Background: an optimization exercise with open tools, aiming at small area and a short achievable clock period. Do not read the settings as production practice. At most, simulation tests tie the RTL to the original design; equivalence was not proved. Some runs may be left out. An edit can pass the tests and still lose a function that they never use. The RTL of runs 2, 3 and 7 to 10 was laid out without a check of its function. In runs 9 and 10 the design's own scripts or RTL, not TritonCTS, make the clock network. No driver is modelled on the clock port, so clock power and skew are understated where the tree is cut down; a real chip needs a root buffer or a tree. No activity file was given, so power comes from the tool's default toggle rates.

**design/flow/design.v**
```verilog
`timescale 1ns / 1ps
module axi4_lite_slave #(
    parameter ADDR_WIDTH = 12,
    parameter DATA_WIDTH = 32
)(
    input  wire                     ACLK,
    input  wire                     ARESETn,
    input  wire [ADDR_WIDTH-1:0]    S_AXI_AWADDR,
    input  wire                     S_AXI_AWVALID,
    output reg                      S_AXI_AWREADY,
    input  wire [DATA_WIDTH-1:0]    S_AXI_WDATA,
    input  wire [(DATA_WIDTH/8)-1:0]S_AXI_WSTRB,
    input  wire                     S_AXI_WVALID,
    output reg                      S_AXI_WREADY,
    output reg  [1:0]               S_AXI_BRESP,
    output reg                      S_AXI_BVALID,
    input  wire                     S_AXI_BREADY,
    input  wire [ADDR_WIDTH-1:0]    S_AXI_ARADDR,
    input  wire                     S_AXI_ARVALID,
    output reg                      S_AXI_ARREADY,
    output reg  [DATA_WIDTH-1:0]    S_AXI_RDATA,
    output reg  [1:0]               S_AXI_RRESP,
    output reg                      S_AXI_RVALID,
    input  wire                     S_AXI_RREADY,
    input  wire                         fifo_empty_i,
    input  wire                         fifo_full_i,
    input  wire [DATA_WIDTH - 1:0]      fifo_level_i,
    output wire [DATA_WIDTH - 1:0]      CONTROL_o
);
    localparam RESP_OKAY   = 2'b00;
    localparam RESP_SLVERR = 2'b10;
    localparam CONTROL_ADDR    = 12'h000;
    localparam STATUS_ADDR     = 12'h004;
    localparam FIFO_LEVEL_ADDR = 12'h008;
    reg [DATA_WIDTH-1:0] CONTROL_reg;
    assign CONTROL_o = CONTROL_reg;
    wire [DATA_WIDTH-1:0] STATUS_reg;
    assign STATUS_reg[0]      = fifo_empty_i;
    assign STATUS_reg[1]      = fifo_full_i;
    assign STATUS_reg[7:2]    = 6'd0;
    assign STATUS_reg[15:8]   = fifo_level_i[7:0];
    assign STATUS_reg[31:16]  = 16'd0;
    reg [ADDR_WIDTH-1:0] awaddr_reg;
    reg [ADDR_WIDTH-1:0] araddr_reg;
    reg aw_en;
    always @(posedge ACLK or negedge ARESETn) begin
        if (!ARESETn) begin
            S_AXI_AWREADY <= 1'b0;
            aw_en         <= 1'b1;
        end else if (!S_AXI_AWREADY && S_AXI_AWVALID && S_AXI_WVALID && aw_en) begin
            S_AXI_AWREADY <= 1'b1;
            awaddr_reg    <= S_AXI_AWADDR;
            aw_en         <= 1'b0;
        end else if (S_AXI_BVALID && S_AXI_BREADY) begin
            aw_en         <= 1'b1;
            S_AXI_AWREADY <= 1'b0;
        end else begin
            S_AXI_AWREADY <= 1'b0;
        end
    end
    always @(posedge ACLK or negedge ARESETn) begin
        if (!ARESETn)
            S_AXI_WREADY <= 1'b0;
        else if (!S_AXI_WREADY && S_AXI_WVALID && S_AXI_AWVALID && aw_en)
            S_AXI_WREADY <= 1'b1;
        else
            S_AXI_WREADY <= 1'b0;
    end
    wire wr_en = S_AXI_AWREADY && S_AXI_AWVALID &&
                 S_AXI_WREADY  && S_AXI_WVALID;
    wire [DATA_WIDTH-1:0] wmask = {
        {8{S_AXI_WSTRB[3]}},
        {8{S_AXI_WSTRB[2]}},
        {8{S_AXI_WSTRB[1]}},
        {8{S_AXI_WSTRB[0]}}
    };
    always @(posedge ACLK or negedge ARESETn) begin
        if (!ARESETn) begin
            CONTROL_reg <= {DATA_WIDTH{1'b0}};
        end else if (wr_en) begin
            case (awaddr_reg)
                CONTROL_ADDR:
                    CONTROL_reg <= (CONTROL_reg & ~wmask) |
                                   (S_AXI_WDATA & wmask);
                default: ;
            endcase
        end
    end
    always @(posedge ACLK or negedge ARESETn) begin
        if (!ARESETn) begin
            S_AXI_BVALID <= 1'b0;
            S_AXI_BRESP  <= RESP_OKAY;
        end else if (wr_en && !S_AXI_BVALID) begin
            S_AXI_BVALID <= 1'b1;
            S_AXI_BRESP  <= (awaddr_reg == CONTROL_ADDR) ?
                             RESP_OKAY : RESP_SLVERR;
        end else if (S_AXI_BVALID && S_AXI_BREADY) begin
            S_AXI_BVALID <= 1'b0;
        end
    end
    always @(posedge ACLK or negedge ARESETn) begin
        if (!ARESETn) begin
            S_AXI_ARREADY <= 1'b0;
        end else if (!S_AXI_ARREADY && S_AXI_ARVALID && !S_AXI_RVALID) begin
            S_AXI_ARREADY <= 1'b1;
            araddr_reg    <= S_AXI_ARADDR;
        end else begin
            S_AXI_ARREADY <= 1'b0;
        end
    end
    reg [DATA_WIDTH-1:0] rdata_reg;
    reg [1:0]            rresp_reg;
    always @(*) begin
        case (araddr_reg)
            CONTROL_ADDR:    begin rdata_reg = CONTROL_reg;     rresp_reg = RESP_OKAY;   end
            STATUS_ADDR:     begin rdata_reg = STATUS_reg;      rresp_reg = RESP_OKAY;   end
            FIFO_LEVEL_ADDR: begin rdata_reg = fifo_level_i;    rresp_reg = RESP_OKAY;   end
            default:         begin rdata_reg = 32'h0;           rresp_reg = RESP_SLVERR; end
        endcase
    end
    always @(posedge ACLK or negedge ARESETn) begin
        if (!ARESETn) begin
            S_AXI_RVALID <= 1'b0;
            S_AXI_RDATA  <= 32'h0;
            S_AXI_RRESP  <= RESP_OKAY;
        end else if (S_AXI_ARREADY && S_AXI_ARVALID && !S_AXI_RVALID) begin
            S_AXI_RVALID <= 1'b1;
            S_AXI_RDATA  <= rdata_reg;
            S_AXI_RRESP  <= rresp_reg;
        end else if (S_AXI_RVALID && S_AXI_RREADY) begin
            S_AXI_RVALID <= 1'b0;
        end
    end
endmodule
`timescale 1ns / 1ps
module fifo_sync
#(
    parameter FIFO_DEPTH = 16,
    parameter DATA_WIDTH = 32,
    parameter FIFO_DEPTH_LOG = $clog2(FIFO_DEPTH)
)
(
    input                           clk,
    input                           rst_n,
    input                           cs,
    input                           wr_en,
    input                           rd_en,
    input  [DATA_WIDTH-1:0]         data_in,
    output reg [DATA_WIDTH-1:0]     data_out,
    output                          fifo_empty,
    output                          fifo_full,
    output [DATA_WIDTH-1:0]         fifo_level
);
    reg [DATA_WIDTH-1:0] fifo_mem [0:FIFO_DEPTH-1];
    reg [FIFO_DEPTH_LOG:0] write_pointer;
    reg [FIFO_DEPTH_LOG:0] read_pointer;
    always @(posedge clk or negedge rst_n) begin
        if (!rst_n) begin
            write_pointer <= 0;
        end
        else if (cs && wr_en && !fifo_full) begin
            fifo_mem[write_pointer[FIFO_DEPTH_LOG-1:0]] <= data_in;
            write_pointer <= write_pointer + 1'b1;
        end
    end
    always @(posedge clk or negedge rst_n) begin
        if (!rst_n) begin
            read_pointer <= 0;
            data_out     <= 0;
        end
        else if (cs && rd_en && !fifo_empty) begin
            data_out <= fifo_mem[read_pointer[FIFO_DEPTH_LOG-1:0]];
            read_pointer <= read_pointer + 1'b1;
        end
    end
    assign fifo_empty = (write_pointer == read_pointer);
    assign fifo_full =
        (write_pointer[FIFO_DEPTH_LOG]     != read_pointer[FIFO_DEPTH_LOG]) &&
        (write_pointer[FIFO_DEPTH_LOG-1:0] == read_pointer[FIFO_DEPTH_LOG-1:0]);
    reg [FIFO_DEPTH_LOG:0] level_count;
    always @(posedge clk) begin
        if (!rst_n)
            level_count <= 0;
        else begin
            case ({cs && wr_en && !fifo_full,
                   cs && rd_en && !fifo_empty})
                2'b10: level_count <= level_count + 1;   
                2'b01: level_count <= level_count - 1;   
                default: level_count <= level_count;     
            endcase
        end
    end
    assign fifo_level = {{(DATA_WIDTH-(FIFO_DEPTH_LOG+1)){1'b0}}, level_count};
endmodule
`timescale 1ns / 1ps
module axi_csr_fifo_top #(
    parameter ADDR_WIDTH = 12,
    parameter DATA_WIDTH = 32,
    parameter FIFO_DEPTH = 16
)(
    input  wire                         ACLK,
    input  wire                         ARESETn,
    input  wire [ADDR_WIDTH - 1:0]      S_AXI_AWADDR,
    input  wire                         S_AXI_AWVALID,
    output wire                         S_AXI_AWREADY,
    input  wire [DATA_WIDTH - 1:0]      S_AXI_WDATA,
    input  wire [(DATA_WIDTH/8) - 1:0]  S_AXI_WSTRB,
    input  wire                         S_AXI_WVALID,
    output wire                         S_AXI_WREADY,
    output wire [1:0]                   S_AXI_BRESP,
    output wire                         S_AXI_BVALID,
    input  wire                         S_AXI_BREADY,
    input  wire [ADDR_WIDTH - 1:0]      S_AXI_ARADDR,
    input  wire                         S_AXI_ARVALID,
    output wire                         S_AXI_ARREADY,
    output wire [DATA_WIDTH - 1:0]      S_AXI_RDATA,
    output wire [1:0]                   S_AXI_RRESP,
    output wire                         S_AXI_RVALID,
    input  wire                         S_AXI_RREADY,
    input  wire                         wr_en,
    input  wire                         rd_en,
    input  wire [DATA_WIDTH - 1:0]      data_in,
    output wire [DATA_WIDTH - 1:0]      data_out
);
    wire fifo_empty;
    wire fifo_full;
    wire [DATA_WIDTH- 1:0]              fifo_level;
    wire [DATA_WIDTH - 1:0]             CONTROL_reg;
    wire fifo_cs;
    assign fifo_cs = CONTROL_reg[0];
    axi4_lite_slave #(
        .ADDR_WIDTH(ADDR_WIDTH),
        .DATA_WIDTH(DATA_WIDTH)
    ) csr_inst (
        .ACLK            (ACLK),
        .ARESETn         (ARESETn),
        .S_AXI_AWADDR    (S_AXI_AWADDR),
        .S_AXI_AWVALID   (S_AXI_AWVALID),
        .S_AXI_AWREADY   (S_AXI_AWREADY),
        .S_AXI_WDATA     (S_AXI_WDATA),
        .S_AXI_WSTRB     (S_AXI_WSTRB),
        .S_AXI_WVALID    (S_AXI_WVALID),
        .S_AXI_WREADY    (S_AXI_WREADY),
        .S_AXI_BRESP     (S_AXI_BRESP),
        .S_AXI_BVALID    (S_AXI_BVALID),
        .S_AXI_BREADY    (S_AXI_BREADY),
        .S_AXI_ARADDR    (S_AXI_ARADDR),
        .S_AXI_ARVALID   (S_AXI_ARVALID),
        .S_AXI_ARREADY   (S_AXI_ARREADY),
        .S_AXI_RDATA     (S_AXI_RDATA),
        .S_AXI_RRESP     (S_AXI_RRESP),
        .S_AXI_RVALID    (S_AXI_RVALID),
        .S_AXI_RREADY    (S_AXI_RREADY),
        .fifo_empty_i    (fifo_empty),
        .fifo_full_i     (fifo_full),
        .fifo_level_i    (fifo_level),
        .CONTROL_o       (CONTROL_reg)
    );
    fifo_sync #(
        .FIFO_DEPTH (FIFO_DEPTH),
        .DATA_WIDTH (DATA_WIDTH)
    ) fifo_inst (
        .clk        (ACLK),
        .rst_n      (ARESETn),
        .cs         (fifo_cs),
        .wr_en      (wr_en),
        .rd_en      (rd_en),
        .data_in    (data_in),
        .data_out   (data_out),
        .fifo_empty (fifo_empty),
        .fifo_full  (fifo_full),
        .fifo_level (fifo_level)
    );
endmodule
```
**design/flow/run.sh**
```bash
#!/bin/bash
# synth_recipe.tcl (not shown) runs the flow's synth.tcl, then flattens the netlist and writes it again
# the make line also repeats each setting of config.mk as NAME=value (left out here)
make -C /OpenROAD-flow-scripts/flow DESIGN_CONFIG=/design/flow/config.mk WORK_HOME=/design/flow/orfs CLKGATE_MAP_FILE= SYNTH_SCRIPT=/design/flow/synth_recipe.tcl finish
```
**design/flow/config.mk**
```make
export PLATFORM = sky130hd
export DESIGN_NAME = axi_csr_fifo_top
export DESIGN_NICKNAME = axi_csr_fifo_top
export VERILOG_FILES = /design/flow/design.v
export SDC_FILE = /design/flow/constraint.sdc
export NUM_CORES = 4
export LEC_CHECK = 0
export CAP_MARGIN = 20
export CORE_MARGIN = 2
export CORE_UTILIZATION = 40
export SLEW_MARGIN = 20
```
**design/flow/constraint.sdc**
```tcl
create_clock -name core_clock -period 5.0 [get_ports {ACLK}]
set_input_delay 1.0000 -clock core_clock [delete_from_list [all_inputs] [get_ports {ACLK}]]
set_output_delay 1.0000 -clock core_clock [all_outputs]
set_load 0.01 [all_outputs]
```
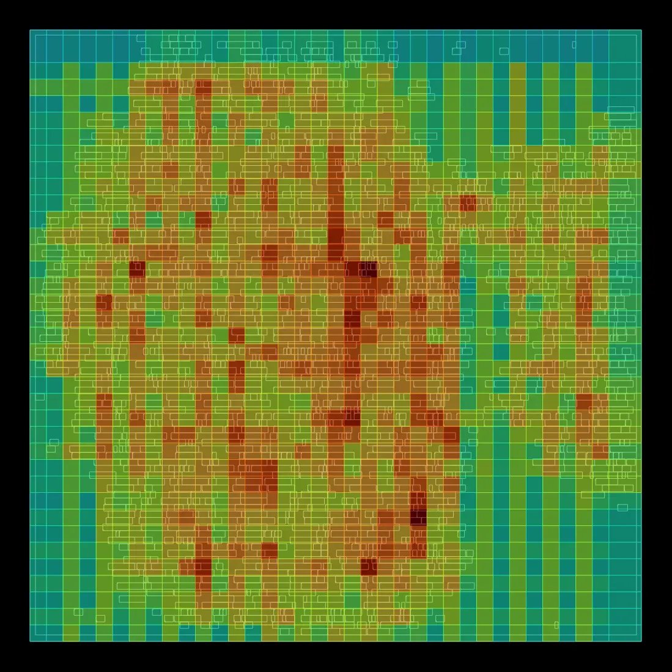
Figure 1: run 1, congestion heat map.
global routing usage on met1: 0.279
global-route total usage across every layer: 0.198
met2 usage in global routing: 0.314

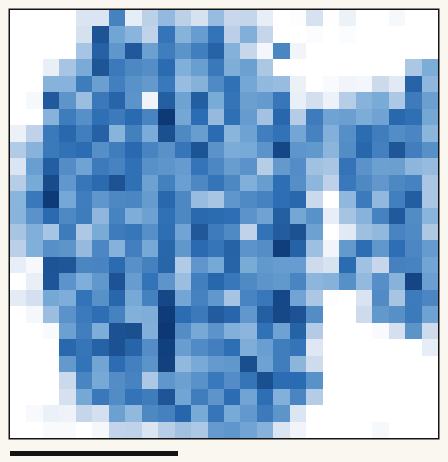
Figure 2: run 1, cell area per tile.
Bar = 100 um. The die is cut into 26 by 26 equal tiles; white is low, dark blue is high, 0 to 100% covered.
The emptiest ninth of the die: lower right. The fullest tile reaches 97%. 18% of the tiles are nearly empty. The mean over all tiles is 45%.

==> summary.txt, run 1 <==
The flow ran to the end and the layout has no timing, DRC or antenna violations. The clock network latency to the later pin of the worst-skew pair is 620 ps. The share of total power dissipated in combinational logic is 0.017. The number of pins with negative max-slew slack in the final report came out at 0. The number of inserted diodes came out at 0. Of the total power, the clock network draws 0.460. The last element of the critical path is fifo_inst.level_count[4].

The mean instance size in the synthesized netlist is 16.0 um^2. The library cell occupying the most area in the post-synthesis netlist is sky130_fd_sc_hd__edfxtp_1. The count of placed standard cells in the final layout, fillers left out is 2,654. Clock-pin slew was measured on the worst setup and hold paths at 60 ps. In this run the cell area measured after placement is 0.0280 mm^2. The count of boundary I/O pins came out at 174. TritonCTS built the clock tree.

In this run the cell area of the synthesized design comes to 0.0252 mm^2. The area added between synthesis and finish came out at 20.4%. After detailed routing, the total wire length is 64.6 mm. The total of plain and repair buffers excluding clock buffers is 206. The min-delay analysis places its worst path in the category in -> async. The vertical die dimension is 255 um. The largest contributor to cell area by class is registers. The die extent in x came out at 255 um.

The first global-routing pass estimated 95.6 mm of wire. The power density over the cells came out at 373 mW/mm^2. For the sequential group, total power comes out at 5.92 mW.

The length of routed wiring on met1 came out at 28.4 mm. By area the synthesized netlist is led by sky130_fd_sc_hd__edfxtp_1, sky130_fd_sc_hd__dfrtp_1, sky130_fd_sc_hd__mux2i_1. The post-synthesis compound-gate area fraction is 0.113.

The worst setup path is launched from a register. The setup-violating endpoint count in the final report is 0. The met3 demand-to-capacity share in global routing is 0.0412. The biggest fanout along the worst timing path is 28. In the layout the commonest cells are sky130_fd_sc_hd__edfxtp_1, sky130_fd_sc_hd__clkdlybuf4s50_1, sky130_fd_sc_hd__dfrtp_1. The group that draws the most power in this run is sequential cells. The maximum clock rate came out at 0.270 GHz. The count of nets left with antenna violations once routing finished came out at 0.

The total via count in the routed design came out at 15.0k. The net load switching power is 2.26 mW. The met3 routed wirelength came out at 5.01 mm. The number of storage elements in the synthesis netlist came out at 655. Of the total synthesized cell area, the portion taken by XOR and XNOR cells is 0.00660. The fraction of synthesized area in multiplexers came out at 0.0460.

The power after layout is 11.3 mW. The worst pin sits at a relative slew slack of 0.288. STA puts the critical path data arrival time at 4240 ps.

Of the total synthesized cell area, the portion taken by AND, OR, NAND and NOR gates is 0.0522. The number of rows in the core area came out at 92. The count of cells along the worst register-to-register path is 12.

Summed over all nets, wire length on met2 after detailed routing comes to 29.9 mm. The count of buffers inserted at the top-level ports came out at 171. The H-tree was split into 3 levels. The clock root buffer is sky130_fd_sc_hd__clkbuf_16. The buffers plus inverters on the worst setup path is 1. The detailed router finished its first iteration with 1,342 violations. Grouping stages by cell kind, the critical path spends the most delay in compound AO/OA/AOI/OAI gates.

After synthesis, the largest family of logic cells by area is compound AO/OA/AOI/OAI gates. Setup repair after global routing left no endpoint under its margin. Leaving out fill and tap cells, the most frequent cell in the layout is sky130_fd_sc_hd__edfxtp_1.

The die outline area came out at 0.0651 mm^2. After clock tree synthesis, the setup repair step added 0 buffers. The worst setup path is captured at a register. The final cell area excluding filler cells is 0.0304 mm^2.

The routed length per placed instance came out at 24.3 um. The number of multi-input combinational cells came out at 806. Tracing the worst setup path back leads to its startpoint at fifo_inst.read_pointer[3]. The HPWL after detailed placement came out at 36.5 mm.

The leakage dissipation came out at 10.4 nW. The measured slew at the worst slew-check pin is 1070 ps. The final clock skew is 29.7 ps. In the final layout, the multi-input gates occupy 0.00582 mm^2. The number of clock buffer instances in the layout is 99. The source of the worst register-to-register timing path is fifo_inst.read_pointer[3].

Of all the cell area in the finished design, non-clock buffers hold 0.0676. The count of yosys warnings during synthesis came out at 3. The number of placed instances with taps included came out at 2,523. Traced cell by cell, the critical path runs through xor2_1, nor4_4, a21o_2, clkinv_1, ha_1, xor2_1, ha_1, o21a_1, o21ai_0, nand2b_1, a211oi_1, mux2i_1. The endpoint identified for the worst register-to-register timing path is fifo_inst.level_count[4]. In this run the top signal layer used is met4.

In the synthesized netlist, the cells that appear most often are sky130_fd_sc_hd__edfxtp_1, sky130_fd_sc_hd__dfrtp_1, sky130_fd_sc_hd__nand2_1, sky130_fd_sc_hd__nor2_1, sky130_fd_sc_hd__clkbuf_1. CTS saw 655 sinks. The share of the synthesized area in the top cell type came out at 0.638. The part of the power in registers came out at 0.523. The maximum clock path buffer count is 3. Of the cells placed in the final design, the portion with a size suffix greater than 1 is 0.120. The synthesized-area fraction occupied by adder cells is 0.00595.

The fraction of power spent switching nets is 0.200. Of the total standard cell area in the layout, the sequential portion is 0.628. STA puts the critical path data required time at 5540 ps.

The clock group total power is 5.21 mW. The total number of nets in the final design came out at 1,863. The number of failing hold endpoints at the final stage came out at 0. Measured on the final layout, the clock distribution area share stands at 0.0767. The start-to-end type of the worst setup path is reg -> reg.

Counting every instance in the synthesized netlist gives 1,579. The final worst hold slack is 399 ps. The synthesized design contains 536 enable-type register cells.

The quantity of hold-fixing buffers added after cts is 0.
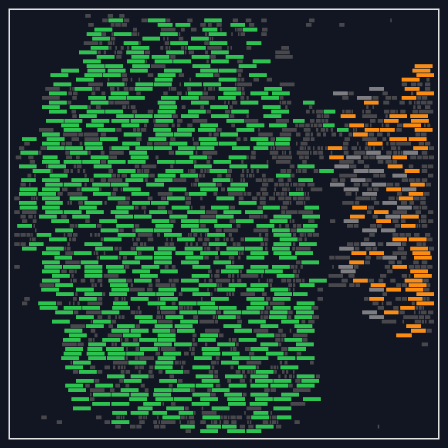
Figure 3: run 1, hierarchy map of the flops.
Key: orange = csr_inst [sequential cells 64]; green = fifo_inst [sequential cells 559]
Another 32 sequential cells are not colored.

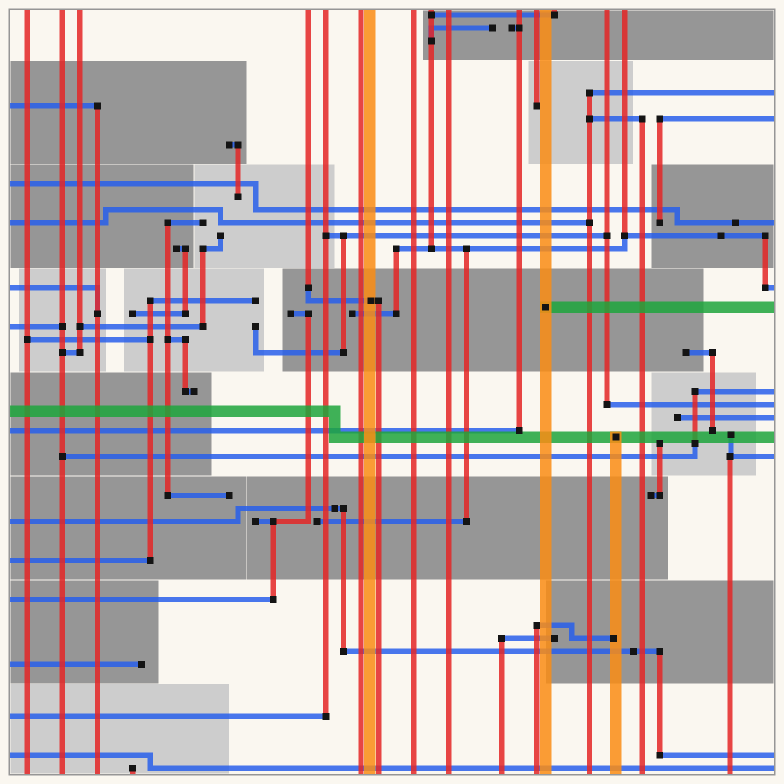
Figure 4: run 1, layout detail.
Window x 118 to 138, y 169 to 189 um. Cells in gray, sequential cells in the stronger gray; small squares are vias.
Key: green = M3; blue = M1; red = M2; orange = M4
11 logic cells have their middle in the window. Sequential cells in the window: 5. Most frequent: edfxtp_1 (5), mux2i_1 (2). Netlist names of flops here include fifo_inst.fifo_mem (5).

Figure 5. Routed metal per tile (run 1).
Bar = 100 um. The die is cut into 26 by 26 equal tiles; white is low, dark blue is high, scaled to the fullest tile. Values are wire area over tile area, all layers added.
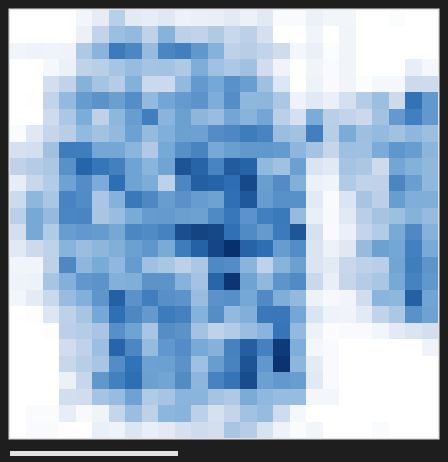

## Run 2: what changed since run 1
==> design/flow/design.v (replaced) <==
`timescale 1ns / 1ps
module axi_csr_fifo_top #(
    parameter ADDR_WIDTH = 12,
    parameter DATA_WIDTH = 32,
    parameter FIFO_DEPTH = 16
)(
    input  wire                         ACLK,
    input  wire                         ARESETn,
    input  wire [ADDR_WIDTH - 1:0]      S_AXI_AWADDR,
    input  wire                         S_AXI_AWVALID,
    output wire                         S_AXI_AWREADY,
    input  wire [DATA_WIDTH - 1:0]      S_AXI_WDATA,
    input  wire [(DATA_WIDTH/8) - 1:0]  S_AXI_WSTRB,
    input  wire                         S_AXI_WVALID,
    output wire                         S_AXI_WREADY,
    output wire [1:0]                   S_AXI_BRESP,
    output wire                         S_AXI_BVALID,
    input  wire                         S_AXI_BREADY,
    input  wire [ADDR_WIDTH - 1:0]      S_AXI_ARADDR,
    input  wire                         S_AXI_ARVALID,
    output wire                         S_AXI_ARREADY,
    output wire [DATA_WIDTH - 1:0]      S_AXI_RDATA,
    output wire [1:0]                   S_AXI_RRESP,
    output wire                         S_AXI_RVALID,
    input  wire                         S_AXI_RREADY,
    input  wire                         wr_en,
    input  wire                         rd_en,
    input  wire [DATA_WIDTH - 1:0]      data_in,
    output reg  [DATA_WIDTH - 1:0]      data_out
);
    reg        wready;
    reg        aw_en;
    reg        bvalid;
    reg        bresp1;
    reg [31:0] control;
    wire accept   = !wready && S_AXI_AWVALID && S_AXI_WVALID && aw_en;
    wire wr_fire  = wready && S_AXI_AWVALID && S_AXI_WVALID;
    wire bhs      = bvalid && S_AXI_BREADY;
    wire aw_is0   = (S_AXI_AWADDR == 12'h000);
    always @(posedge ACLK or negedge ARESETn) begin
        if (!ARESETn) begin
            wready <= 1'b0;
            aw_en  <= 1'b1;
            bvalid <= 1'b0;
        end else begin
            wready <= accept;
            if (accept)
                aw_en <= 1'b0;
            else if (bhs)
                aw_en <= 1'b1;
            if (wr_fire && !bvalid)
                bvalid <= 1'b1;
            else if (bhs)
                bvalid <= 1'b0;
        end
    end
    always @(posedge ACLK)
        if (wr_fire && !bvalid)
            bresp1 <= !aw_is0;
    integer b;
    always @(posedge ACLK or negedge ARESETn) begin
        if (!ARESETn)
            control <= 32'h0;
        else if (wr_fire && aw_is0)
            for (b = 0; b < 4; b = b + 1)
                if (S_AXI_WSTRB[b])
                    control[b*8 +: 8] <= S_AXI_WDATA[b*8 +: 8];
    end
    assign S_AXI_AWREADY = wready;
    assign S_AXI_WREADY  = wready;
    assign S_AXI_BVALID  = bvalid;
    assign S_AXI_BRESP   = {bresp1, 1'b0};
    reg [31:0] mem [0:15];
    reg [4:0]  wp, rp;
    wire       cs    = control[0];
    wire       empty = (wp == rp);
    wire       full  = (wp[4] != rp[4]) && (wp[3:0] == rp[3:0]);
    wire [4:0] level = wp - rp;
    wire       we    = cs && wr_en && !full;
    wire       re    = cs && rd_en && !empty;
    always @(posedge ACLK or negedge ARESETn) begin
        if (!ARESETn) begin
            wp <= 5'd0;
            rp <= 5'd0;
        end else begin
            if (we) wp <= wp + 5'd1;
            if (re) rp <= rp + 5'd1;
        end
    end
    always @(posedge ACLK)
        if (we)
            mem[wp[3:0]] <= data_in;
    always @(posedge ACLK or negedge ARESETn) begin
        if (!ARESETn)
            data_out <= 32'h0;
        else if (re)
            data_out <= mem[rp[3:0]];
    end
    reg        arready;
    reg        rvalid;
    reg        rresp1;
    reg [31:0] rdata;
    wire rd_fire = arready && S_AXI_ARVALID && !rvalid;
    wire ar_lo   = (S_AXI_ARADDR[11:4] == 8'h00) && (S_AXI_ARADDR[1:0] == 2'b00);
    wire ar_is0  = ar_lo && (S_AXI_ARADDR[3:2] == 2'd0);
    wire ar_is4  = ar_lo && (S_AXI_ARADDR[3:2] == 2'd1);
    wire ar_is8  = ar_lo && (S_AXI_ARADDR[3:2] == 2'd2);
    wire [31:0] status_v = {16'd0, 3'd0, level, 6'd0, full, empty};
    wire [31:0] level_v  = {27'd0, level};
    wire [31:0] rd_val   = ({32{ar_is0}} & control) |
                           ({32{ar_is4}} & status_v) |
                           ({32{ar_is8}} & level_v);
    always @(posedge ACLK or negedge ARESETn) begin
        if (!ARESETn) begin
            arready <= 1'b0;
            rvalid  <= 1'b0;
        end else begin
            arready <= !arready && S_AXI_ARVALID && !rvalid;
            if (rd_fire)
                rvalid <= 1'b1;
            else if (rvalid && S_AXI_RREADY)
                rvalid <= 1'b0;
        end
    end
    always @(posedge ACLK)
        if (rd_fire) begin
            rdata  <= rd_val;
            rresp1 <= !(ar_is0 || ar_is4 || ar_is8);
        end
    assign S_AXI_ARREADY = arready;
    assign S_AXI_RVALID  = rvalid;
    assign S_AXI_RDATA   = rdata;
    assign S_AXI_RRESP   = {rresp1, 1'b0};
endmodule
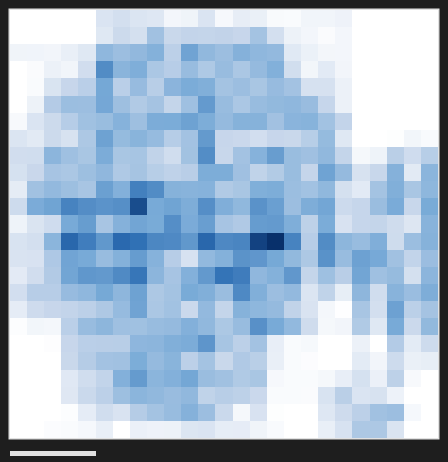
Figure 6: run 2, routed metal per tile.
Bar = 50 um. The die is cut into 25 by 25 equal tiles; white is low, dark blue is high, scaled to the fullest tile. Values are wire area over tile area, all layers added.
The emptiest ninth of the die: upper right. 14% of the tiles are nearly empty. The mean over all tiles is 0.14. The densest ninth of the die: center. 12% of the tiles are over half the peak.

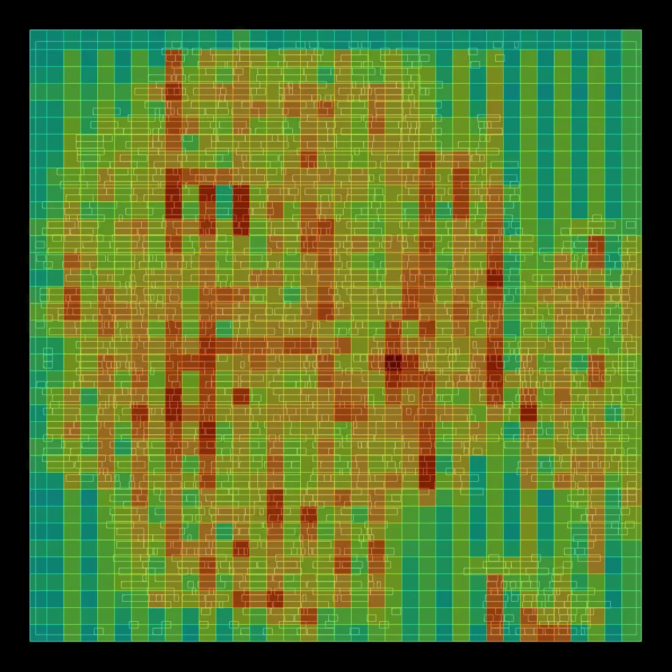
Figure 7: run 2, congestion heat map.
GR met3 Demand/Resource: 0.0405
GR peak layer: met2
global routing usage on met1: 0.250
met2 usage in global routing: 0.287

==> summary.txt, run 2 <==
The clock network latency to the later pin of the worst-skew pair is 600 ps (was 620 ps). The post-synthesis compound-gate area fraction is 0.0497 (was 0.113). The critical path endpoint category is a register (unchanged). The area of placed instances came to 0.0268 mm^2 (was 0.0280 mm^2).

The HPWL after detailed placement came out at 32.3 mm (was 36.5 mm). The total of plain and repair buffers excluding clock buffers came out at 204 (was 206). The uppermost metal layer occupied by signal nets is met5 (was met4). The count of H-tree levels built during CTS came out at 3 (unchanged). The mean instance size in the synthesized netlist came out at 18.1 um^2 (was 16.0 um^2). Run status: timing/DRC/antenna clean (unchanged). The synthesized-area fraction occupied by adder cells was 0.00550 (was 0.00595). The number of inserted diodes was 1 (was 0). The critical path startpoint category is a register (unchanged). The start-to-end type of the worst setup path was reg -> reg (unchanged).

The number of antenna-violating nets in the routed design is 0 (unchanged). The area of the mapped netlist is 0.0241 mm^2 (was 0.0252 mm^2). The combinational family with the most area after synthesis was multiplexers (was compound AO/OA/AOI/OAI gates). The clock network fraction of design power came out at 0.454 (was 0.460).

The number of synthesized flops with an enable pin was 546 (was 536). The biggest fanout along the worst timing path came to 25 (was 28). The count of yosys warnings during synthesis came to 1 (was 3).

The number of storage elements in the synthesis netlist is 625 (was 655). Cells along the critical path: inv_1, ha_1, and4_1, a21oi_1, nand3_1, nor2_4, buf_4 (was xor2_1, nor4_4, a21o_2, clkinv_1, ha_1, xor2_1, ha_1, o21a_1, o21ai_0, nand2b_1, a211oi_1, mux2i_1). The all-layer global routing usage is 0.181 (was 0.198). The required time at the worst-slack endpoint is 5300 ps (was 5540 ps). The most common cell after layout, fill and taps aside is sky130_fd_sc_hd__edfxtp_1 (unchanged). The fraction of power spent switching nets is 0.196 (was 0.200). The clock root buffer is sky130_fd_sc_hd__clkbuf_16 (unchanged). The synthesized netlist cell count was 1,333 (was 1,579). The clock transition time at the flip-flop clock pins of the worst setup and hold paths is 60 ps (about the same).

Most numerous cell types in the synthesized netlist: sky130_fd_sc_hd__edfxtp_1, sky130_fd_sc_hd__mux2i_1, sky130_fd_sc_hd__dfrtp_1, sky130_fd_sc_hd__nor2_1, sky130_fd_sc_hd__o22ai_1 (was sky130_fd_sc_hd__edfxtp_1, sky130_fd_sc_hd__dfrtp_1, sky130_fd_sc_hd__nand2_1, sky130_fd_sc_hd__nor2_1, sky130_fd_sc_hd__clkbuf_1). The number of rows in the core area was 89 (was 92). The net load switching power came out at 2.13 mW (was 2.26 mW). The quantity of hold-fixing buffers added after cts is 0 (unchanged). The number of pins with negative max-slew slack in the final report is 0 (unchanged). The final clock skew is 25.1 ps (was 29.7 ps). The count of buffers inserted at the top-level ports is 171 (unchanged).

The group drawing the most power was sequential cells (unchanged). The number of placed instances with taps included is 2,237 (was 2,523). The total via count in the routed design came out at 12.6k (was 15.0k). The wire length reported by the detailed router is 56.1 mm (was 64.6 mm). The final cell area excluding filler cells came to 0.0290 mm^2 (was 0.0304 mm^2). The area added between synthesis and finish was 20.4% (about the same). The maximum clock rate is 0.261 GHz (was 0.270 GHz). The fraction of the mapped netlist area in simple logic gates is 0.0364 (was 0.0522). The measured slew at the worst slew-check pin came out at 1160 ps (was 1070 ps). The combinational fraction of design power is 0.021 (was 0.017). The critical path launch point is rp[2] (was fifo_inst.read_pointer[3]). The number of multi-input combinational cells came out at 624 (was 806). The largest contributor to cell area by class is registers (unchanged). The die extent in x came out at 250 um (was 255 um). The number of sinks driven by the clock tree is 625 (was 655). The share of the final layout cell area in sequential cells came out at 0.633 (was 0.628). The total sequential power is 5.70 mW (was 5.92 mW). The wire length of the first global-routing pass is 83.8 mm (was 95.6 mm). The count of placed standard cells in the final layout, fillers left out came out at 2,360 (was 2,654).

The count of boundary I/O pins is 174 (unchanged). The area occupied by multi-input gates is 0.00544 mm^2 (was 0.00582 mm^2). The reg-to-reg endpoint is mem[12][20] (was fifo_inst.level_count[4]). The clock group total power is 4.92 mW (was 5.21 mW).

The number of DRC markers in iteration 0 came out at 956 (was 1,342). The clock network contribution to total cell area is 0.0757 (was 0.0767). The part of the power in registers came out at 0.526 (was 0.523). The non-clock buffering overhead in the final layout is 0.0685 (was 0.0676). The worst min-delay path class is reg -> reg (was in -> async). The data arrival time at the worst-slack endpoint came out at 4140 ps (was 4240 ps). The fraction of final layout cells with drive strength greater than 1 is 0.142 (was 0.120). The total number of nets in the final design came out at 1,646 (was 1,863). The xor/xnor share of the synthesized area is 0.00400 (was 0.00660). The last element of the critical path is mem[12][20] (was fifo_inst.level_count[4]). The maximum clock path buffer count was 3 (unchanged).

Highest-count cells in the layout ignoring fill and taps: sky130_fd_sc_hd__edfxtp_1, sky130_fd_sc_hd__mux2i_1, sky130_fd_sc_hd__clkdlybuf4s50_1 (was sky130_fd_sc_hd__edfxtp_1, sky130_fd_sc_hd__clkdlybuf4s50_1, sky130_fd_sc_hd__dfrtp_1). The share of the synthesized area in the top cell type came out at 0.680 (was 0.638).
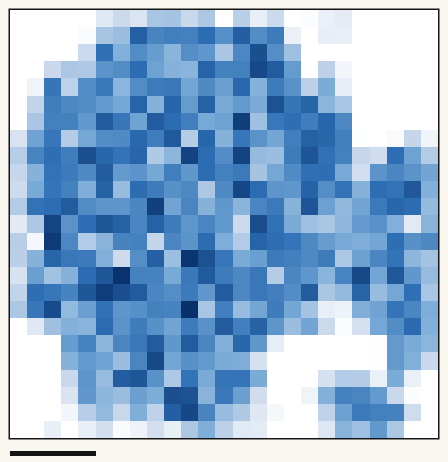
Figure 8: run 2, cell area per tile.
Bar = 50 um. The die is cut into 25 by 25 equal tiles; white is low, dark blue is high, 0 to 100% covered.
The mean over all tiles is 45%. 18% of the tiles are nearly empty. The emptiest ninth of the die: upper right. The fullest tile reaches 100%. 15% of the tiles are over 75% full.

Figure 9. Clock distribution (run 2).
Bar = 50 um.
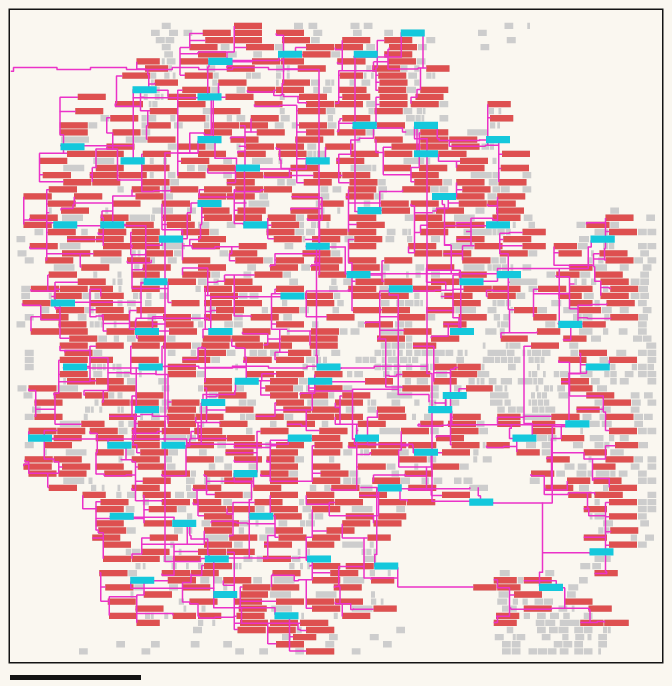

## Run 3: what changed since run 2
--- a/design/flow/config.mk
+++ b/design/flow/config.mk
@@ -8,4 +8,5 @@
 export CAP_MARGIN = 20
 export CORE_MARGIN = 2
 export CORE_UTILIZATION = 40
+export SETUP_SLACK_MARGIN = 3.0
 export SLEW_MARGIN = 20
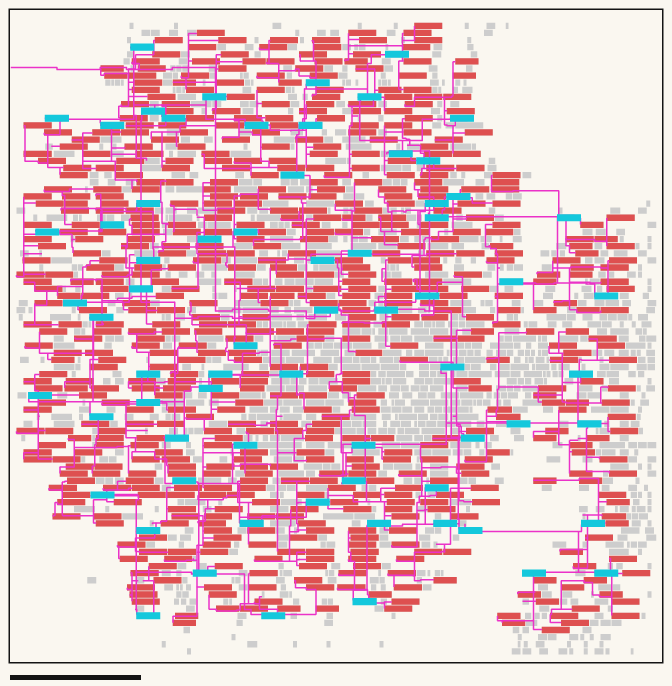
Figure 10: run 3, clock distribution.
Bar = 50 um.
Key: cyan = clock-net drivers [count 68]; red = flip-flops [count 625]; magenta = clock wires [length 7,430 um]
There are 69 routed clock nets. Position of the flops: spread over the die.

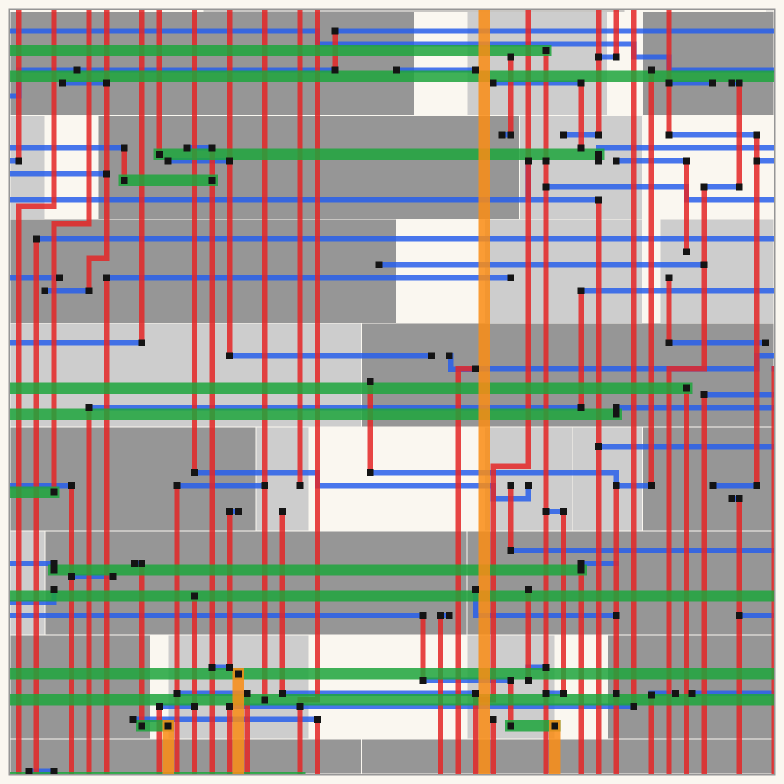
Figure 11: run 3, layout detail.
Window x 115 to 135, y 165 to 185 um. Cells in gray, sequential cells in the stronger gray; small squares are vias.
Key: green = M3; orange = M4; blue = M1; red = M2
17 logic cells have their middle in the window. Sequential cells in the window: 7. Most frequent: edfxtp_1 (6), mux2i_1 (3). Netlist names of flops here include mem (6), data_out (1).

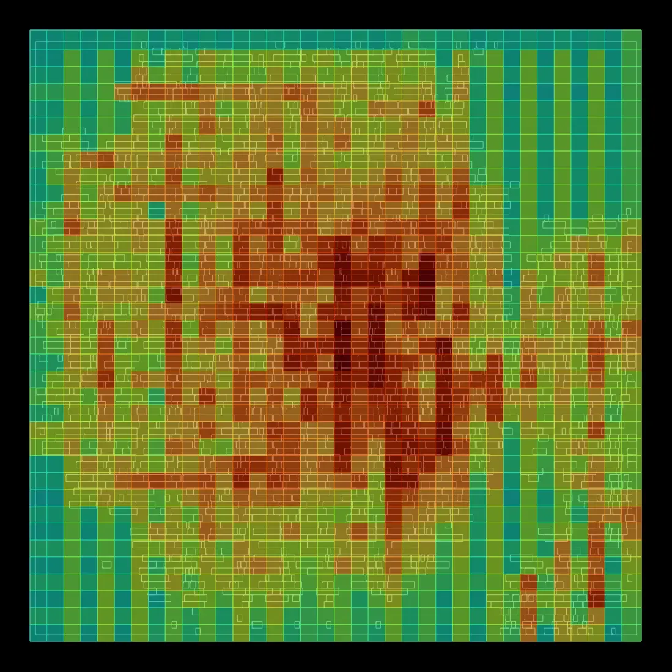
Figure 12: run 3, congestion heat map.
post-detailed-route wirelength per cell: 27.4 um
Layout Utilization: 0.549
global-route total usage across every layer: 0.210
GR met3 Demand/Resource: 0.0545
met2 usage in global routing: 0.339

==> summary.txt, run 3 <==
The CTS tree was done (unchanged). The wire length of the first global-routing pass is 94.6 mm (was 83.8 mm). The number of failing hold endpoints at the final stage came to 0 (unchanged).

The number of placed instances with taps included is 2,221 (was 2,237). The number of synthesized flops with an enable pin came to 546 (unchanged). The library cell occupying the most area in the post-synthesis netlist was sky130_fd_sc_hd__edfxtp_1 (unchanged). The final cell area excluding filler cells came to 0.0326 mm^2 (was 0.0290 mm^2).

The final worst hold slack came to 446 ps (was 470 ps). The number of storage elements in the synthesis netlist came out at 625 (unchanged). The last element of the critical path is mem[3][11] (was mem[12][20]).

The die extent in x is 250 um (unchanged). The combinational fraction of design power is 0.019 (was 0.021). The clock group total power came out at 4.97 mW (was 4.92 mW). The number of sinks driven by the clock tree is 625 (unchanged).

The final clock skew was 31.5 ps (was 25.1 ps). The detailed-route vias per instance was 5.53 (was 5.35). Ranking of synthesized cells by area: sky130_fd_sc_hd__edfxtp_1, sky130_fd_sc_hd__dfrtp_1, sky130_fd_sc_hd__mux2i_1 (unchanged). The met1 usage is 0.273 (was 0.250). The fraction of the mapped netlist area in simple logic gates came out at 0.0364 (unchanged). The clock root buffer was sky130_fd_sc_hd__clkbuf_16 (unchanged).

The fraction of power spent switching nets was 0.197 (was 0.196). The non-clock buffering overhead in the final layout is 0.149 (was 0.0685). The number of flip-flops in the largest register came out at 512 (unchanged). The area occupied by multi-input gates is 0.00610 mm^2 (was 0.00544 mm^2). The worst-case setup slack after placement came to 1600 ps (was 961 ps). The tightest slew margin relative to the limit is 0.300 (was 0.226). The post-synthesis compound-gate area fraction came out at 0.0497 (unchanged). The power density over the cells came out at 334 mW/mm^2 (was 374 mW/mm^2).

The part of the power in registers is 0.524 (was 0.526). The number of post-CTS setup repair buffers is 153 (was 0). The quantity of hold-fixing buffers added after cts is 0 (unchanged). Run status: timing/DRC/antenna clean (unchanged). The area of the mapped netlist was 0.0241 mm^2 (unchanged). The count of cells along the worst register-to-register path was 10 (was 7). The count of H-tree levels built during CTS is 3 (unchanged).

The count of boundary I/O pins is 174 (unchanged). The share of the synthesized area in the top cell type is 0.680 (unchanged). The required time at the worst-slack endpoint came out at 5300 ps (about the same). The number of antenna-violating nets in the routed design is 0 (unchanged). The leakage dissipation came out at 12.4 nW (was 10.6 nW). The worst hold path startpoint is arready (unchanged).

The xor/xnor share of the synthesized area came out at 0.00400 (unchanged). The group drawing the most power is sequential cells (unchanged). The buffers plus inverters on the worst setup path is 5 (was 2). Most numerous cell types in the synthesized netlist: sky130_fd_sc_hd__edfxtp_1, sky130_fd_sc_hd__mux2i_1, sky130_fd_sc_hd__dfrtp_1, sky130_fd_sc_hd__nor2_1, sky130_fd_sc_hd__o22ai_1 (unchanged). RSZ-0062 raised after global routing: yes (was no). The HPWL after detailed placement came out at 29.4 mm (was 32.3 mm). The final total negative setup slack was 0 ps (unchanged). The fraction of synthesized area in multiplexers came out at 0.127 (unchanged).

The clock network latency to the later pin of the worst-skew pair came out at 610 ps (was 600 ps). The total of plain and repair buffers excluding clock buffers is 408 (was 204). The number of pins with negative max-slew slack in the final report is 0 (unchanged).

The power after layout came out at 10.9 mW (was 10.8 mW). The count of yosys warnings during synthesis came out at 1 (unchanged). The area added between synthesis and finish came out at 35.2% (was 20.4%). The reg-to-reg endpoint was mem[3][11] (was mem[12][20]). The uppermost metal layer occupied by signal nets was met5 (unchanged).

The count of placed standard cells in the final layout, fillers left out came out at 2,584 (was 2,360). The area of placed instances is 0.0268 mm^2 (about the same). The largest contributor to cell area by class was registers (unchanged). The power in combinational cells came out at 0.203 mW (was 0.226 mW). The wire length reported by the detailed router was 70.7 mm (was 56.1 mm). The fraction of final layout cells with drive strength greater than 1 is 0.339 (was 0.142). The mean instance size in the synthesized netlist came out at 18.1 um^2 (unchanged). The number of clock buffer instances in the layout is 96 (was 92). Highest-count cells in the layout ignoring fill and taps: sky130_fd_sc_hd__edfxtp_1, sky130_fd_sc_hd__mux2i_1, sky130_fd_sc_hd__clkbuf_16 (was sky130_fd_sc_hd__edfxtp_1, sky130_fd_sc_hd__mux2i_1, sky130_fd_sc_hd__clkdlybuf4s50_1).

The data arrival time at the worst-slack endpoint is 2730 ps (was 4140 ps). The number of DRC markers in iteration 0 is 1,479 (was 956). The most common cell after layout, fill and taps aside is sky130_fd_sc_hd__edfxtp_1 (unchanged). The TritonCTS buffer count came out at 68 (unchanged).

The combinational family with the most area after synthesis was multiplexers (unchanged). The total via count in the routed design was 14.3k (was 12.6k). The clock network contribution to total cell area came out at 0.0680 (was 0.0757). The setup-violating endpoint count in the final report was 0 (unchanged). The clock network fraction of design power is 0.457 (was 0.454). The met3 routed wirelength came to 6.40 mm (was 3.74 mm). The total number of nets in the final design was 1,866 (was 1,646).

The number of stages on the worst hold path came out at 1 (unchanged). The vertical die dimension came to 250 um (unchanged). The maximum clock path buffer count came to 3 (unchanged).

The length of routed wiring on met1 is 28.0 mm (was 25.2 mm). Cells along the critical path: inv_4, ha_4, and4_4, a21oi_4, buf_6, nor3b_4, buf_6, buf_6, and2_4, buf_12 (was inv_1, ha_1, and4_1, a21oi_1, nand3_1, nor2_4, buf_4). The layer with the highest usage is met2 (unchanged). The biggest fanout along the worst timing path is 6 (was 25). The critical path launch point was rp[3] (was rp[2]). The count of buffers inserted at the top-level ports came out at 171 (unchanged). The synthesized-area fraction occupied by adder cells came to 0.00550 (unchanged).

The die outline area is 0.0623 mm^2 (unchanged). The maximum clock rate is 0.411 GHz (was 0.261 GHz). The number of inserted diodes is 2 (was 1). The routed length on met2 came out at 33.6 mm (was 26.2 mm). The worst min-delay path class is reg -> reg (unchanged). The number of rows in the core area came out at 89 (unchanged).

The measured slew at the worst slew-check pin came out at 1050 ps (was 1160 ps). The synthesized netlist cell count came out at 1,333 (unchanged). The number of multi-input combinational cells came out at 640 (was 624). The pin count of the biggest net entering global routing is 61 (was 104).

The total sequential power came out at 5.70 mW (about the same). The start-to-end type of the worst setup path is reg -> reg (unchanged). The clock transition time at the flip-flop clock pins of the worst setup and hold paths is 60 ps (about the same).
Figure 13. Routed metal per tile (run 3).
Bar = 50 um. The die is cut into 25 by 25 equal tiles; white is low, dark blue is high, scaled to the fullest tile. Values are wire area over tile area, all layers added.
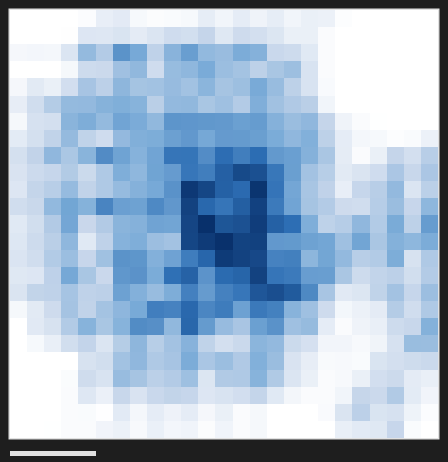

## Run 4: what changed since run 3
--- a/design/flow/design.v
+++ b/design/flow/design.v
@@ -71,30 +71,39 @@
     assign S_AXI_BVALID  = bvalid;
     assign S_AXI_BRESP   = {bresp1, 1'b0};
     reg [31:0] mem [0:15];
-    reg [4:0]  wp, rp;
+    reg [3:0]  wp, rp;
+    reg        full, empty;
     wire       cs    = control[0];
-    wire       empty = (wp == rp);
-    wire       full  = (wp[4] != rp[4]) && (wp[3:0] == rp[3:0]);
-    wire [4:0] level = wp - rp;
+    wire [3:0] diff  = wp - rp;
+    wire [4:0] level = {full, diff};
     wire       we    = cs && wr_en && !full;
     wire       re    = cs && rd_en && !empty;
     always @(posedge ACLK or negedge ARESETn) begin
         if (!ARESETn) begin
-            wp <= 5'd0;
-            rp <= 5'd0;
+            wp    <= 4'd0;
+            rp    <= 4'd0;
+            full  <= 1'b0;
+            empty <= 1'b1;
         end else begin
-            if (we) wp <= wp + 5'd1;
-            if (re) rp <= rp + 5'd1;
+            if (we) wp <= wp + 4'd1;
+            if (re) rp <= rp + 4'd1;
+            if (we && !re) begin
+                full  <= (diff == 4'd15);
+                empty <= 1'b0;
+            end else if (re && !we) begin
+                full  <= 1'b0;
+                empty <= (diff == 4'd1);
+            end
         end
     end
     always @(posedge ACLK)
         if (we)
-            mem[wp[3:0]] <= data_in;
+            mem[wp] <= data_in;
     always @(posedge ACLK or negedge ARESETn) begin
         if (!ARESETn)
             data_out <= 32'h0;
         else if (re)
-            data_out <= mem[rp[3:0]];
+            data_out <= mem[rp];
     end
     reg        arready;
     reg        rvalid;
--- a/design/flow/config.mk
+++ b/design/flow/config.mk
@@ -7,6 +7,7 @@
 export LEC_CHECK = 0
 export CAP_MARGIN = 20
 export CORE_MARGIN = 2
-export CORE_UTILIZATION = 40
+export CORE_UTILIZATION = 65
+export PLACE_DENSITY = 0.75
 export SETUP_SLACK_MARGIN = 3.0
 export SLEW_MARGIN = 20
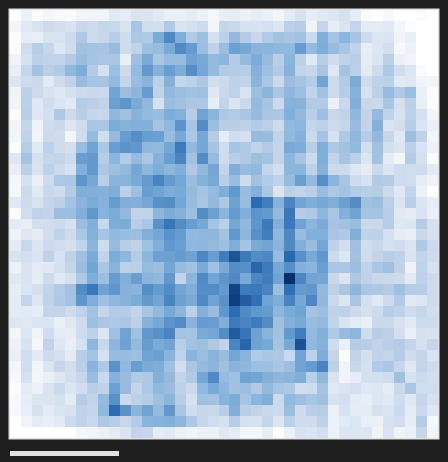
Figure 14: run 4, routed metal per tile.
Bar = 50 um. The die is cut into 39 by 39 equal tiles; white is low, dark blue is high, scaled to the fullest tile. Values are wire area over tile area, all layers added.
The densest ninth of the die: center. 15% of the tiles are over half the peak. The mean over all tiles is 0.32. The fullest tile reaches 1.0. 1.8% of the tiles are nearly empty.

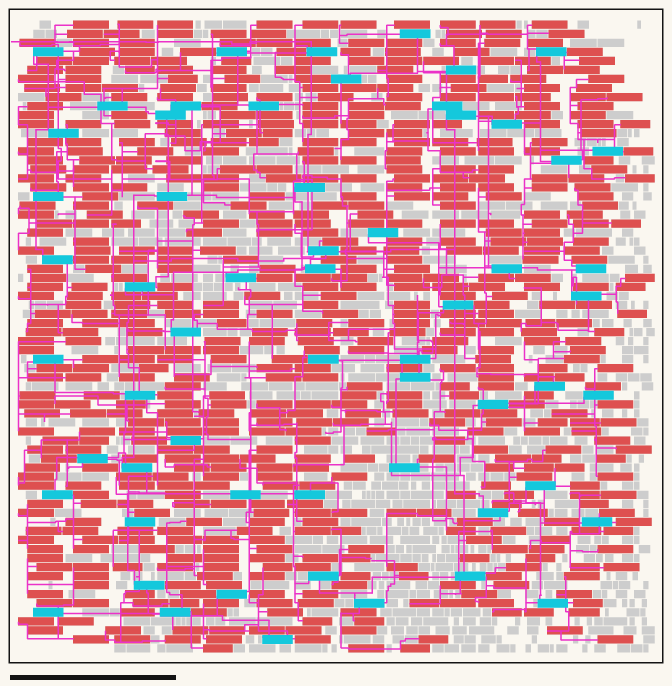
Figure 15: run 4, clock distribution.
Bar = 50 um.
Key: magenta = clock wires [length 7,300 um]; cyan = clock-net drivers [count 59]; red = flip-flops [count 625]
There are 60 routed clock nets.

==> summary.txt, run 4 <==
Run status: timing/DRC/antenna clean (unchanged). The number of flip-flops in the largest register is 512 (unchanged). The met2 demand-to-capacity share in global routing is 0.558 (was 0.339). The total via count in the routed design is 14.0k (was 14.3k). The length of routed wiring on met1 is 24.4 mm (was 28.0 mm). The largest contributor to cell area by class is registers (unchanged). Ranking of synthesized cells by area: sky130_fd_sc_hd__edfxtp_1, sky130_fd_sc_hd__mux4_2, sky130_fd_sc_hd__dfrtp_1 (was sky130_fd_sc_hd__edfxtp_1, sky130_fd_sc_hd__dfrtp_1, sky130_fd_sc_hd__mux2i_1). The met1 usage is 0.477 (was 0.273). The met3 demand-to-capacity share in global routing came out at 0.0705 (was 0.0545). The number of clock buffer instances in the layout is 83 (was 96). The number of storage elements in the synthesis netlist was 625 (unchanged).

The all-layer global routing usage was 0.346 (was 0.210). The total number of nets in the final design came out at 1,600 (was 1,866). The worst min-delay path class is reg -> reg (unchanged). The clock root buffer is sky130_fd_sc_hd__clkbuf_16 (unchanged). The area occupied by multi-input gates came out at 0.00587 mm^2 (was 0.00610 mm^2). The share of the synthesized area in the top cell type came out at 0.683 (was 0.680). The library cell occupying the most area in the post-synthesis netlist is sky130_fd_sc_hd__edfxtp_1 (unchanged). The number of placed instances with taps included came to 1,727 (was 2,221). The area added between synthesis and finish is 27.2% (was 35.2%). The data arrival time at the worst-slack endpoint is 1240 ps (was 2730 ps). The clock transition time at the flip-flop clock pins of the worst setup and hold paths is 70 ps (was 60 ps). The uppermost metal layer occupied by signal nets was met4 (was met5). The total of plain and repair buffers excluding clock buffers came out at 331 (was 408). The non-clock buffering overhead in the final layout is 0.123 (was 0.149).

The required time at the worst-slack endpoint came out at 4000 ps (was 5300 ps). The count of boundary I/O pins came out at 174 (unchanged). The critical path endpoint category is an output port (was register).

The maximum clock path buffer count was 3 (unchanged). The die outline area came out at 0.0385 mm^2 (was 0.0623 mm^2). The net load switching power was 2.13 mW (was 2.14 mW). The HPWL after detailed placement is 27.1 mm (was 29.4 mm).

The worst hold path startpoint is data_out[26] (was arready). The clock group total power came to 4.49 mW (was 4.97 mW). The leakage dissipation is 11.2 nW (was 12.4 nW).

The number of stages on the worst hold path is 2 (was 1). The TritonCTS buffer count was 59 (was 68). The clock network contribution to total cell area came to 0.0619 (was 0.0680). The number of rows in the core area came out at 70 (was 89). The fraction of the mapped netlist area in simple logic gates came out at 0.0317 (was 0.0364). The routed length on met2 is 35.0 mm (was 33.6 mm).

The biggest fanout along the worst timing path is 2 (was 6). The combinational fraction of design power is 0.021 (was 0.019). The number of inserted diodes came out at 3 (was 2).

The part of the power in registers came out at 0.548 (was 0.524). The number of multi-input combinational cells is 463 (was 640). The worst-case setup slack after placement came out at 1660 ps (was 1600 ps). The fraction of synthesized area in multiplexers was 0.162 (was 0.127). The final cell area excluding filler cells is 0.0305 mm^2 (was 0.0326 mm^2). The power density over the cells was 340 mW/mm^2 (was 334 mW/mm^2). Highest-count cells in the layout ignoring fill and taps: sky130_fd_sc_hd__edfxtp_1, sky130_fd_sc_hd__mux4_2, sky130_fd_sc_hd__clkdlybuf4s50_1 (was sky130_fd_sc_hd__edfxtp_1, sky130_fd_sc_hd__mux2i_1, sky130_fd_sc_hd__clkbuf_16).

The layer with the highest usage is met2 (unchanged). The count of yosys warnings during synthesis came to 1 (unchanged). The clock network latency to the later pin of the worst-skew pair came out at 640 ps (was 610 ps). The buffers plus inverters on the worst setup path came out at 1 (was 5).
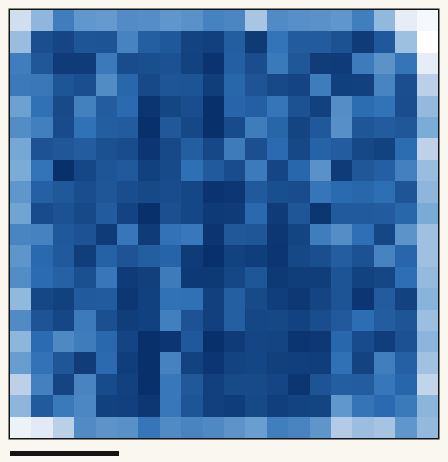
Figure 16: run 4, cell area per tile.
Bar = 50 um. The die is cut into 20 by 20 equal tiles; white is low, dark blue is high, 0 to 100% covered.
0.30% of the tiles are nearly empty. The fullest tile reaches 100%. 66% of the tiles are over 75% full. The mean over all tiles is 78%.

Figure 17. Layout detail (run 4).
Window x 88 to 108, y 127 to 147 um. Cells in gray, sequential cells in the stronger gray; small squares are vias.
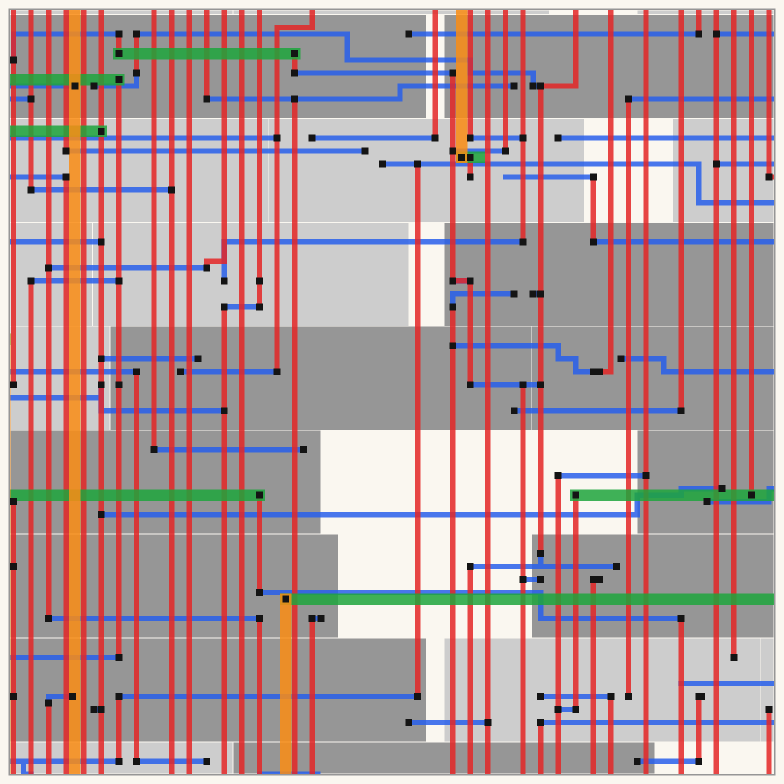

## Run 5: what changed since run 4
--- a/design/flow/config.mk
+++ b/design/flow/config.mk
@@ -7,7 +7,6 @@
 export LEC_CHECK = 0
 export CAP_MARGIN = 20
 export CORE_MARGIN = 2
-export CORE_UTILIZATION = 65
-export PLACE_DENSITY = 0.75
+export CORE_UTILIZATION = 40
 export SETUP_SLACK_MARGIN = 3.0
 export SLEW_MARGIN = 20
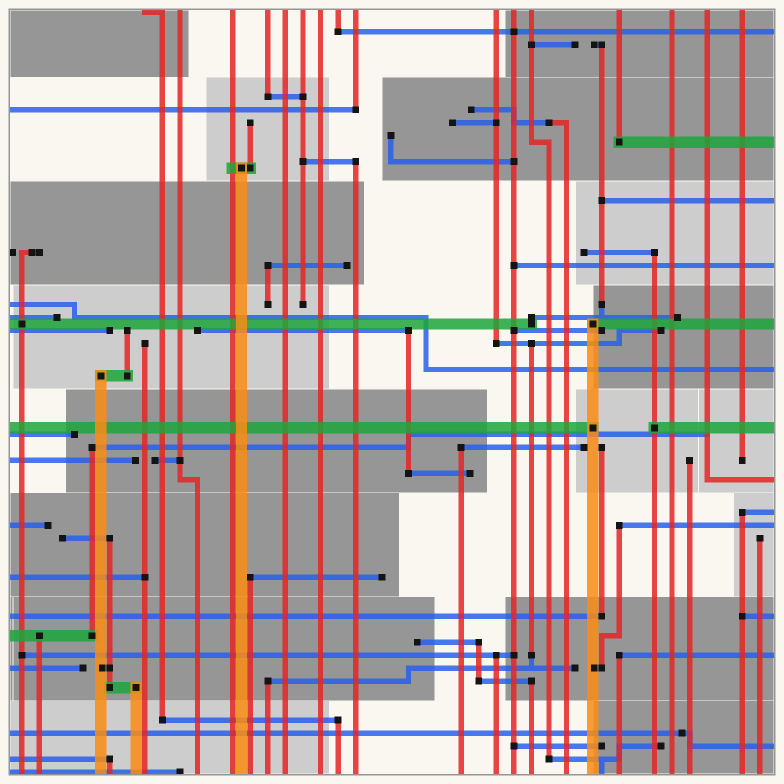
Figure 18: run 5, layout detail.
Window x 114 to 134, y 164 to 184 um. Cells in gray, sequential cells in the stronger gray; small squares are vias.
Key: blue = M1; green = M3; orange = M4; red = M2
12 logic cells have their middle in the window. Most frequent: edfxtp_1 (7), clkbuf_16 (2). Netlist names of flops here include mem (7). Sequential cells in the window: 7.

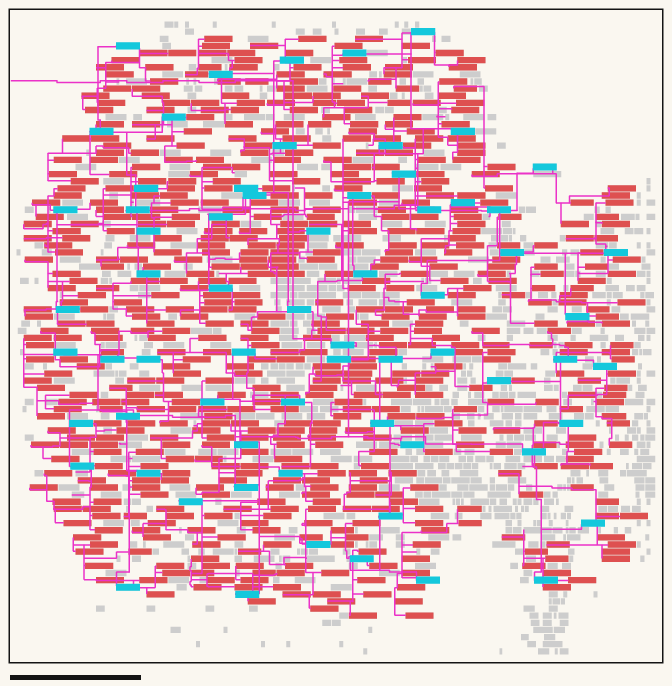
Figure 19: run 5, clock distribution.
Bar = 50 um.
Key: magenta = clock wires [length 7,460 um]; cyan = clock-net drivers [count 66]; red = flip-flops [count 625]
There are 67 routed clock nets.

==> summary.txt, run 5 <==
Run status: timing/DRC/antenna clean (unchanged). The layer with the highest usage is met2 (unchanged). The maximum clock rate came out at 0.463 GHz (was 0.446 GHz).

The number of pins with negative max-slew slack in the final report was 0 (unchanged). The total via count in the routed design is 12.6k (was 14.0k). The measured slew at the worst slew-check pin came to 726 ps (was 980 ps).

The non-clock buffering overhead in the final layout came out at 0.111 (was 0.123). The area added between synthesis and finish was 28.2% (was 27.2%). The initial core utilization was 0.406 (was 0.657).

The source of the worst register-to-register timing path is rp[1] (was wp[1]). The TritonCTS buffer count came out at 66 (was 59). The clock root buffer is sky130_fd_sc_hd__clkbuf_16 (unchanged). The post-synthesis compound-gate area fraction is 0.0194 (unchanged). The net load switching power came to 2.09 mW (was 2.13 mW). The number of inserted diodes is 0 (was 3).

The start-to-end type of the worst setup path was reg -> out (unchanged). The worst min-delay path class was in -> async (was reg -> reg). The maximum clock path buffer count came out at 3 (unchanged).

The power density over the cells came out at 349 mW/mm^2 (was 340 mW/mm^2). The last element of the critical path is data_out[22] (was data_out[9]). The met3 demand-to-capacity share in global routing is 0.0400 (was 0.0705). The part of the power in registers came out at 0.530 (was 0.548). The total number of nets in the final design was 1,585 (was 1,600).

The detailed-route vias per instance is 5.50 (was 6.97). The fraction of the mapped netlist area in simple logic gates is 0.0317 (unchanged). Cells along the critical path: buf_6 (was buf_2). The die extent in x is 249 um (was 196 um). The power after layout came out at 10.8 mW (was 10.4 mW).

The critical path startpoint category is a register (unchanged). The library cell occupying the most area in the post-synthesis netlist was sky130_fd_sc_hd__edfxtp_1 (unchanged). The mean instance size in the synthesized netlist came out at 21.1 um^2 (unchanged). The share of the synthesized area in the top cell type came out at 0.683 (unchanged). The biggest fanout along the worst timing path is 2 (unchanged).

The count of boundary I/O pins is 174 (unchanged). The fraction of power spent switching nets was 0.194 (was 0.205). The number of antenna-violating nets in the routed design was 0 (unchanged).

The fraction of final layout cells with drive strength greater than 1 came out at 0.363 (was 0.377). Most numerous cell types in the synthesized netlist: sky130_fd_sc_hd__edfxtp_1, sky130_fd_sc_hd__mux4_2, sky130_fd_sc_hd__dfrtp_1, sky130_fd_sc_hd__mux2i_1, sky130_fd_sc_hd__nand2_1 (unchanged). The number of post-CTS setup repair buffers is 105 (was 108).

The number of DRC markers in iteration 0 came out at 1,050 (was 1,853). The power in combinational cells is 0.205 mW (was 0.215 mW). The quantity of hold-fixing buffers added after cts is 0 (unchanged). The HPWL after detailed placement was 28.6 mm (was 27.1 mm). The number of sinks driven by the clock tree came out at 625 (unchanged). The met3 routed wirelength came out at 4.16 mm (was 8.29 mm). The cell family with the largest share of critical-path delay is flip-flops (unchanged). The group drawing the most power was sequential cells (unchanged). The total of plain and repair buffers excluding clock buffers came out at 307 (was 331).

The wire length of the first global-routing pass is 90.7 mm (was 93.8 mm). The number of storage elements in the synthesis netlist is 625 (unchanged). The fraction of synthesized area in multiplexers is 0.162 (unchanged).

The register area share after synthesis came out at 0.765 (unchanged). The required time at the worst-slack endpoint is 4000 ps (about the same). The number of clock buffer instances in the layout is 94 (was 83). The area of the mapped netlist is 0.0240 mm^2 (unchanged).

The leakage dissipation came to 11.1 nW (was 11.2 nW). The number of failing hold endpoints at the final stage is 0 (unchanged). The reg-to-reg endpoint is rdata[11] (was mem[14][16]). Highest-count cells in the layout ignoring fill and taps: sky130_fd_sc_hd__edfxtp_1, sky130_fd_sc_hd__mux4_2, sky130_fd_sc_hd__clkdlybuf4s50_1 (unchanged). The clock group total power came out at 4.85 mW (was 4.49 mW). The largest contributor to cell area by class is registers (unchanged). The final clock skew came out at 26.8 ps (was 22.3 ps). The final total negative setup slack was 0 ps (unchanged). The vertical die dimension came out at 249 um (was 196 um). The uppermost metal layer occupied by signal nets is met5 (was met4). The area of placed instances came out at 0.0267 mm^2 (was 0.0263 mm^2). The synthesized netlist cell count came out at 1,137 (unchanged). The tightest slew margin relative to the limit is 0.516 (was 0.347). The pin count of the biggest net entering global routing came to 48 (was 62). The total sequential power came to 5.70 mW (about the same).

The routed length on met2 is 30.4 mm (was 35.0 mm). The number of flip-flops in the largest register is 512 (unchanged). The number of multi-input combinational cells was 464 (was 463). The count of buffers inserted at the top-level ports was 171 (unchanged). Ranking of synthesized cells by area: sky130_fd_sc_hd__edfxtp_1, sky130_fd_sc_hd__mux4_2, sky130_fd_sc_hd__dfrtp_1 (unchanged). The die outline area came to 0.0620 mm^2 (was 0.0385 mm^2).

The final worst hold slack was 473 ps (was 485 ps). The worst-case setup slack after placement was 1610 ps (was 1660 ps). The count of yosys warnings during synthesis is 1 (unchanged). The share of the final layout cell area in sequential cells came out at 0.597 (was 0.602). The critical path launch point is data_out[22] (was data_out[9]). The flip-flop cell with the highest count after synthesis is sky130_fd_sc_hd__edfxtp_1 (unchanged).

The count of H-tree levels built during CTS came out at 3 (was 2). The wire length reported by the detailed router came out at 61.9 mm (was 71.7 mm). The clock network contribution to total cell area is 0.0692 (was 0.0619). The count of cells along the worst register-to-register path is 6 (was 2).
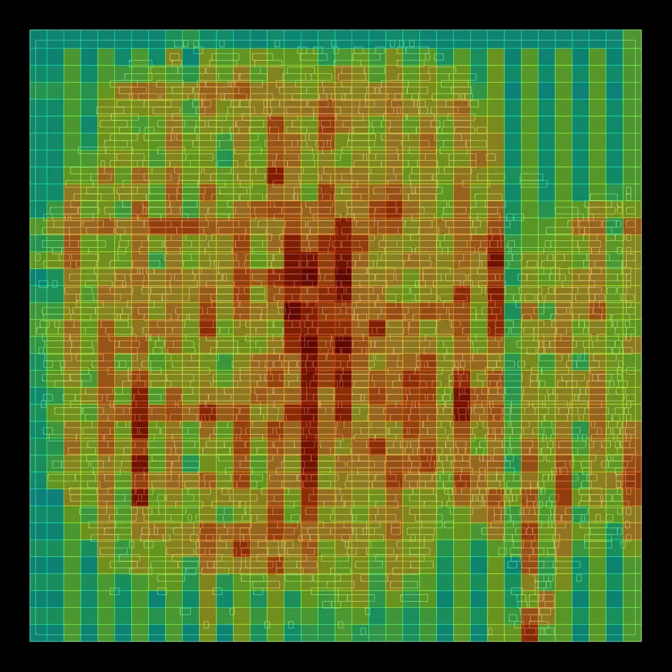
Figure 20: run 5, congestion heat map.
met2 usage in global routing: 0.331
post-detailed-route wirelength per cell: 27.0 um
global routing usage on met1: 0.273
Layout Utilization: 0.521
global-route total usage across every layer: 0.200

Figure 21. Routed metal per tile (run 5).
Bar = 50 um. The die is cut into 25 by 25 equal tiles; white is low, dark blue is high, scaled to the fullest tile. Values are wire area over tile area, all layers added.
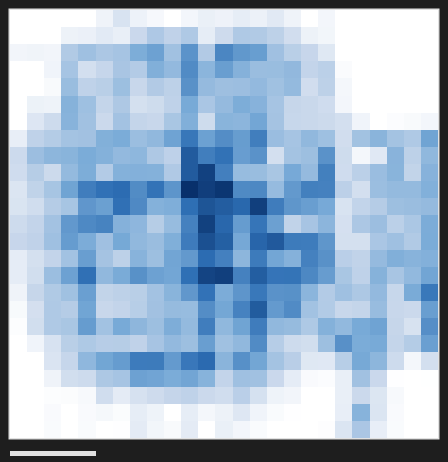

## Run 6: what changed since run 5
--- a/design/flow/config.mk
+++ b/design/flow/config.mk
@@ -8,5 +8,5 @@
 export CAP_MARGIN = 20
 export CORE_MARGIN = 2
 export CORE_UTILIZATION = 40
-export SETUP_SLACK_MARGIN = 3.0
+export SETUP_SLACK_MARGIN = 2.8
 export SLEW_MARGIN = 20
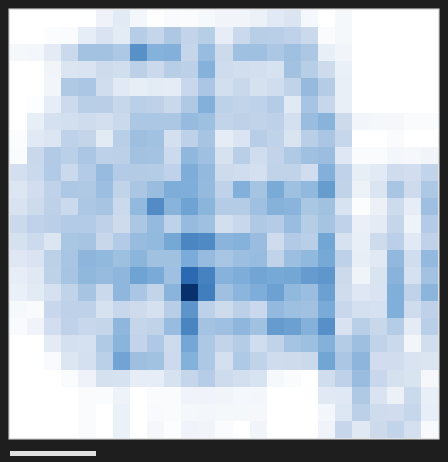
Figure 22: run 6, routed metal per tile.
Bar = 50 um. The die is cut into 25 by 25 equal tiles; white is low, dark blue is high, scaled to the fullest tile. Values are wire area over tile area, all layers added.
The densest ninth of the die: center. The mean over all tiles is 0.14. The fullest tile reaches 0.62. 14% of the tiles are nearly empty.

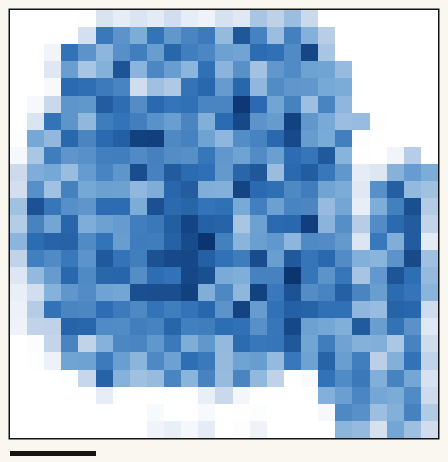
Figure 23: run 6, cell area per tile.
Bar = 50 um. The die is cut into 25 by 25 equal tiles; white is low, dark blue is high, 0 to 100% covered.
The fullest tile reaches 98%. The densest ninth of the die: center. 19% of the tiles are nearly empty. The mean over all tiles is 46%. The emptiest ninth of the die: upper right. 17% of the tiles are over 75% full.

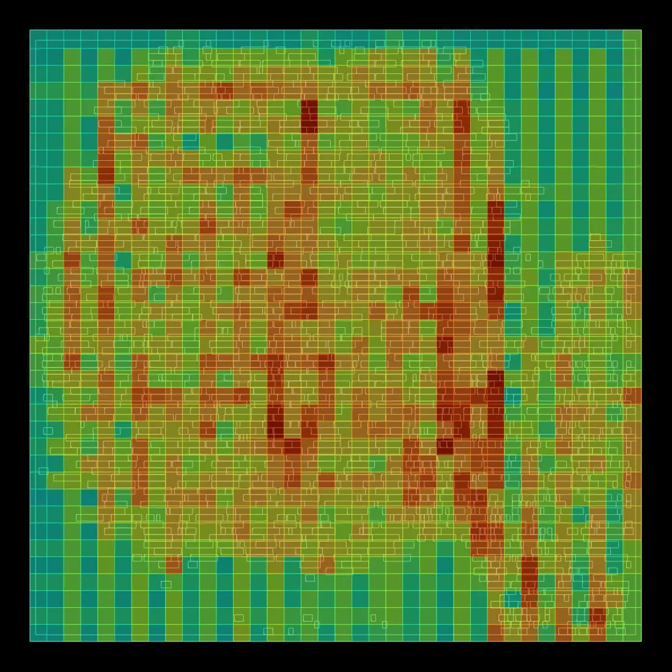
Figure 24: run 6, congestion heat map.
Layout Utilization: 0.501
GR met3 Demand/Resource: 0.0295
global-route total usage across every layer: 0.180

==> summary.txt, run 6 <==
The largest contributor to cell area by class was registers (unchanged). The number of failing hold endpoints at the final stage came out at 0 (unchanged). The required time at the worst-slack endpoint is 5490 ps (was 4000 ps).

The number of clock buffer instances in the layout came out at 85 (was 94). The source of the worst register-to-register timing path is rp[2] (was rp[1]). The quantity of hold-fixing buffers added after cts is 0 (unchanged). The total of plain and repair buffers excluding clock buffers is 256 (was 307).

The power density over the cells came out at 349 mW/mm^2 (about the same). The length of routed wiring on met1 came to 23.3 mm (was 25.8 mm). The uppermost metal layer occupied by signal nets is met5 (unchanged). The clock root buffer is sky130_fd_sc_hd__clkbuf_16 (unchanged). The clock network fraction of design power was 0.430 (was 0.451). Cells along the critical path: dlygate4sd2_1, or4_4, nor4_4, buf_12, nand2_8, mux2_1 (was buf_6). The fraction of final layout cells with drive strength greater than 1 is 0.320 (was 0.363). The final total negative setup slack is 0 ps (unchanged). The library cell occupying the most area in the post-synthesis netlist is sky130_fd_sc_hd__edfxtp_1 (unchanged). The buffers plus inverters on the worst setup path came to 2 (was 1). The setup-violating endpoint count in the final report is 0 (unchanged). The synthesized-area fraction occupied by adder cells came out at 0.00552 (unchanged). The reg-to-reg endpoint was data_out[6] (was rdata[11]).

The final worst hold slack came to 442 ps (was 473 ps). The count of yosys warnings during synthesis is 1 (unchanged). The number of multi-input combinational cells was 461 (was 464). The last element of the critical path was control[25] (was data_out[22]). The number of placed instances with taps included came out at 2,030 (unchanged). The number of flip-flops in the largest register is 512 (unchanged). The area of placed instances came to 0.0266 mm^2 (was 0.0267 mm^2). The share of the synthesized area in the top cell type is 0.683 (unchanged).

The non-clock buffering overhead in the final layout was 0.0898 (was 0.111). The detailed-route vias per instance is 5.40 (was 5.50). The clock network latency to the later pin of the worst-skew pair came out at 630 ps (was 600 ps). The TritonCTS buffer count is 61 (was 66).

The worst hold path begins at arready. The CTS tree is done (unchanged). The area occupied by multi-input gates was 0.00566 mm^2 (was 0.00580 mm^2). The leakage dissipation is 10.6 nW (was 11.1 nW).

Most numerous cell types in the synthesized netlist: sky130_fd_sc_hd__edfxtp_1, sky130_fd_sc_hd__mux4_2, sky130_fd_sc_hd__dfrtp_1, sky130_fd_sc_hd__mux2i_1, sky130_fd_sc_hd__nand2_1 (unchanged). The critical path endpoint category is a register (was output port). The register area share after synthesis is 0.765 (unchanged). The met3 routed wirelength came out at 3.30 mm (was 4.16 mm). The data arrival time at the worst-slack endpoint is 2690 ps (was 1160 ps). The flip-flop cell with the highest count after synthesis is sky130_fd_sc_hd__edfxtp_1 (unchanged). Run status: timing/DRC/antenna clean (unchanged).

The maximum clock rate is 0.454 GHz (was 0.463 GHz). The clock transition time at the flip-flop clock pins of the worst setup and hold paths came out at 60 ps (about the same). The routed length on met2 came out at 27.9 mm (was 30.4 mm). The total sequential power came out at 5.70 mW (about the same).

The wire length reported by the detailed router came out at 55.9 mm (was 61.9 mm). RSZ-0062 raised after global routing: yes (unchanged). The number of antenna-violating nets in the routed design is 0 (unchanged).

The part of the power in registers is 0.550 (was 0.530). The routed length per placed instance is 25.0 um (was 27.0 um). The start-to-end type of the worst setup path is in -> reg (was reg -> out). The power in combinational cells is 0.203 mW (was 0.205 mW). The group drawing the most power is sequential cells (unchanged).

The critical path startpoint category is a primary input (was register). The layer with the highest usage is met2 (unchanged). The biggest fanout along the worst timing path came to 8 (was 2). The number of DRC markers in iteration 0 is 1,023 (was 1,050).

The xor/xnor share of the synthesized area is 0.00328 (unchanged). Highest-count cells in the layout ignoring fill and taps: sky130_fd_sc_hd__edfxtp_1, sky130_fd_sc_hd__mux4_2, sky130_fd_sc_hd__clkdlybuf4s50_1 (unchanged). The combinational family with the most area after synthesis is multiplexers (unchanged). Counting instances, the worst hold path has a depth of 1.

The measured slew at the worst slew-check pin came out at 926 ps (was 726 ps). The met2 demand-to-capacity share in global routing is 0.299 (was 0.331). The met1 usage came to 0.245 (was 0.273).
Figure 25. Layout detail (run 6).
Window x 114 to 134, y 164 to 184 um. Cells in gray, sequential cells in the stronger gray; small squares are vias.
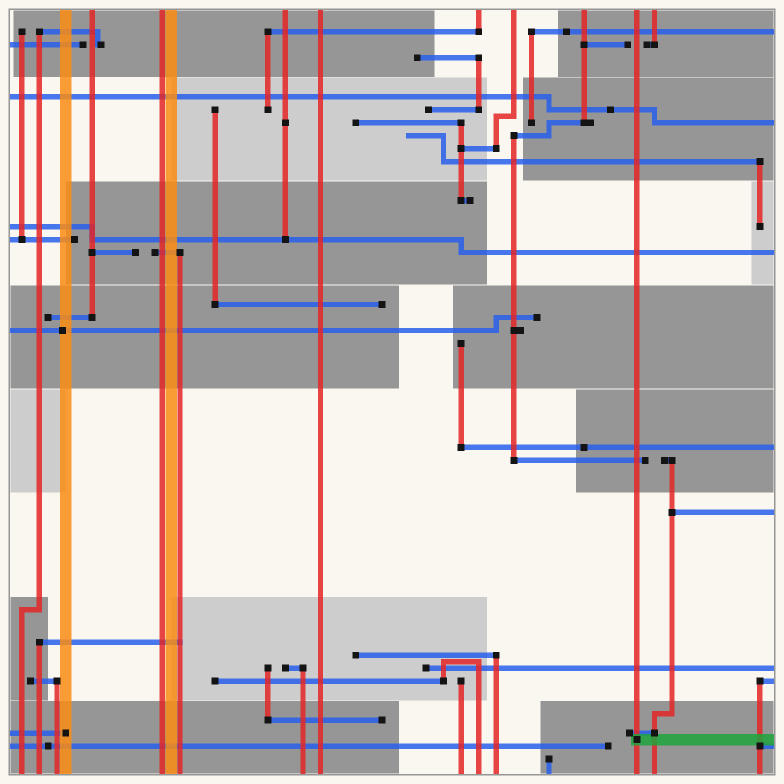

## Run 7: what changed since run 6
--- a/design/flow/design.v
+++ b/design/flow/design.v
@@ -32,11 +32,11 @@
     reg        aw_en;
     reg        bvalid;
     reg        bresp1;
+    reg        aw_is0;       
     reg [31:0] control;
-    wire accept   = !wready && S_AXI_AWVALID && S_AXI_WVALID && aw_en;
-    wire wr_fire  = wready && S_AXI_AWVALID && S_AXI_WVALID;
-    wire bhs      = bvalid && S_AXI_BREADY;
-    wire aw_is0   = (S_AXI_AWADDR == 12'h000);
+    wire accept  = !wready && S_AXI_AWVALID && S_AXI_WVALID && aw_en;
+    wire wr_fire = wready && S_AXI_AWVALID && S_AXI_WVALID;
+    wire bhs     = bvalid && S_AXI_BREADY;
     always @(posedge ACLK or negedge ARESETn) begin
         if (!ARESETn) begin
             wready <= 1'b0;
@@ -54,9 +54,12 @@
                 bvalid <= 1'b0;
         end
     end
-    always @(posedge ACLK)
+    always @(posedge ACLK) begin
+        if (accept)
+            aw_is0 <= (S_AXI_AWADDR == 12'h000);
         if (wr_fire && !bvalid)
             bresp1 <= !aw_is0;
+    end
     integer b;
     always @(posedge ACLK or negedge ARESETn) begin
         if (!ARESETn)
@@ -99,21 +102,33 @@
     always @(posedge ACLK)
         if (we)
             mem[wp] <= data_in;
+    reg [31:0] rd_next;
+    integer k;
+    always @(*) begin
+        rd_next = {32{!re}} & data_out;
+        for (k = 0; k < 16; k = k + 1)
+            rd_next = rd_next | ({32{re && (rp == k)}} & mem[k]);
+    end
     always @(posedge ACLK or negedge ARESETn) begin
         if (!ARESETn)
             data_out <= 32'h0;
-        else if (re)
-            data_out <= mem[rp];
+        else
+            data_out <= rd_next;
     end
     reg        arready;
     reg        rvalid;
     reg        rresp1;
+    reg        ar_is0, ar_is4, ar_is8;    
     reg [31:0] rdata;
+    wire ar_take = !arready && S_AXI_ARVALID && !rvalid;
     wire rd_fire = arready && S_AXI_ARVALID && !rvalid;
     wire ar_lo   = (S_AXI_ARADDR[11:4] == 8'h00) && (S_AXI_ARADDR[1:0] == 2'b00);
-    wire ar_is0  = ar_lo && (S_AXI_ARADDR[3:2] == 2'd0);
-    wire ar_is4  = ar_lo && (S_AXI_ARADDR[3:2] == 2'd1);
-    wire ar_is8  = ar_lo && (S_AXI_ARADDR[3:2] == 2'd2);
+    always @(posedge ACLK)
+        if (ar_take) begin
+            ar_is0 <= ar_lo && (S_AXI_ARADDR[3:2] == 2'd0);
+            ar_is4 <= ar_lo && (S_AXI_ARADDR[3:2] == 2'd1);
+            ar_is8 <= ar_lo && (S_AXI_ARADDR[3:2] == 2'd2);
+        end
     wire [31:0] status_v = {16'd0, 3'd0, level, 6'd0, full, empty};
     wire [31:0] level_v  = {27'd0, level};
     wire [31:0] rd_val   = ({32{ar_is0}} & control) |
@@ -124,7 +139,7 @@
             arready <= 1'b0;
             rvalid  <= 1'b0;
         end else begin
-            arready <= !arready && S_AXI_ARVALID && !rvalid;
+            arready <= ar_take;
             if (rd_fire)
                 rvalid <= 1'b1;
             else if (rvalid && S_AXI_RREADY)
--- a/design/flow/config.mk
+++ b/design/flow/config.mk
@@ -8,5 +8,5 @@
 export CAP_MARGIN = 20
 export CORE_MARGIN = 2
 export CORE_UTILIZATION = 40
-export SETUP_SLACK_MARGIN = 2.8
+export SETUP_SLACK_MARGIN = 3.0
 export SLEW_MARGIN = 20
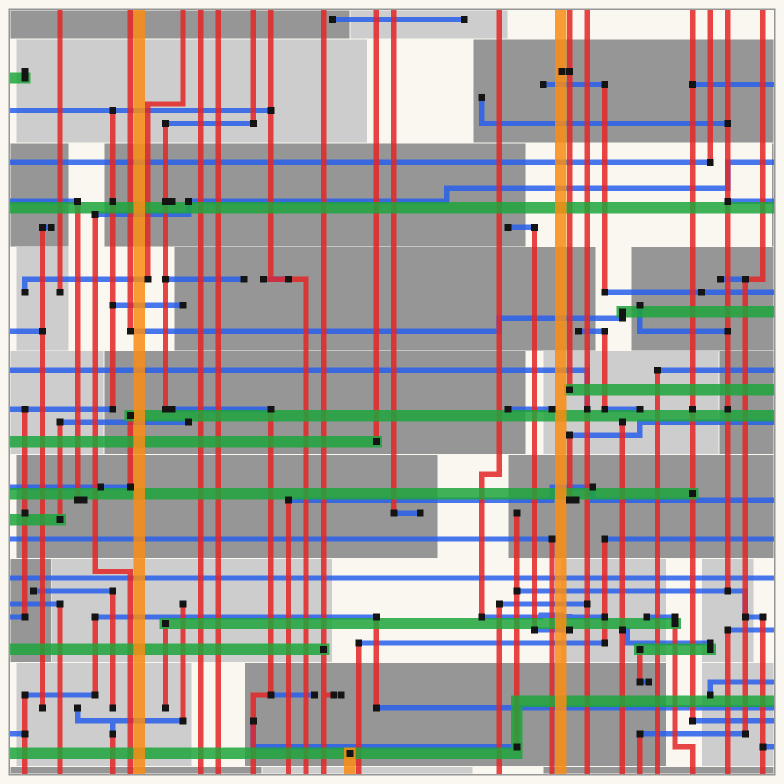
Figure 26: run 7, layout detail.
Window x 113 to 133, y 163 to 183 um. Cells in gray, sequential cells in the stronger gray; small squares are vias.
Key: green = M3; blue = M1; red = M2; orange = M4
Netlist names of flops here include mem (7). 14 logic cells have their middle in the window. Most frequent: edfxtp_1 (7), a22oi_2 (2). Sequential cells in the window: 7.

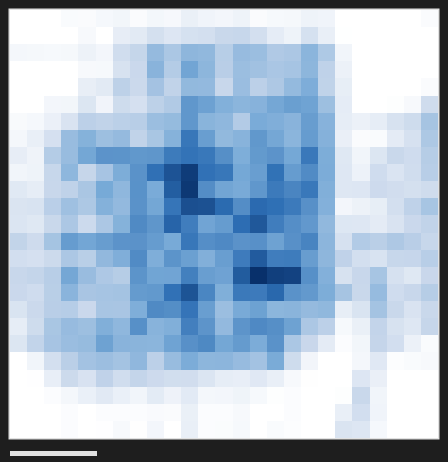
Figure 27: run 7, routed metal per tile.
Bar = 50 um. The die is cut into 25 by 25 equal tiles; white is low, dark blue is high, scaled to the fullest tile. Values are wire area over tile area, all layers added.
The fullest tile reaches 0.77. The mean over all tiles is 0.22. 21% of the tiles are over half the peak. 17% of the tiles are nearly empty. The densest ninth of the die: center.

==> summary.txt, run 7 <==
The pin count of the biggest net entering global routing is 58 (was 55). Most numerous cell types in the synthesized netlist: sky130_fd_sc_hd__edfxtp_1, sky130_fd_sc_hd__a22oi_1, sky130_fd_sc_hd__dfrtp_1, sky130_fd_sc_hd__mux2_2, sky130_fd_sc_hd__and2_1 (was sky130_fd_sc_hd__edfxtp_1, sky130_fd_sc_hd__mux4_2, sky130_fd_sc_hd__dfrtp_1, sky130_fd_sc_hd__mux2i_1, sky130_fd_sc_hd__nand2_1). The uppermost metal layer occupied by signal nets is met5 (unchanged). The share of the final layout cell area in sequential cells is 0.581 (was 0.620).

The count of buffers inserted at the top-level ports is 171 (unchanged). The number of synthesized flops with an enable pin came out at 550 (was 546). The routed length per placed instance came out at 30.4 um (was 25.0 um). The number of storage elements in the synthesis netlist came out at 629 (was 625). The met3 demand-to-capacity share in global routing came to 0.0625 (was 0.0295). The group drawing the most power is sequential cells (unchanged). Cells along the critical path: buf_6, buf_6, nand2b_4, buf_12, nor2_2, buf_6, a22oi_2, nand2_1, or3_1 (was dlygate4sd2_1, or4_4, nor4_4, buf_12, nand2_8, mux2_1). The critical path launch point was empty (was S_AXI_AWADDR[3]). The clock group total power came out at 5.11 mW (was 4.46 mW). The number of post-CTS setup repair buffers is 181 (was 64). The reg-to-reg endpoint is data_out[10] (was data_out[6]). Ranking of synthesized cells by area: sky130_fd_sc_hd__edfxtp_1, sky130_fd_sc_hd__dfrtp_1, sky130_fd_sc_hd__a22oi_1 (was sky130_fd_sc_hd__edfxtp_1, sky130_fd_sc_hd__mux4_2, sky130_fd_sc_hd__dfrtp_1). The xor/xnor share of the synthesized area was 0.00335 (was 0.00328). The clock network contribution to total cell area is 0.0707 (was 0.0651).

The layer with the highest usage is met2 (unchanged). The fraction of the mapped netlist area in simple logic gates came to 0.0604 (was 0.0317). The library cell occupying the most area in the post-synthesis netlist is sky130_fd_sc_hd__edfxtp_1 (unchanged).

The synthesized-area fraction occupied by adder cells is 0.00723 (was 0.00552). The multi-input gate share of the layout cell area was 0.168 (was 0.191). The final total negative setup slack came out at 0 ps (unchanged). The clock root buffer is sky130_fd_sc_hd__clkbuf_16 (unchanged). The share of the synthesized area in the top cell type is 0.702 (was 0.683). The critical path startpoint category is a register (was primary input). The total via count in the routed design is 15.4k (was 12.1k).

Run status: timing/DRC/antenna clean (unchanged). The met2 demand-to-capacity share in global routing came out at 0.394 (was 0.299). The number of sinks driven by the clock tree came out at 629 (was 625).

The fraction of power spent switching nets came out at 0.204 (was 0.199). The final cell area excluding filler cells is 0.0318 mm^2 (was 0.0296 mm^2). The number of multi-input combinational cells came out at 602 (was 461). The mean instance size in the synthesized netlist came out at 18.2 um^2 (was 21.1 um^2).

The area occupied by multi-input gates was 0.00536 mm^2 (was 0.00566 mm^2). The number of antenna-violating nets in the routed design came to 0 (unchanged). The number of failing hold endpoints at the final stage came out at 0 (unchanged). The largest contributor to cell area by class is registers (unchanged). The met3 routed wirelength is 9.62 mm (was 3.30 mm). The number of stages on the worst hold path came out at 2 (was 1). The count of H-tree levels built during CTS is 3 (was 2). The total of plain and repair buffers excluding clock buffers came to 422 (was 256). The critical path endpoint category was a register (unchanged). The number of rows in the core area came out at 88 (was 89). The cell family with the largest share of critical-path delay is simple AND/OR/NAND/NOR gates (unchanged). The total number of nets in the final design was 1,850 (was 1,524). The clock network latency to the later pin of the worst-skew pair is 630 ps (about the same). The number of DRC markers in iteration 0 is 1,937 (was 1,023). The non-clock buffering overhead in the final layout is 0.147 (was 0.0898). The required time at the worst-slack endpoint came out at 5490 ps (about the same). The maximum clock path buffer count is 3 (unchanged). The count of cells along the worst register-to-register path came to 9 (was 4). The measured slew at the worst slew-check pin is 917 ps (was 926 ps). The count of boundary I/O pins is 174 (unchanged). The quantity of hold-fixing buffers added after cts was 0 (unchanged).

The synthesized netlist cell count is 1,295 (was 1,137). The worst-case setup slack after placement is 1340 ps (was 1620 ps). The met1 usage came out at 0.340 (was 0.245). The start-to-end type of the worst setup path was reg -> reg (was in -> reg).

The number of pins with negative max-slew slack in the final report came out at 0 (unchanged). The source of the worst register-to-register timing path is empty (was rp[2]). The total internal power is 8.81 mW (was 8.30 mW). The number of inserted filler cells in the final layout came out at 4,425 (was 4,763). The number of clock buffer instances in the layout is 87 (was 85). The clock transition time at the flip-flop clock pins of the worst setup and hold paths is 60 ps (about the same). The leakage dissipation was 11.3 nW (was 10.6 nW). The all-layer global routing usage came out at 0.255 (was 0.180). The number of placed instances with taps included came out at 2,191 (was 2,030).

The number of flip-flops and latches is 629 (was 625). The detailed-route vias per instance came out at 6.01 (was 5.40). The number of inserted diodes is 1 (was 0). The biggest fanout along the worst timing path came to 20 (was 8).

Highest-count cells in the layout ignoring fill and taps: sky130_fd_sc_hd__edfxtp_1, sky130_fd_sc_hd__a22oi_1, sky130_fd_sc_hd__buf_4 (was sky130_fd_sc_hd__edfxtp_1, sky130_fd_sc_hd__mux4_2, sky130_fd_sc_hd__clkdlybuf4s50_1). The power in combinational cells was 0.205 mW (was 0.203 mW). The routed length on met2 came out at 35.0 mm (was 27.9 mm). The length of routed wiring on met1 is 29.0 mm (was 23.3 mm).

The area of placed instances is 0.0261 mm^2 (was 0.0266 mm^2). The initial core utilization is 0.406 (about the same). RSZ-0062 raised after global routing: yes (unchanged). The maximum resistive drop on vdd is 308 uV (was 272 uV). The setup-violating endpoint count in the final report came out at 0 (unchanged).

The most common cell after layout, fill and taps aside is sky130_fd_sc_hd__edfxtp_1 (unchanged). The core occupancy in the finished layout is 0.550 (was 0.501). The worst min-delay path class is reg -> reg (unchanged). The register area share after synthesis is 0.786 (was 0.765).

The net load switching power came to 2.26 mW (was 2.06 mW). The area added between synthesis and finish came out at 35.4% (was 23.5%). The die outline area was 0.0608 mm^2 (was 0.0620 mm^2). The count of placed standard cells in the final layout, fillers left out is 2,556 (was 2,237).

The number of flip-flops in the largest register was 512 (unchanged). The die extent in x was 246 um (was 249 um). The count of yosys warnings during synthesis was 1 (unchanged).

The vertical die dimension is 246 um (was 249 um). The power after layout is 11.1 mW (was 10.4 mW). The combinational fraction of design power is 0.019 (was 0.020). The part of the power in registers is 0.519 (was 0.550). The final worst hold slack was 482 ps (was 442 ps). The fraction of synthesized area in multiplexers came to 0.0227 (was 0.162). The final clock skew came out at 29.6 ps (was 15.6 ps). The buffers plus inverters on the worst setup path was 4 (was 2).
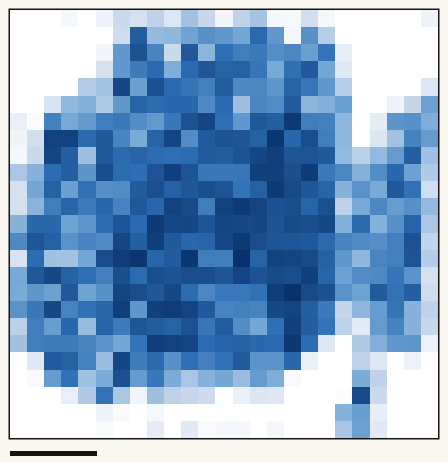
Figure 28: run 7, cell area per tile.
Bar = 50 um. The die is cut into 25 by 25 equal tiles; white is low, dark blue is high, 0 to 100% covered.
18% of the tiles are nearly empty. The fullest tile reaches 100%. 33% of the tiles are over 75% full.

Figure 29. Congestion heat map (run 7).
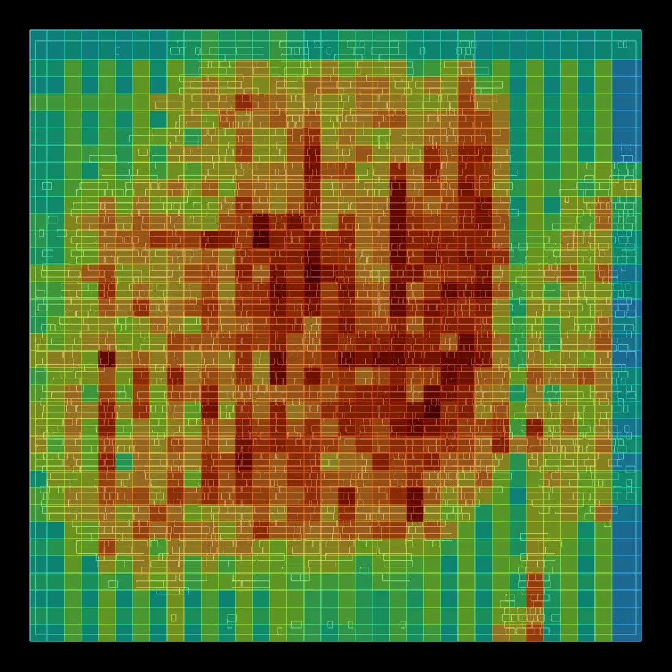

## Run 8: what changed since run 7
--- a/design/flow/config.mk
+++ b/design/flow/config.mk
@@ -8,5 +8,5 @@
 export CAP_MARGIN = 20
 export CORE_MARGIN = 2
 export CORE_UTILIZATION = 40
-export SETUP_SLACK_MARGIN = 3.0
+export SETUP_SLACK_MARGIN = 2.8
 export SLEW_MARGIN = 20
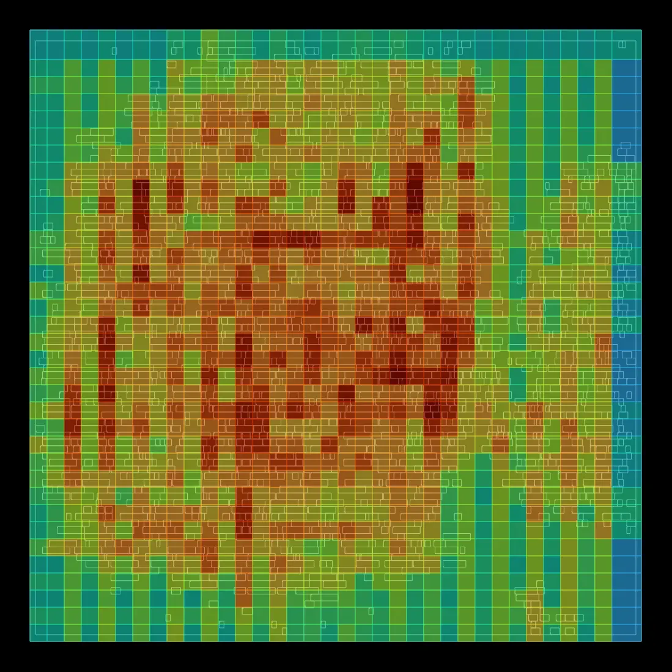
Figure 30: run 8, congestion heat map.
Layout Utilization: 0.516
global routing usage on met1: 0.328
GR met3 Demand/Resource: 0.0576
global-route total usage across every layer: 0.232
met2 usage in global routing: 0.354

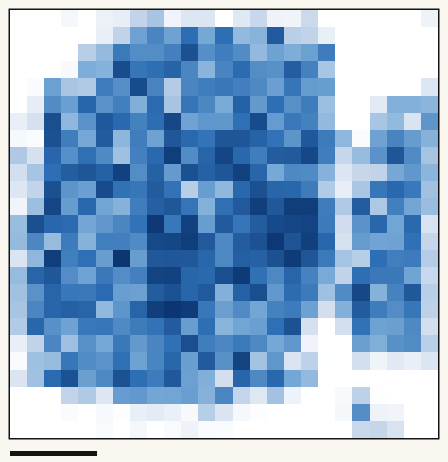
Figure 31: run 8, cell area per tile.
Bar = 50 um. The die is cut into 25 by 25 equal tiles; white is low, dark blue is high, 0 to 100% covered.
22% of the tiles are over 75% full. 16% of the tiles are nearly empty. The fullest tile reaches 98%.

==> summary.txt, run 8 <==
The fraction of the mapped netlist area in simple logic gates is 0.0604 (unchanged). The area of placed instances is 0.0261 mm^2 (about the same). The area added between synthesis and finish came to 27.1% (was 35.4%). The CTS tree is done (unchanged). The number of antenna-violating nets in the routed design is 0 (unchanged). The number of stages on the worst hold path is 2 (unchanged). The number of failing hold endpoints at the final stage came out at 0 (unchanged). The fraction of synthesized area in multiplexers came to 0.0227 (unchanged).

The clock root buffer is sky130_fd_sc_hd__clkbuf_16 (unchanged). The cell family with the largest share of critical-path delay is flip-flops (was simple AND/OR/NAND/NOR gates). Run status: timing/DRC/antenna clean (unchanged).

The number of flip-flops in the largest register came out at 512 (unchanged). The met3 routed wirelength came out at 7.95 mm (was 9.62 mm). The largest contributor to cell area by class is registers (unchanged). The number of post-CTS setup repair buffers is 92 (was 181). The routed length per placed instance is 29.4 um (was 30.4 um). The part of the power in registers is 0.542 (was 0.519). The maximum clock rate is 0.451 GHz (was 0.439 GHz). Ranking of synthesized cells by area: sky130_fd_sc_hd__edfxtp_1, sky130_fd_sc_hd__dfrtp_1, sky130_fd_sc_hd__a22oi_1 (unchanged). The biggest fanout along the worst timing path is 2 (was 20).

The worst min-delay path class is reg -> reg (unchanged). The HPWL after detailed placement is 34.7 mm (was 34.5 mm). The synthesized-area fraction occupied by adder cells came out at 0.00723 (unchanged).

The combinational fraction of design power came out at 0.019 (about the same). The number of clock buffer instances in the layout is 100 (was 87). The quantity of hold-fixing buffers added after cts is 0 (unchanged). The number of flip-flops and latches came out at 629 (unchanged). The area occupied by multi-input gates came out at 0.00497 mm^2 (was 0.00536 mm^2). The count of placed standard cells in the final layout, fillers left out is 2,445 (was 2,556). The count of buffers inserted at the top-level ports is 171 (unchanged). Cells along the critical path: buf_2 (was buf_6, buf_6, nand2b_4, buf_12, nor2_2, buf_6, a22oi_2, nand2_1, or3_1). The initial core utilization is 0.406 (unchanged).

The total number of nets in the final design is 1,743 (was 1,850). The wire length of the first global-routing pass came out at 99.7 mm (was 109 mm). The clock transition time at the flip-flop clock pins of the worst setup and hold paths is 60 ps (about the same).

The tightest slew margin relative to the limit came out at 0.378 (was 0.389). The total sequential power is 5.75 mW (about the same). The die outline area came to 0.0608 mm^2 (unchanged).

The last element of the critical path is data_out[13] (was data_out[10]). The data arrival time at the worst-slack endpoint came out at 1220 ps (was 2770 ps). The count of cells along the worst register-to-register path was 8 (was 9). The synthesized netlist cell count is 1,295 (unchanged). The die extent in x is 246 um (unchanged).

The area of the mapped netlist came out at 0.0235 mm^2 (unchanged). The fraction of final layout cells with drive strength greater than 1 came out at 0.267 (was 0.353). The power after layout is 10.6 mW (was 11.1 mW). The clock network contribution to total cell area was 0.0677 (was 0.0707). The critical path launch point is data_out[13] (was empty). The fraction of power spent switching nets came to 0.202 (was 0.204).
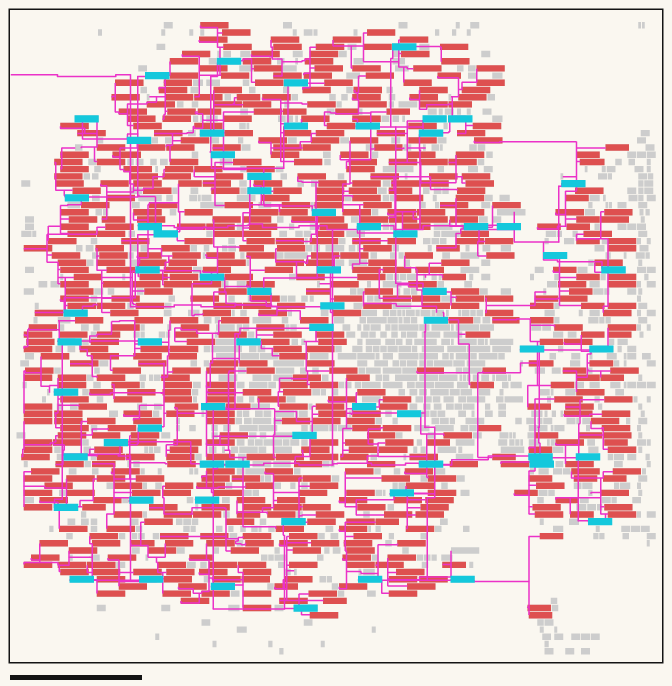
Figure 32: run 8, clock distribution.
Bar = 50 um.
Key: red = flip-flops [count 629]; magenta = clock wires [length 7,270 um]; cyan = clock-net drivers [count 66]
Position of the flops: spread over the die. There are 67 routed clock nets.

Figure 33. Routed metal per tile (run 8).
Bar = 50 um. The die is cut into 25 by 25 equal tiles; white is low, dark blue is high, scaled to the fullest tile. Values are wire area over tile area, all layers added.
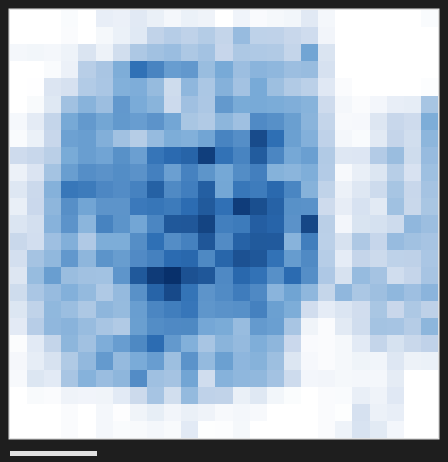

## Run 9: what changed since run 8
==> design/flow/flow/run.sh (new file) <==
#!/bin/bash
# The standard layout, with two changes:
#  - ports are buffered with buf_2 instead of the default pick;
#  - the clock tree is a balanced two-level tree built by flow/pre_cts.tcl
#    (4 root buffers fed by the clock port, each driving leaf buffers that
#    drive equal-sized spatial clusters of flip-flops).
set -euo pipefail
here=$(pwd)
export PRE_CTS_TCL=$here/flow/pre_cts.tcl
export BUFFER_PORTS_ARGS="-buffer_cell sky130_fd_sc_hd__buf_2"
bash standard.sh > standard.log 2>&1
==> design/flow/flow/clock_tree.tcl (new file) <==
# Two-level clock tree built before the standard CTS step, which is then
# skipped: clock port -> NROOT root buffers -> NLEAF leaf buffers -> flops.
# Flops are split into NLEAF spatial clusters of (nearly) equal size, each
# driven by one leaf buffer at its centre; leaves are split the same way
# among the root buffers. Every flop sees the same two buffer stages.

proc ct_centres {pts k} {
  # k-means seeds spread along the sorted point list
  set n [llength $pts]
  set cs {}
  for {set i 0} {$i < $k} {incr i} { lappend cs [lindex $pts [expr {int(($i + 0.5) * $n / $k)}]] }
  return $cs
}

# Capacity-limited k-means: every cluster gets at most cap points.
proc ct_cluster {pts k iters} {
  set n [llength $pts]
  set cap [expr {int(ceil(double($n) / $k))}]
  set cs [ct_centres [lsort -real -index 0 $pts] $k]
  set asg {}
  for {set it 0} {$it < $iters} {incr it} {
    set pairs {}
    set j 0
    foreach p $pts {
      lassign $p x y
      set c 0
      foreach q $cs {
        lassign $q cx cy
        lappend pairs [list [expr {($x-$cx)*($x-$cx)+($y-$cy)*($y-$cy)}] $j $c]
        incr c
      }
      incr j
    }
    set pairs [lsort -real -index 0 $pairs]
    set asg [lrepeat $n -1]
    set cnt [lrepeat $k 0]
    set left $n
    foreach pr $pairs {
      lassign $pr d j c
      if {[lindex $asg $j] >= 0 || [lindex $cnt $c] >= $cap} continue
      lset asg $j $c
      lset cnt $c [expr {[lindex $cnt $c] + 1}]
      if {[incr left -1] == 0} break
    }
    set sx [lrepeat $k 0.0]; set sy [lrepeat $k 0.0]
    set j 0
    foreach p $pts {
      set a [lindex $asg $j]
      lset sx $a [expr {[lindex $sx $a] + [lindex $p 0]}]
      lset sy $a [expr {[lindex $sy $a] + [lindex $p 1]}]
      incr j
    }
    set ncs {}
    for {set c 0} {$c < $k} {incr c} {
      set m [lindex $cnt $c]
      if {$m > 0} {
        lappend ncs [list [expr {[lindex $sx $c] / $m}] [expr {[lindex $sy $c] / $m}]]
      } else {
        lappend ncs [lindex $cs $c]
      }
    }
    set cs $ncs
  }
  return [list $asg $cs]
}

proc ct_place {inst xy} {
  lassign $xy x y
  set m [$inst getMaster]
  $inst setLocation [expr {int($x - [$m getWidth] / 2)}] [expr {int($y - [$m getHeight] / 2)}]
  $inst setPlacementStatus PLACED
}

proc ct_build {clkport nleaf nroot leafbuf rootbuf} {
  set db [ord::get_db]
  set block [ord::get_db_block]
  set clknet [$block findNet $clkport]
  set sinks {}
  set pts {}
  foreach it [$clknet getITerms] {
    set bb [[$it getInst] getBBox]
    lappend sinks $it
    lappend pts [list [expr {([$bb xMin] + [$bb xMax]) / 2.0}] [expr {([$bb yMin] + [$bb yMax]) / 2.0}]]
  }
  puts "clock_tree: [llength $sinks] sinks, $nleaf leaves, $nroot roots"
  lassign [ct_cluster $pts $nleaf 12] asg cs
  set leaves {}
  for {set c 0} {$c < $nleaf} {incr c} {
    set inst [odb::dbInst_create $block [$db findMaster $leafbuf] "clkbuf_leaf_$c"]
    ct_place $inst [lindex $cs $c]
    set net [odb::dbNet_create $block "clknet_leaf_$c"]
    $net setSigType CLOCK
    [$inst findITerm X] connect $net
    lappend leaves $inst
  }
  set j 0
  foreach it $sinks {
    $it disconnect
    $it connect [$block findNet "clknet_leaf_[lindex $asg $j]"]
    incr j
  }
  lassign [ct_cluster $cs $nroot 12] rasg rcs
  for {set r 0} {$r < $nroot} {incr r} {
    set inst [odb::dbInst_create $block [$db findMaster $rootbuf] "clkbuf_root_$r"]
    ct_place $inst [lindex $rcs $r]
    set net [odb::dbNet_create $block "clknet_root_$r"]
    $net setSigType CLOCK
    [$inst findITerm X] connect $net
    [$inst findITerm A] connect $clknet
  }
  set j 0
  foreach l $leaves {
    [$l findITerm A] connect [$block findNet "clknet_root_[lindex $rasg $j]"]
    incr j
  }
  $clknet setSigType CLOCK
}
==> design/flow/flow/pre_cts.tcl (new file) <==
# Runs before the standard CTS step: build the clock tree here and turn the
# standard clock_tree_synthesis call into a no-op.
source [file join [file dirname [info script]] clock_tree.tcl]
ct_build ACLK 28 4 sky130_fd_sc_hd__clkbuf_16 sky130_fd_sc_hd__clkbuf_16
rename clock_tree_synthesis ct_standard_cts
proc clock_tree_synthesis {args} {
  puts "clock_tree_synthesis skipped: the tree was built by pre_cts.tcl"
  set_propagated_clock [all_clocks]
}
==> design/flow/standard.sh (new file) <==
#!/bin/bash
# synth_recipe.tcl (not shown) runs the flow's synth.tcl, then flattens the netlist and writes it again
# the make line also repeats each setting of config.mk as NAME=value (left out here)
make -C /OpenROAD-flow-scripts/flow DESIGN_CONFIG=/design/flow/config.mk WORK_HOME=/design/flow/orfs CLKGATE_MAP_FILE= SYNTH_SCRIPT=/design/flow/synth_recipe.tcl "${@:-finish}"
--- a/design/flow/config.mk
+++ b/design/flow/config.mk
@@ -8,5 +8,5 @@
 export CAP_MARGIN = 20
 export CORE_MARGIN = 2
 export CORE_UTILIZATION = 40
-export SETUP_SLACK_MARGIN = 2.8
+export SETUP_SLACK_MARGIN = 3.1
 export SLEW_MARGIN = 20
removed: design/flow/run.sh
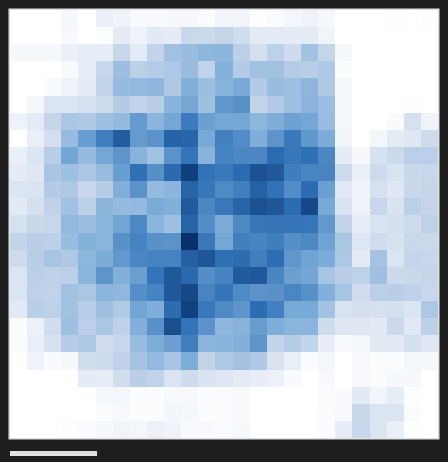
Figure 34: run 9, routed metal per tile.
Bar = 50 um. The die is cut into 25 by 25 equal tiles; white is low, dark blue is high, scaled to the fullest tile. Values are wire area over tile area, all layers added.
17% of the tiles are nearly empty. The fullest tile reaches 0.76. 23% of the tiles are over half the peak. The mean over all tiles is 0.22.

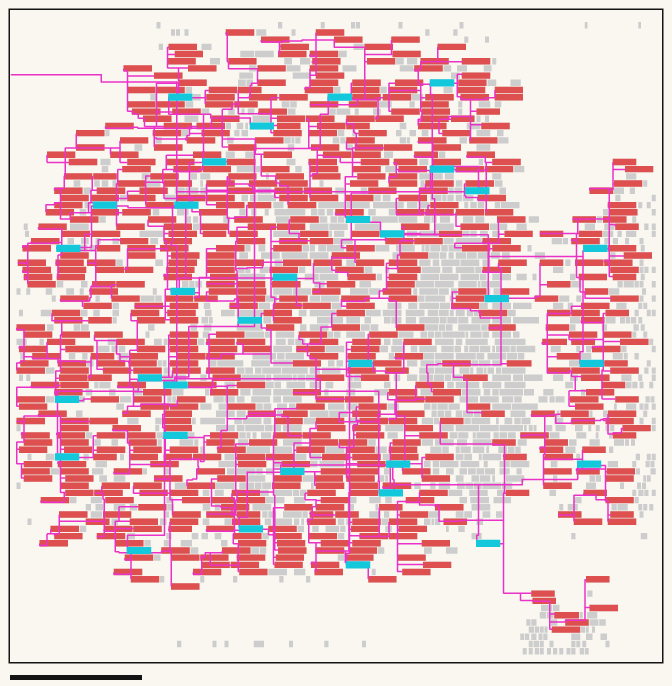
Figure 35: run 9, clock distribution.
Bar = 50 um.
Key: cyan = clock-net drivers [count 32]; magenta = clock wires [length 6,380 um]; red = flip-flops [count 629]
Position of the flops: spread over the die. There are 33 routed clock nets.

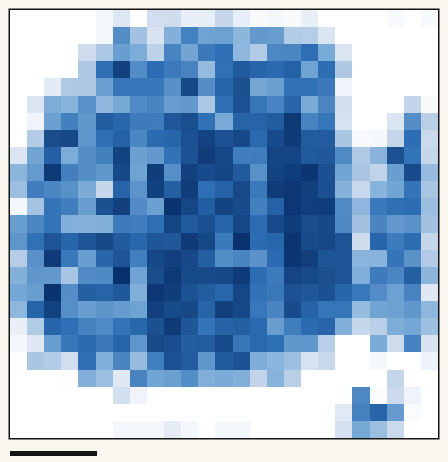
Figure 36: run 9, cell area per tile.
Bar = 50 um. The die is cut into 25 by 25 equal tiles; white is low, dark blue is high, 0 to 100% covered.
The densest ninth of the die: center. 29% of the tiles are over 75% full. The fullest tile reaches 100%. The mean over all tiles is 49%.

==> summary.txt, run 9 <==
The count of buffers inserted at the top-level ports is 171 (unchanged). The last element of the critical path is data_out[21] (was data_out[13]). The initial core utilization came out at 0.406 (unchanged). The source of the worst register-to-register timing path is rp[1] (was empty). The leakage dissipation is 10.8 nW (was 10.4 nW). The flip-flop cell with the highest count after synthesis was sky130_fd_sc_hd__edfxtp_1 (unchanged).

The power density over the cells is 280 mW/mm^2 (was 355 mW/mm^2). The die outline area came to 0.0608 mm^2 (unchanged). The detailed-route vias per instance is 6.12 (was 5.90).

The power after layout is 8.59 mW (was 10.6 mW). The die extent in x came out at 246 um (unchanged). The area of placed instances is 0.0253 mm^2 (was 0.0261 mm^2).

Cells along the critical path: ha_4, buf_12, nand2b_4, nor4_4, buf_6, buf_12, a222oi_1, and3_1, nand4_1 (was buf_2). The combinational family with the most area after synthesis is compound AO/OA/AOI/OAI gates (unchanged). The tightest slew margin relative to the limit came out at 0.313 (was 0.378). The most common cell after layout, fill and taps aside is sky130_fd_sc_hd__edfxtp_1 (unchanged).

Most numerous cell types in the synthesized netlist: sky130_fd_sc_hd__edfxtp_1, sky130_fd_sc_hd__a22oi_1, sky130_fd_sc_hd__dfrtp_1, sky130_fd_sc_hd__mux2_2, sky130_fd_sc_hd__and2_1 (unchanged). The fraction of power spent switching nets was 0.194 (was 0.202). The net load switching power was 1.67 mW (was 2.14 mW).

The synthesized netlist cell count came out at 1,295 (unchanged). The number of multi-input combinational cells came out at 603 (was 601). The final cell area excluding filler cells came out at 0.0306 mm^2 (was 0.0299 mm^2). The met2 demand-to-capacity share in global routing is 0.379 (was 0.354).

Run status: timing/DRC/antenna clean (unchanged). The number of synthesized flops with an enable pin was 550 (unchanged). The worst hold path startpoint is mem[13][13] (was mem[10][21]). The area of the mapped netlist is 0.0235 mm^2 (unchanged).

The count of boundary I/O pins is 174 (unchanged). The length of routed wiring on met1 is 29.1 mm (was 29.3 mm). The power in combinational cells is 0.165 mW (was 0.202 mW). The register area share after synthesis came to 0.786 (unchanged). The HPWL after detailed placement is 34.6 mm (was 34.7 mm).

Ranking of synthesized cells by area: sky130_fd_sc_hd__edfxtp_1, sky130_fd_sc_hd__dfrtp_1, sky130_fd_sc_hd__a22oi_1 (unchanged). The uppermost metal layer occupied by signal nets was met5 (was met4). The number of placed instances with taps included is 2,190 (unchanged). The start-to-end type of the worst setup path is reg -> reg (was reg -> out). The data arrival time at the worst-slack endpoint came out at 2440 ps (was 1220 ps). Highest-count cells in the layout ignoring fill and taps: sky130_fd_sc_hd__edfxtp_1, sky130_fd_sc_hd__buf_2, sky130_fd_sc_hd__a22oi_1 (was sky130_fd_sc_hd__edfxtp_1, sky130_fd_sc_hd__a22oi_1, sky130_fd_sc_hd__clkdlybuf4s50_1).

The worst-case setup slack after placement came out at 1720 ps (was 1320 ps). The synthesized-area fraction occupied by adder cells came out at 0.00723 (unchanged). The share of the final layout cell area in sequential cells came out at 0.604 (was 0.619). The number of flip-flops and latches is 629 (unchanged). The part of the power in registers is 0.667 (was 0.542). The pin count of the biggest net entering global routing came out at 62 (was 57). The group drawing the most power was sequential cells (unchanged). The number of failing hold endpoints at the final stage is 0 (unchanged). The total number of nets in the final design came out at 1,823 (was 1,743). The total internal power is 6.92 mW (was 8.46 mW). The clock network latency to the later pin of the worst-skew pair came to 390 ps (was 620 ps). The total sequential power came out at 5.74 mW (was 5.75 mW). The number of rows in the core area came out at 88 (unchanged). The count of yosys warnings during synthesis is 1 (unchanged).

The final worst hold slack came out at 487 ps (was 483 ps). The all-layer global routing usage is 0.245 (was 0.232). The total via count in the routed design is 15.1k (was 14.4k). The measured slew at the worst slew-check pin was 1030 ps (was 933 ps).

The number of inserted diodes came out at 1 (was 2). The quantity of hold-fixing buffers added after cts is 0 (unchanged). The wire length of the first global-routing pass was 106 mm (was 99.7 mm).

The critical path launch point was rp[1] (was data_out[13]). The share of the synthesized area in the top cell type came out at 0.702 (unchanged). The clock transition time at the flip-flop clock pins of the worst setup and hold paths is 100 ps (was 60 ps). The number of stages on the worst hold path came out at 2 (unchanged). The count of placed standard cells in the final layout, fillers left out came to 2,473 (was 2,445). The required time at the worst-slack endpoint came out at 5260 ps (was 4000 ps). The critical path endpoint category is a register (was output port). The largest contributor to cell area by class is registers (unchanged). The cell family with the largest share of critical-path delay is flip-flops (unchanged). The number of DRC markers in iteration 0 came out at 2,308 (was 1,900). The layer with the highest usage is met2 (unchanged). The library cell occupying the most area in the post-synthesis netlist is sky130_fd_sc_hd__edfxtp_1 (unchanged).

The final clock skew came out at 31.4 ps (was 37.2 ps). The final total negative setup slack is 0 ps (unchanged). The area added between synthesis and finish was 30.3% (was 27.1%). The fraction of the mapped netlist area in simple logic gates came out at 0.0604 (unchanged).

The number of antenna-violating nets in the routed design came out at 0 (unchanged). The worst min-delay path class is reg -> reg (unchanged). The mean instance size in the synthesized netlist was 18.2 um^2 (unchanged). The number of post-CTS setup repair buffers is 175 (was 92). The area occupied by multi-input gates is 0.00553 mm^2 (was 0.00497 mm^2).

The biggest fanout along the worst timing path is 19 (was 2). The multi-input gate share of the layout cell area was 0.180 (was 0.166). The post-synthesis compound-gate area fraction is 0.100 (unchanged).

The setup-violating endpoint count in the final report is 0 (unchanged). The wire length reported by the detailed router is 78.1 mm (was 71.8 mm). The number of inserted filler cells in the final layout was 4,532 (was 4,691).

The combinational fraction of design power is 0.019 (about the same).
Figure 37. Layout detail (run 9).
Window x 113 to 133, y 163 to 183 um. Cells in gray, sequential cells in the stronger gray; small squares are vias.
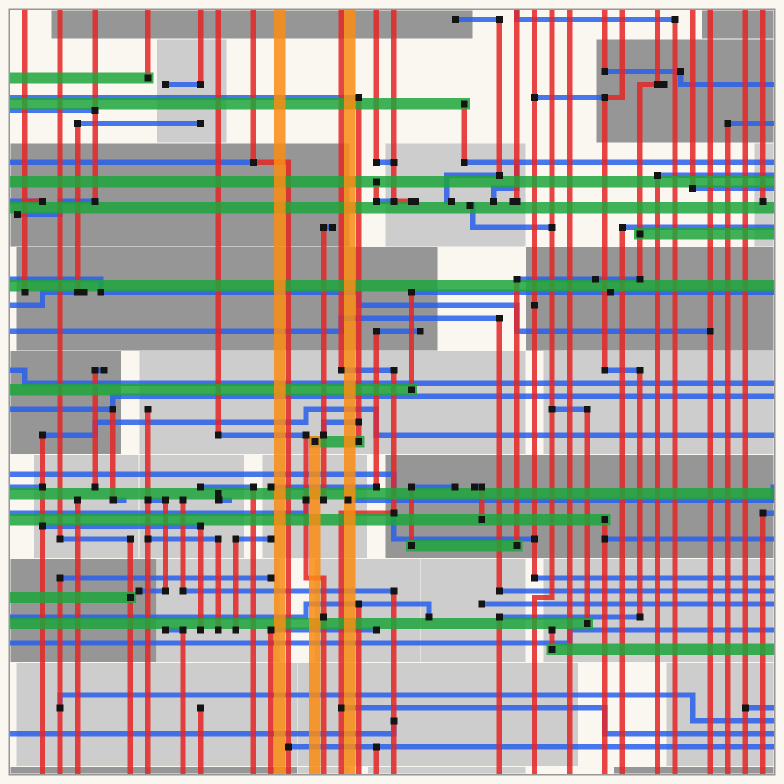

## Run 10: what changed since run 9
--- a/design/flow/design.v
+++ b/design/flow/design.v
@@ -102,18 +102,18 @@
     always @(posedge ACLK)
         if (we)
             mem[wp] <= data_in;
-    reg [31:0] rd_next;
+    reg [31:0] rd_word;
     integer k;
     always @(*) begin
-        rd_next = {32{!re}} & data_out;
+        rd_word = 32'h0;
         for (k = 0; k < 16; k = k + 1)
-            rd_next = rd_next | ({32{re && (rp == k)}} & mem[k]);
+            rd_word = rd_word | ({32{rp == k}} & mem[k]);
     end
     always @(posedge ACLK or negedge ARESETn) begin
         if (!ARESETn)
             data_out <= 32'h0;
-        else
-            data_out <= rd_next;
+        else if (re)
+            data_out <= rd_word;
     end
     reg        arready;
     reg        rvalid;
--- a/design/flow/config.mk
+++ b/design/flow/config.mk
@@ -8,5 +8,5 @@
 export CAP_MARGIN = 20
 export CORE_MARGIN = 2
 export CORE_UTILIZATION = 40
-export SETUP_SLACK_MARGIN = 3.1
+export SETUP_SLACK_MARGIN = 3.05
 export SLEW_MARGIN = 20
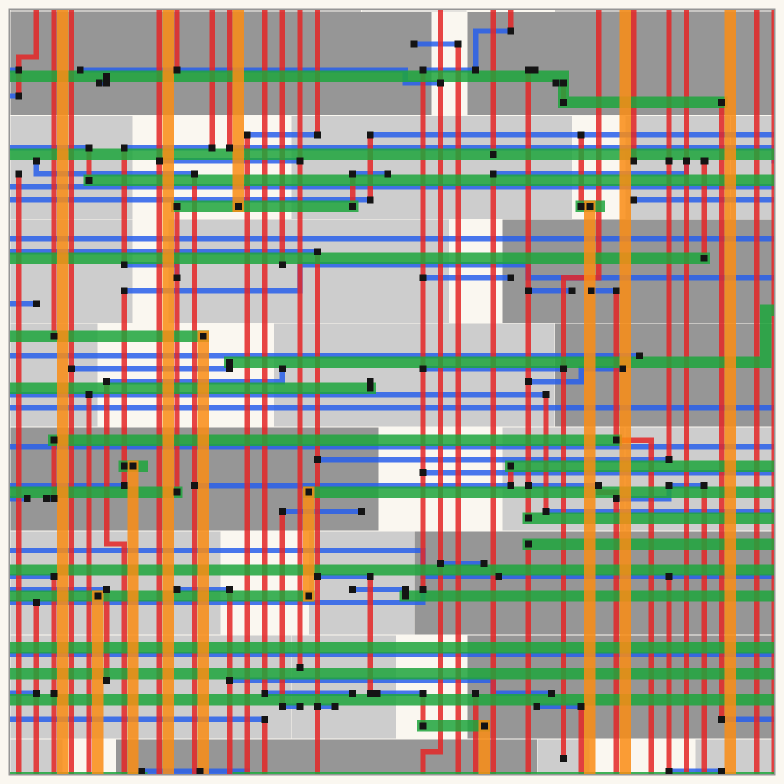
Figure 38: run 10, layout detail.
Window x 115 to 135, y 165 to 185 um. Cells in gray, sequential cells in the stronger gray; small squares are vias.
Key: blue = M1; orange = M4; red = M2; green = M3
Most frequent: edfxtp_1 (7), buf_12 (6). Netlist names of flops here include mem (7). Sequential cells in the window: 7. 19 logic cells have their middle in the window.

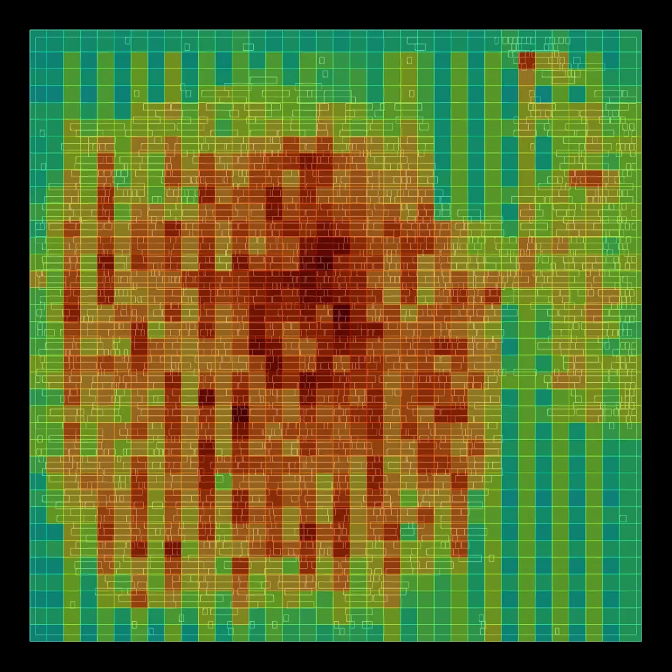
Figure 39: run 10, congestion heat map.
met2 usage in global routing: 0.374
global routing usage on met1: 0.316
Layout Utilization: 0.510
post-detailed-route wirelength per cell: 30.5 um
global-route total usage across every layer: 0.238

==> summary.txt, run 10 <==
The met3 routed wirelength came out at 9.47 mm (was 10.1 mm). The area occupied by multi-input gates is 0.00594 mm^2 (was 0.00553 mm^2). The power in combinational cells came out at 0.161 mW (was 0.165 mW). The cell family with the largest share of critical-path delay is compound AO/OA/AOI/OAI gates (was flip-flops).

The uppermost metal layer occupied by signal nets is met5 (unchanged). Most numerous cell types in the synthesized netlist: sky130_fd_sc_hd__edfxtp_1, sky130_fd_sc_hd__dfrtp_1, sky130_fd_sc_hd__a22oi_1, sky130_fd_sc_hd__nand2_1, sky130_fd_sc_hd__buf_2 (was sky130_fd_sc_hd__edfxtp_1, sky130_fd_sc_hd__a22oi_1, sky130_fd_sc_hd__dfrtp_1, sky130_fd_sc_hd__mux2_2, sky130_fd_sc_hd__and2_1). The fraction of synthesized area in multiplexers is 0.0353 (was 0.0227). The number of antenna violations at the first check in global routing is 5 (was 3).

The count of cells along the worst register-to-register path is 8 (was 9). The quantity of hold-fixing buffers added after cts came to 0 (unchanged). The setup-violating endpoint count in the final report is 0 (unchanged). The number of storage elements in the synthesis netlist came out at 629 (unchanged). The number of flip-flops and latches came to 629 (unchanged). The routed length on met2 is 36.4 mm (was 35.0 mm). The register area share after synthesis was 0.761 (was 0.786). The biggest fanout along the worst timing path came out at 8 (was 19). The combinational fraction of design power came out at 0.019 (about the same). The measured slew at the worst slew-check pin came out at 1040 ps (was 1030 ps). The fraction of power spent switching nets is 0.194 (about the same).

The flip-flop cell with the highest count after synthesis was sky130_fd_sc_hd__edfxtp_1 (unchanged). The clock transition time at the flip-flop clock pins of the worst setup and hold paths is 90 ps (was 100 ps). The part of the power in registers came to 0.668 (was 0.667).

The count of yosys warnings during synthesis came out at 1 (unchanged). The final worst hold slack is 503 ps (was 487 ps). The clock network fraction of design power is 0.313 (about the same).

The critical path endpoint category was a register (unchanged). The net load switching power is 1.67 mW (about the same). The group drawing the most power is sequential cells (unchanged). The share of the synthesized area in the top cell type is 0.680 (was 0.702). The vertical die dimension was 250 um (was 246 um). The die extent in x came out at 250 um (was 246 um). The length of routed wiring on met1 is 29.2 mm (was 29.1 mm). The start-to-end type of the worst setup path is reg -> reg (unchanged). RSZ-0062 raised after global routing: yes (unchanged).

The power density over the cells came to 279 mW/mm^2 (was 280 mW/mm^2). The fraction of final layout cells with drive strength greater than 1 came out at 0.355 (was 0.402). The total internal power was 6.92 mW (about the same). The largest contributor to cell area by class is registers (unchanged). The final cell area excluding filler cells is 0.0308 mm^2 (was 0.0306 mm^2). The number of inserted filler cells in the final layout was 4,752 (was 4,532). The worst hold path startpoint is control[31] (was mem[13][13]).

The reg-to-reg endpoint is data_out[16] (was data_out[21]). The count of placed standard cells in the final layout, fillers left out is 2,586 (was 2,473). The total via count in the routed design is 15.9k (was 15.1k). The HPWL after detailed placement came out at 33.0 mm (was 34.6 mm). The number of synthesized flops with an enable pin came to 550 (unchanged). The layer with the highest usage is met2 (unchanged).

The tightest slew margin relative to the limit is 0.309 (was 0.313). The number of flip-flops in the largest register is 512 (unchanged). The maximum clock rate came out at 0.455 GHz (was 0.459 GHz). The data arrival time at the worst-slack endpoint came out at 2440 ps (about the same). The most common cell after layout, fill and taps aside is sky130_fd_sc_hd__edfxtp_1 (unchanged). The worst min-delay path class is reg -> reg (unchanged). The die outline area is 0.0627 mm^2 (was 0.0608 mm^2). The synthesized-area fraction occupied by adder cells is 0.00700 (was 0.00723).

The share of the final layout cell area in sequential cells came out at 0.602 (was 0.604). The worst-case setup slack after placement came out at 1920 ps (was 1720 ps). The count of boundary I/O pins came out at 174 (unchanged). Run status: timing/DRC/antenna clean (unchanged). The combinational family with the most area after synthesis was compound AO/OA/AOI/OAI gates (unchanged). The last element of the critical path is data_out[16] (was data_out[21]).

The pin count of the biggest net entering global routing came out at 60 (was 62). The count of buffers inserted at the top-level ports came out at 171 (unchanged). The critical path launch point is rp[1] (unchanged). The number of stages on the worst hold path is 1 (was 2). The total sequential power is 5.74 mW (about the same). The final clock skew came to 26.9 ps (was 31.4 ps).

The initial core utilization is 0.403 (was 0.406). The detailed-route vias per instance was 6.13 (was 6.12). The wire length of the first global-routing pass is 108 mm (was 106 mm).

The clock network latency to the later pin of the worst-skew pair is 380 ps (was 390 ps). The area of the mapped netlist came out at 0.0243 mm^2 (was 0.0235 mm^2). The power after layout came out at 8.59 mW (about the same).

The number of rows in the core area came to 90 (was 88). The number of inserted diodes was 1 (unchanged). The leakage dissipation was 10.6 nW (was 10.8 nW). The clock group total power is 2.69 mW (about the same). Cells along the critical path: clkinvlp_4, ha_4, buf_12, buf_4, a22o_1, a221oi_2, a21oi_2, o32a_1 (was ha_4, buf_12, nand2b_4, nor4_4, buf_6, buf_12, a222oi_1, and3_1, nand4_1). The met3 demand-to-capacity share in global routing is 0.0621 (was 0.0568). The area of placed instances came to 0.0258 mm^2 (was 0.0253 mm^2).

The number of antenna-violating nets in the routed design is 0 (unchanged). The multi-input gate share of the layout cell area is 0.193 (was 0.180). The synthesized netlist cell count is 1,457 (was 1,295). The number of non-clock inverters in the layout came to 15 (unchanged). Highest-count cells in the layout ignoring fill and taps: sky130_fd_sc_hd__edfxtp_1, sky130_fd_sc_hd__buf_2, sky130_fd_sc_hd__buf_12 (was sky130_fd_sc_hd__edfxtp_1, sky130_fd_sc_hd__buf_2, sky130_fd_sc_hd__a22oi_1). The number of placed instances with taps included came out at 2,322 (was 2,190). Ranking of synthesized cells by area: sky130_fd_sc_hd__edfxtp_1, sky130_fd_sc_hd__dfrtp_1, sky130_fd_sc_hd__a22oi_1 (unchanged). The area added between synthesis and finish is 26.5% (was 30.3%). The fraction of the mapped netlist area in simple logic gates is 0.0524 (was 0.0604). The xor/xnor share of the synthesized area came out at 0.00324 (was 0.00335). The mean instance size in the synthesized netlist came to 16.7 um^2 (was 18.2 um^2). The number of multi-input combinational cells is 726 (was 603). The total number of nets in the final design is 1,919 (was 1,823).
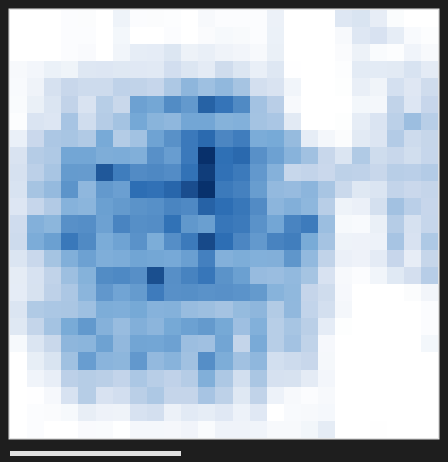
Figure 40: run 10, routed metal per tile.
Bar = 100 um. The die is cut into 25 by 25 equal tiles; white is low, dark blue is high, scaled to the fullest tile. Values are wire area over tile area, all layers added.
21% of the tiles are over half the peak. The fullest tile reaches 0.80. The mean over all tiles is 0.22. The emptiest ninth of the die: lower right. The densest ninth of the die: center.

==> re-timing with driven ports <==
In the flow no input, the clock included, has a driving cell. The finished layouts below were timed again as built, in two steps.
Step 1 sets driving cells, clkbuf_16 on the clock port and buf_2 on the other inputs (assumed; they add their load-dependent delay and slew).
Step 2, shift: input delay + t, output delay - t, t = (earliest + latest rising clock arrival at the registers) / 2. This alone moves slack from input paths to output paths.
Slacks: no drivers / after step 1 / after step 2; pairs: no drivers / after step 1.
run | shift t [ns] | setup WS [ns] | latest minus earliest clock arrival (ns) | worst register clock-pin slew, ns | worst data-port slew with drivers (ns)
run 1 | 0.665 | 1.301 / 1.301 / 0.965 | 0.038 / 0.038 | 0.06 / 0.06 | 0.08
run 2 | 0.652 | 1.162 / 1.162 / 0.943 | 0.027 / 0.026 | 0.06 / 0.06 | 0.09
run 3 | 0.652 | 2.568 / 2.557 / 1.905 | 0.032 / 0.032 | 0.07 / 0.07 | 0.08
run 4 | 0.674 | 2.757 / 2.705 / 2.257 | 0.030 / 0.030 | 0.08 / 0.08 | 0.12
run 5 | 0.645 | 2.839 / 2.778 / 2.250 | 0.028 / 0.028 | 0.06 / 0.06 | 0.10
run 6 | 0.676 | 2.798 / 2.752 / 2.159 | 0.020 / 0.020 | 0.07 / 0.07 | 0.09
run 7 | 0.671 | 2.722 / 2.703 / 2.119 | 0.034 / 0.034 | 0.07 / 0.07 | 0.09
run 8 | 0.655 | 2.785 / 2.726 / 2.158 | 0.044 / 0.045 | 0.07 / 0.07 | 0.09
run 9 | 0.505 | 2.824 / 2.823 / 2.435 | 0.033 / 0.032 | 0.10 / 0.10 | 0.13
run 10 | 0.511 | 2.803 / 2.803 / 2.469 | 0.032 / 0.032 | 0.10 / 0.10 | 0.11
After both steps setup and hold are still met in every run listed. The setup slack of run 3, which loses most, moves by -0.011 ns with the drivers and by -0.663 ns with both steps.
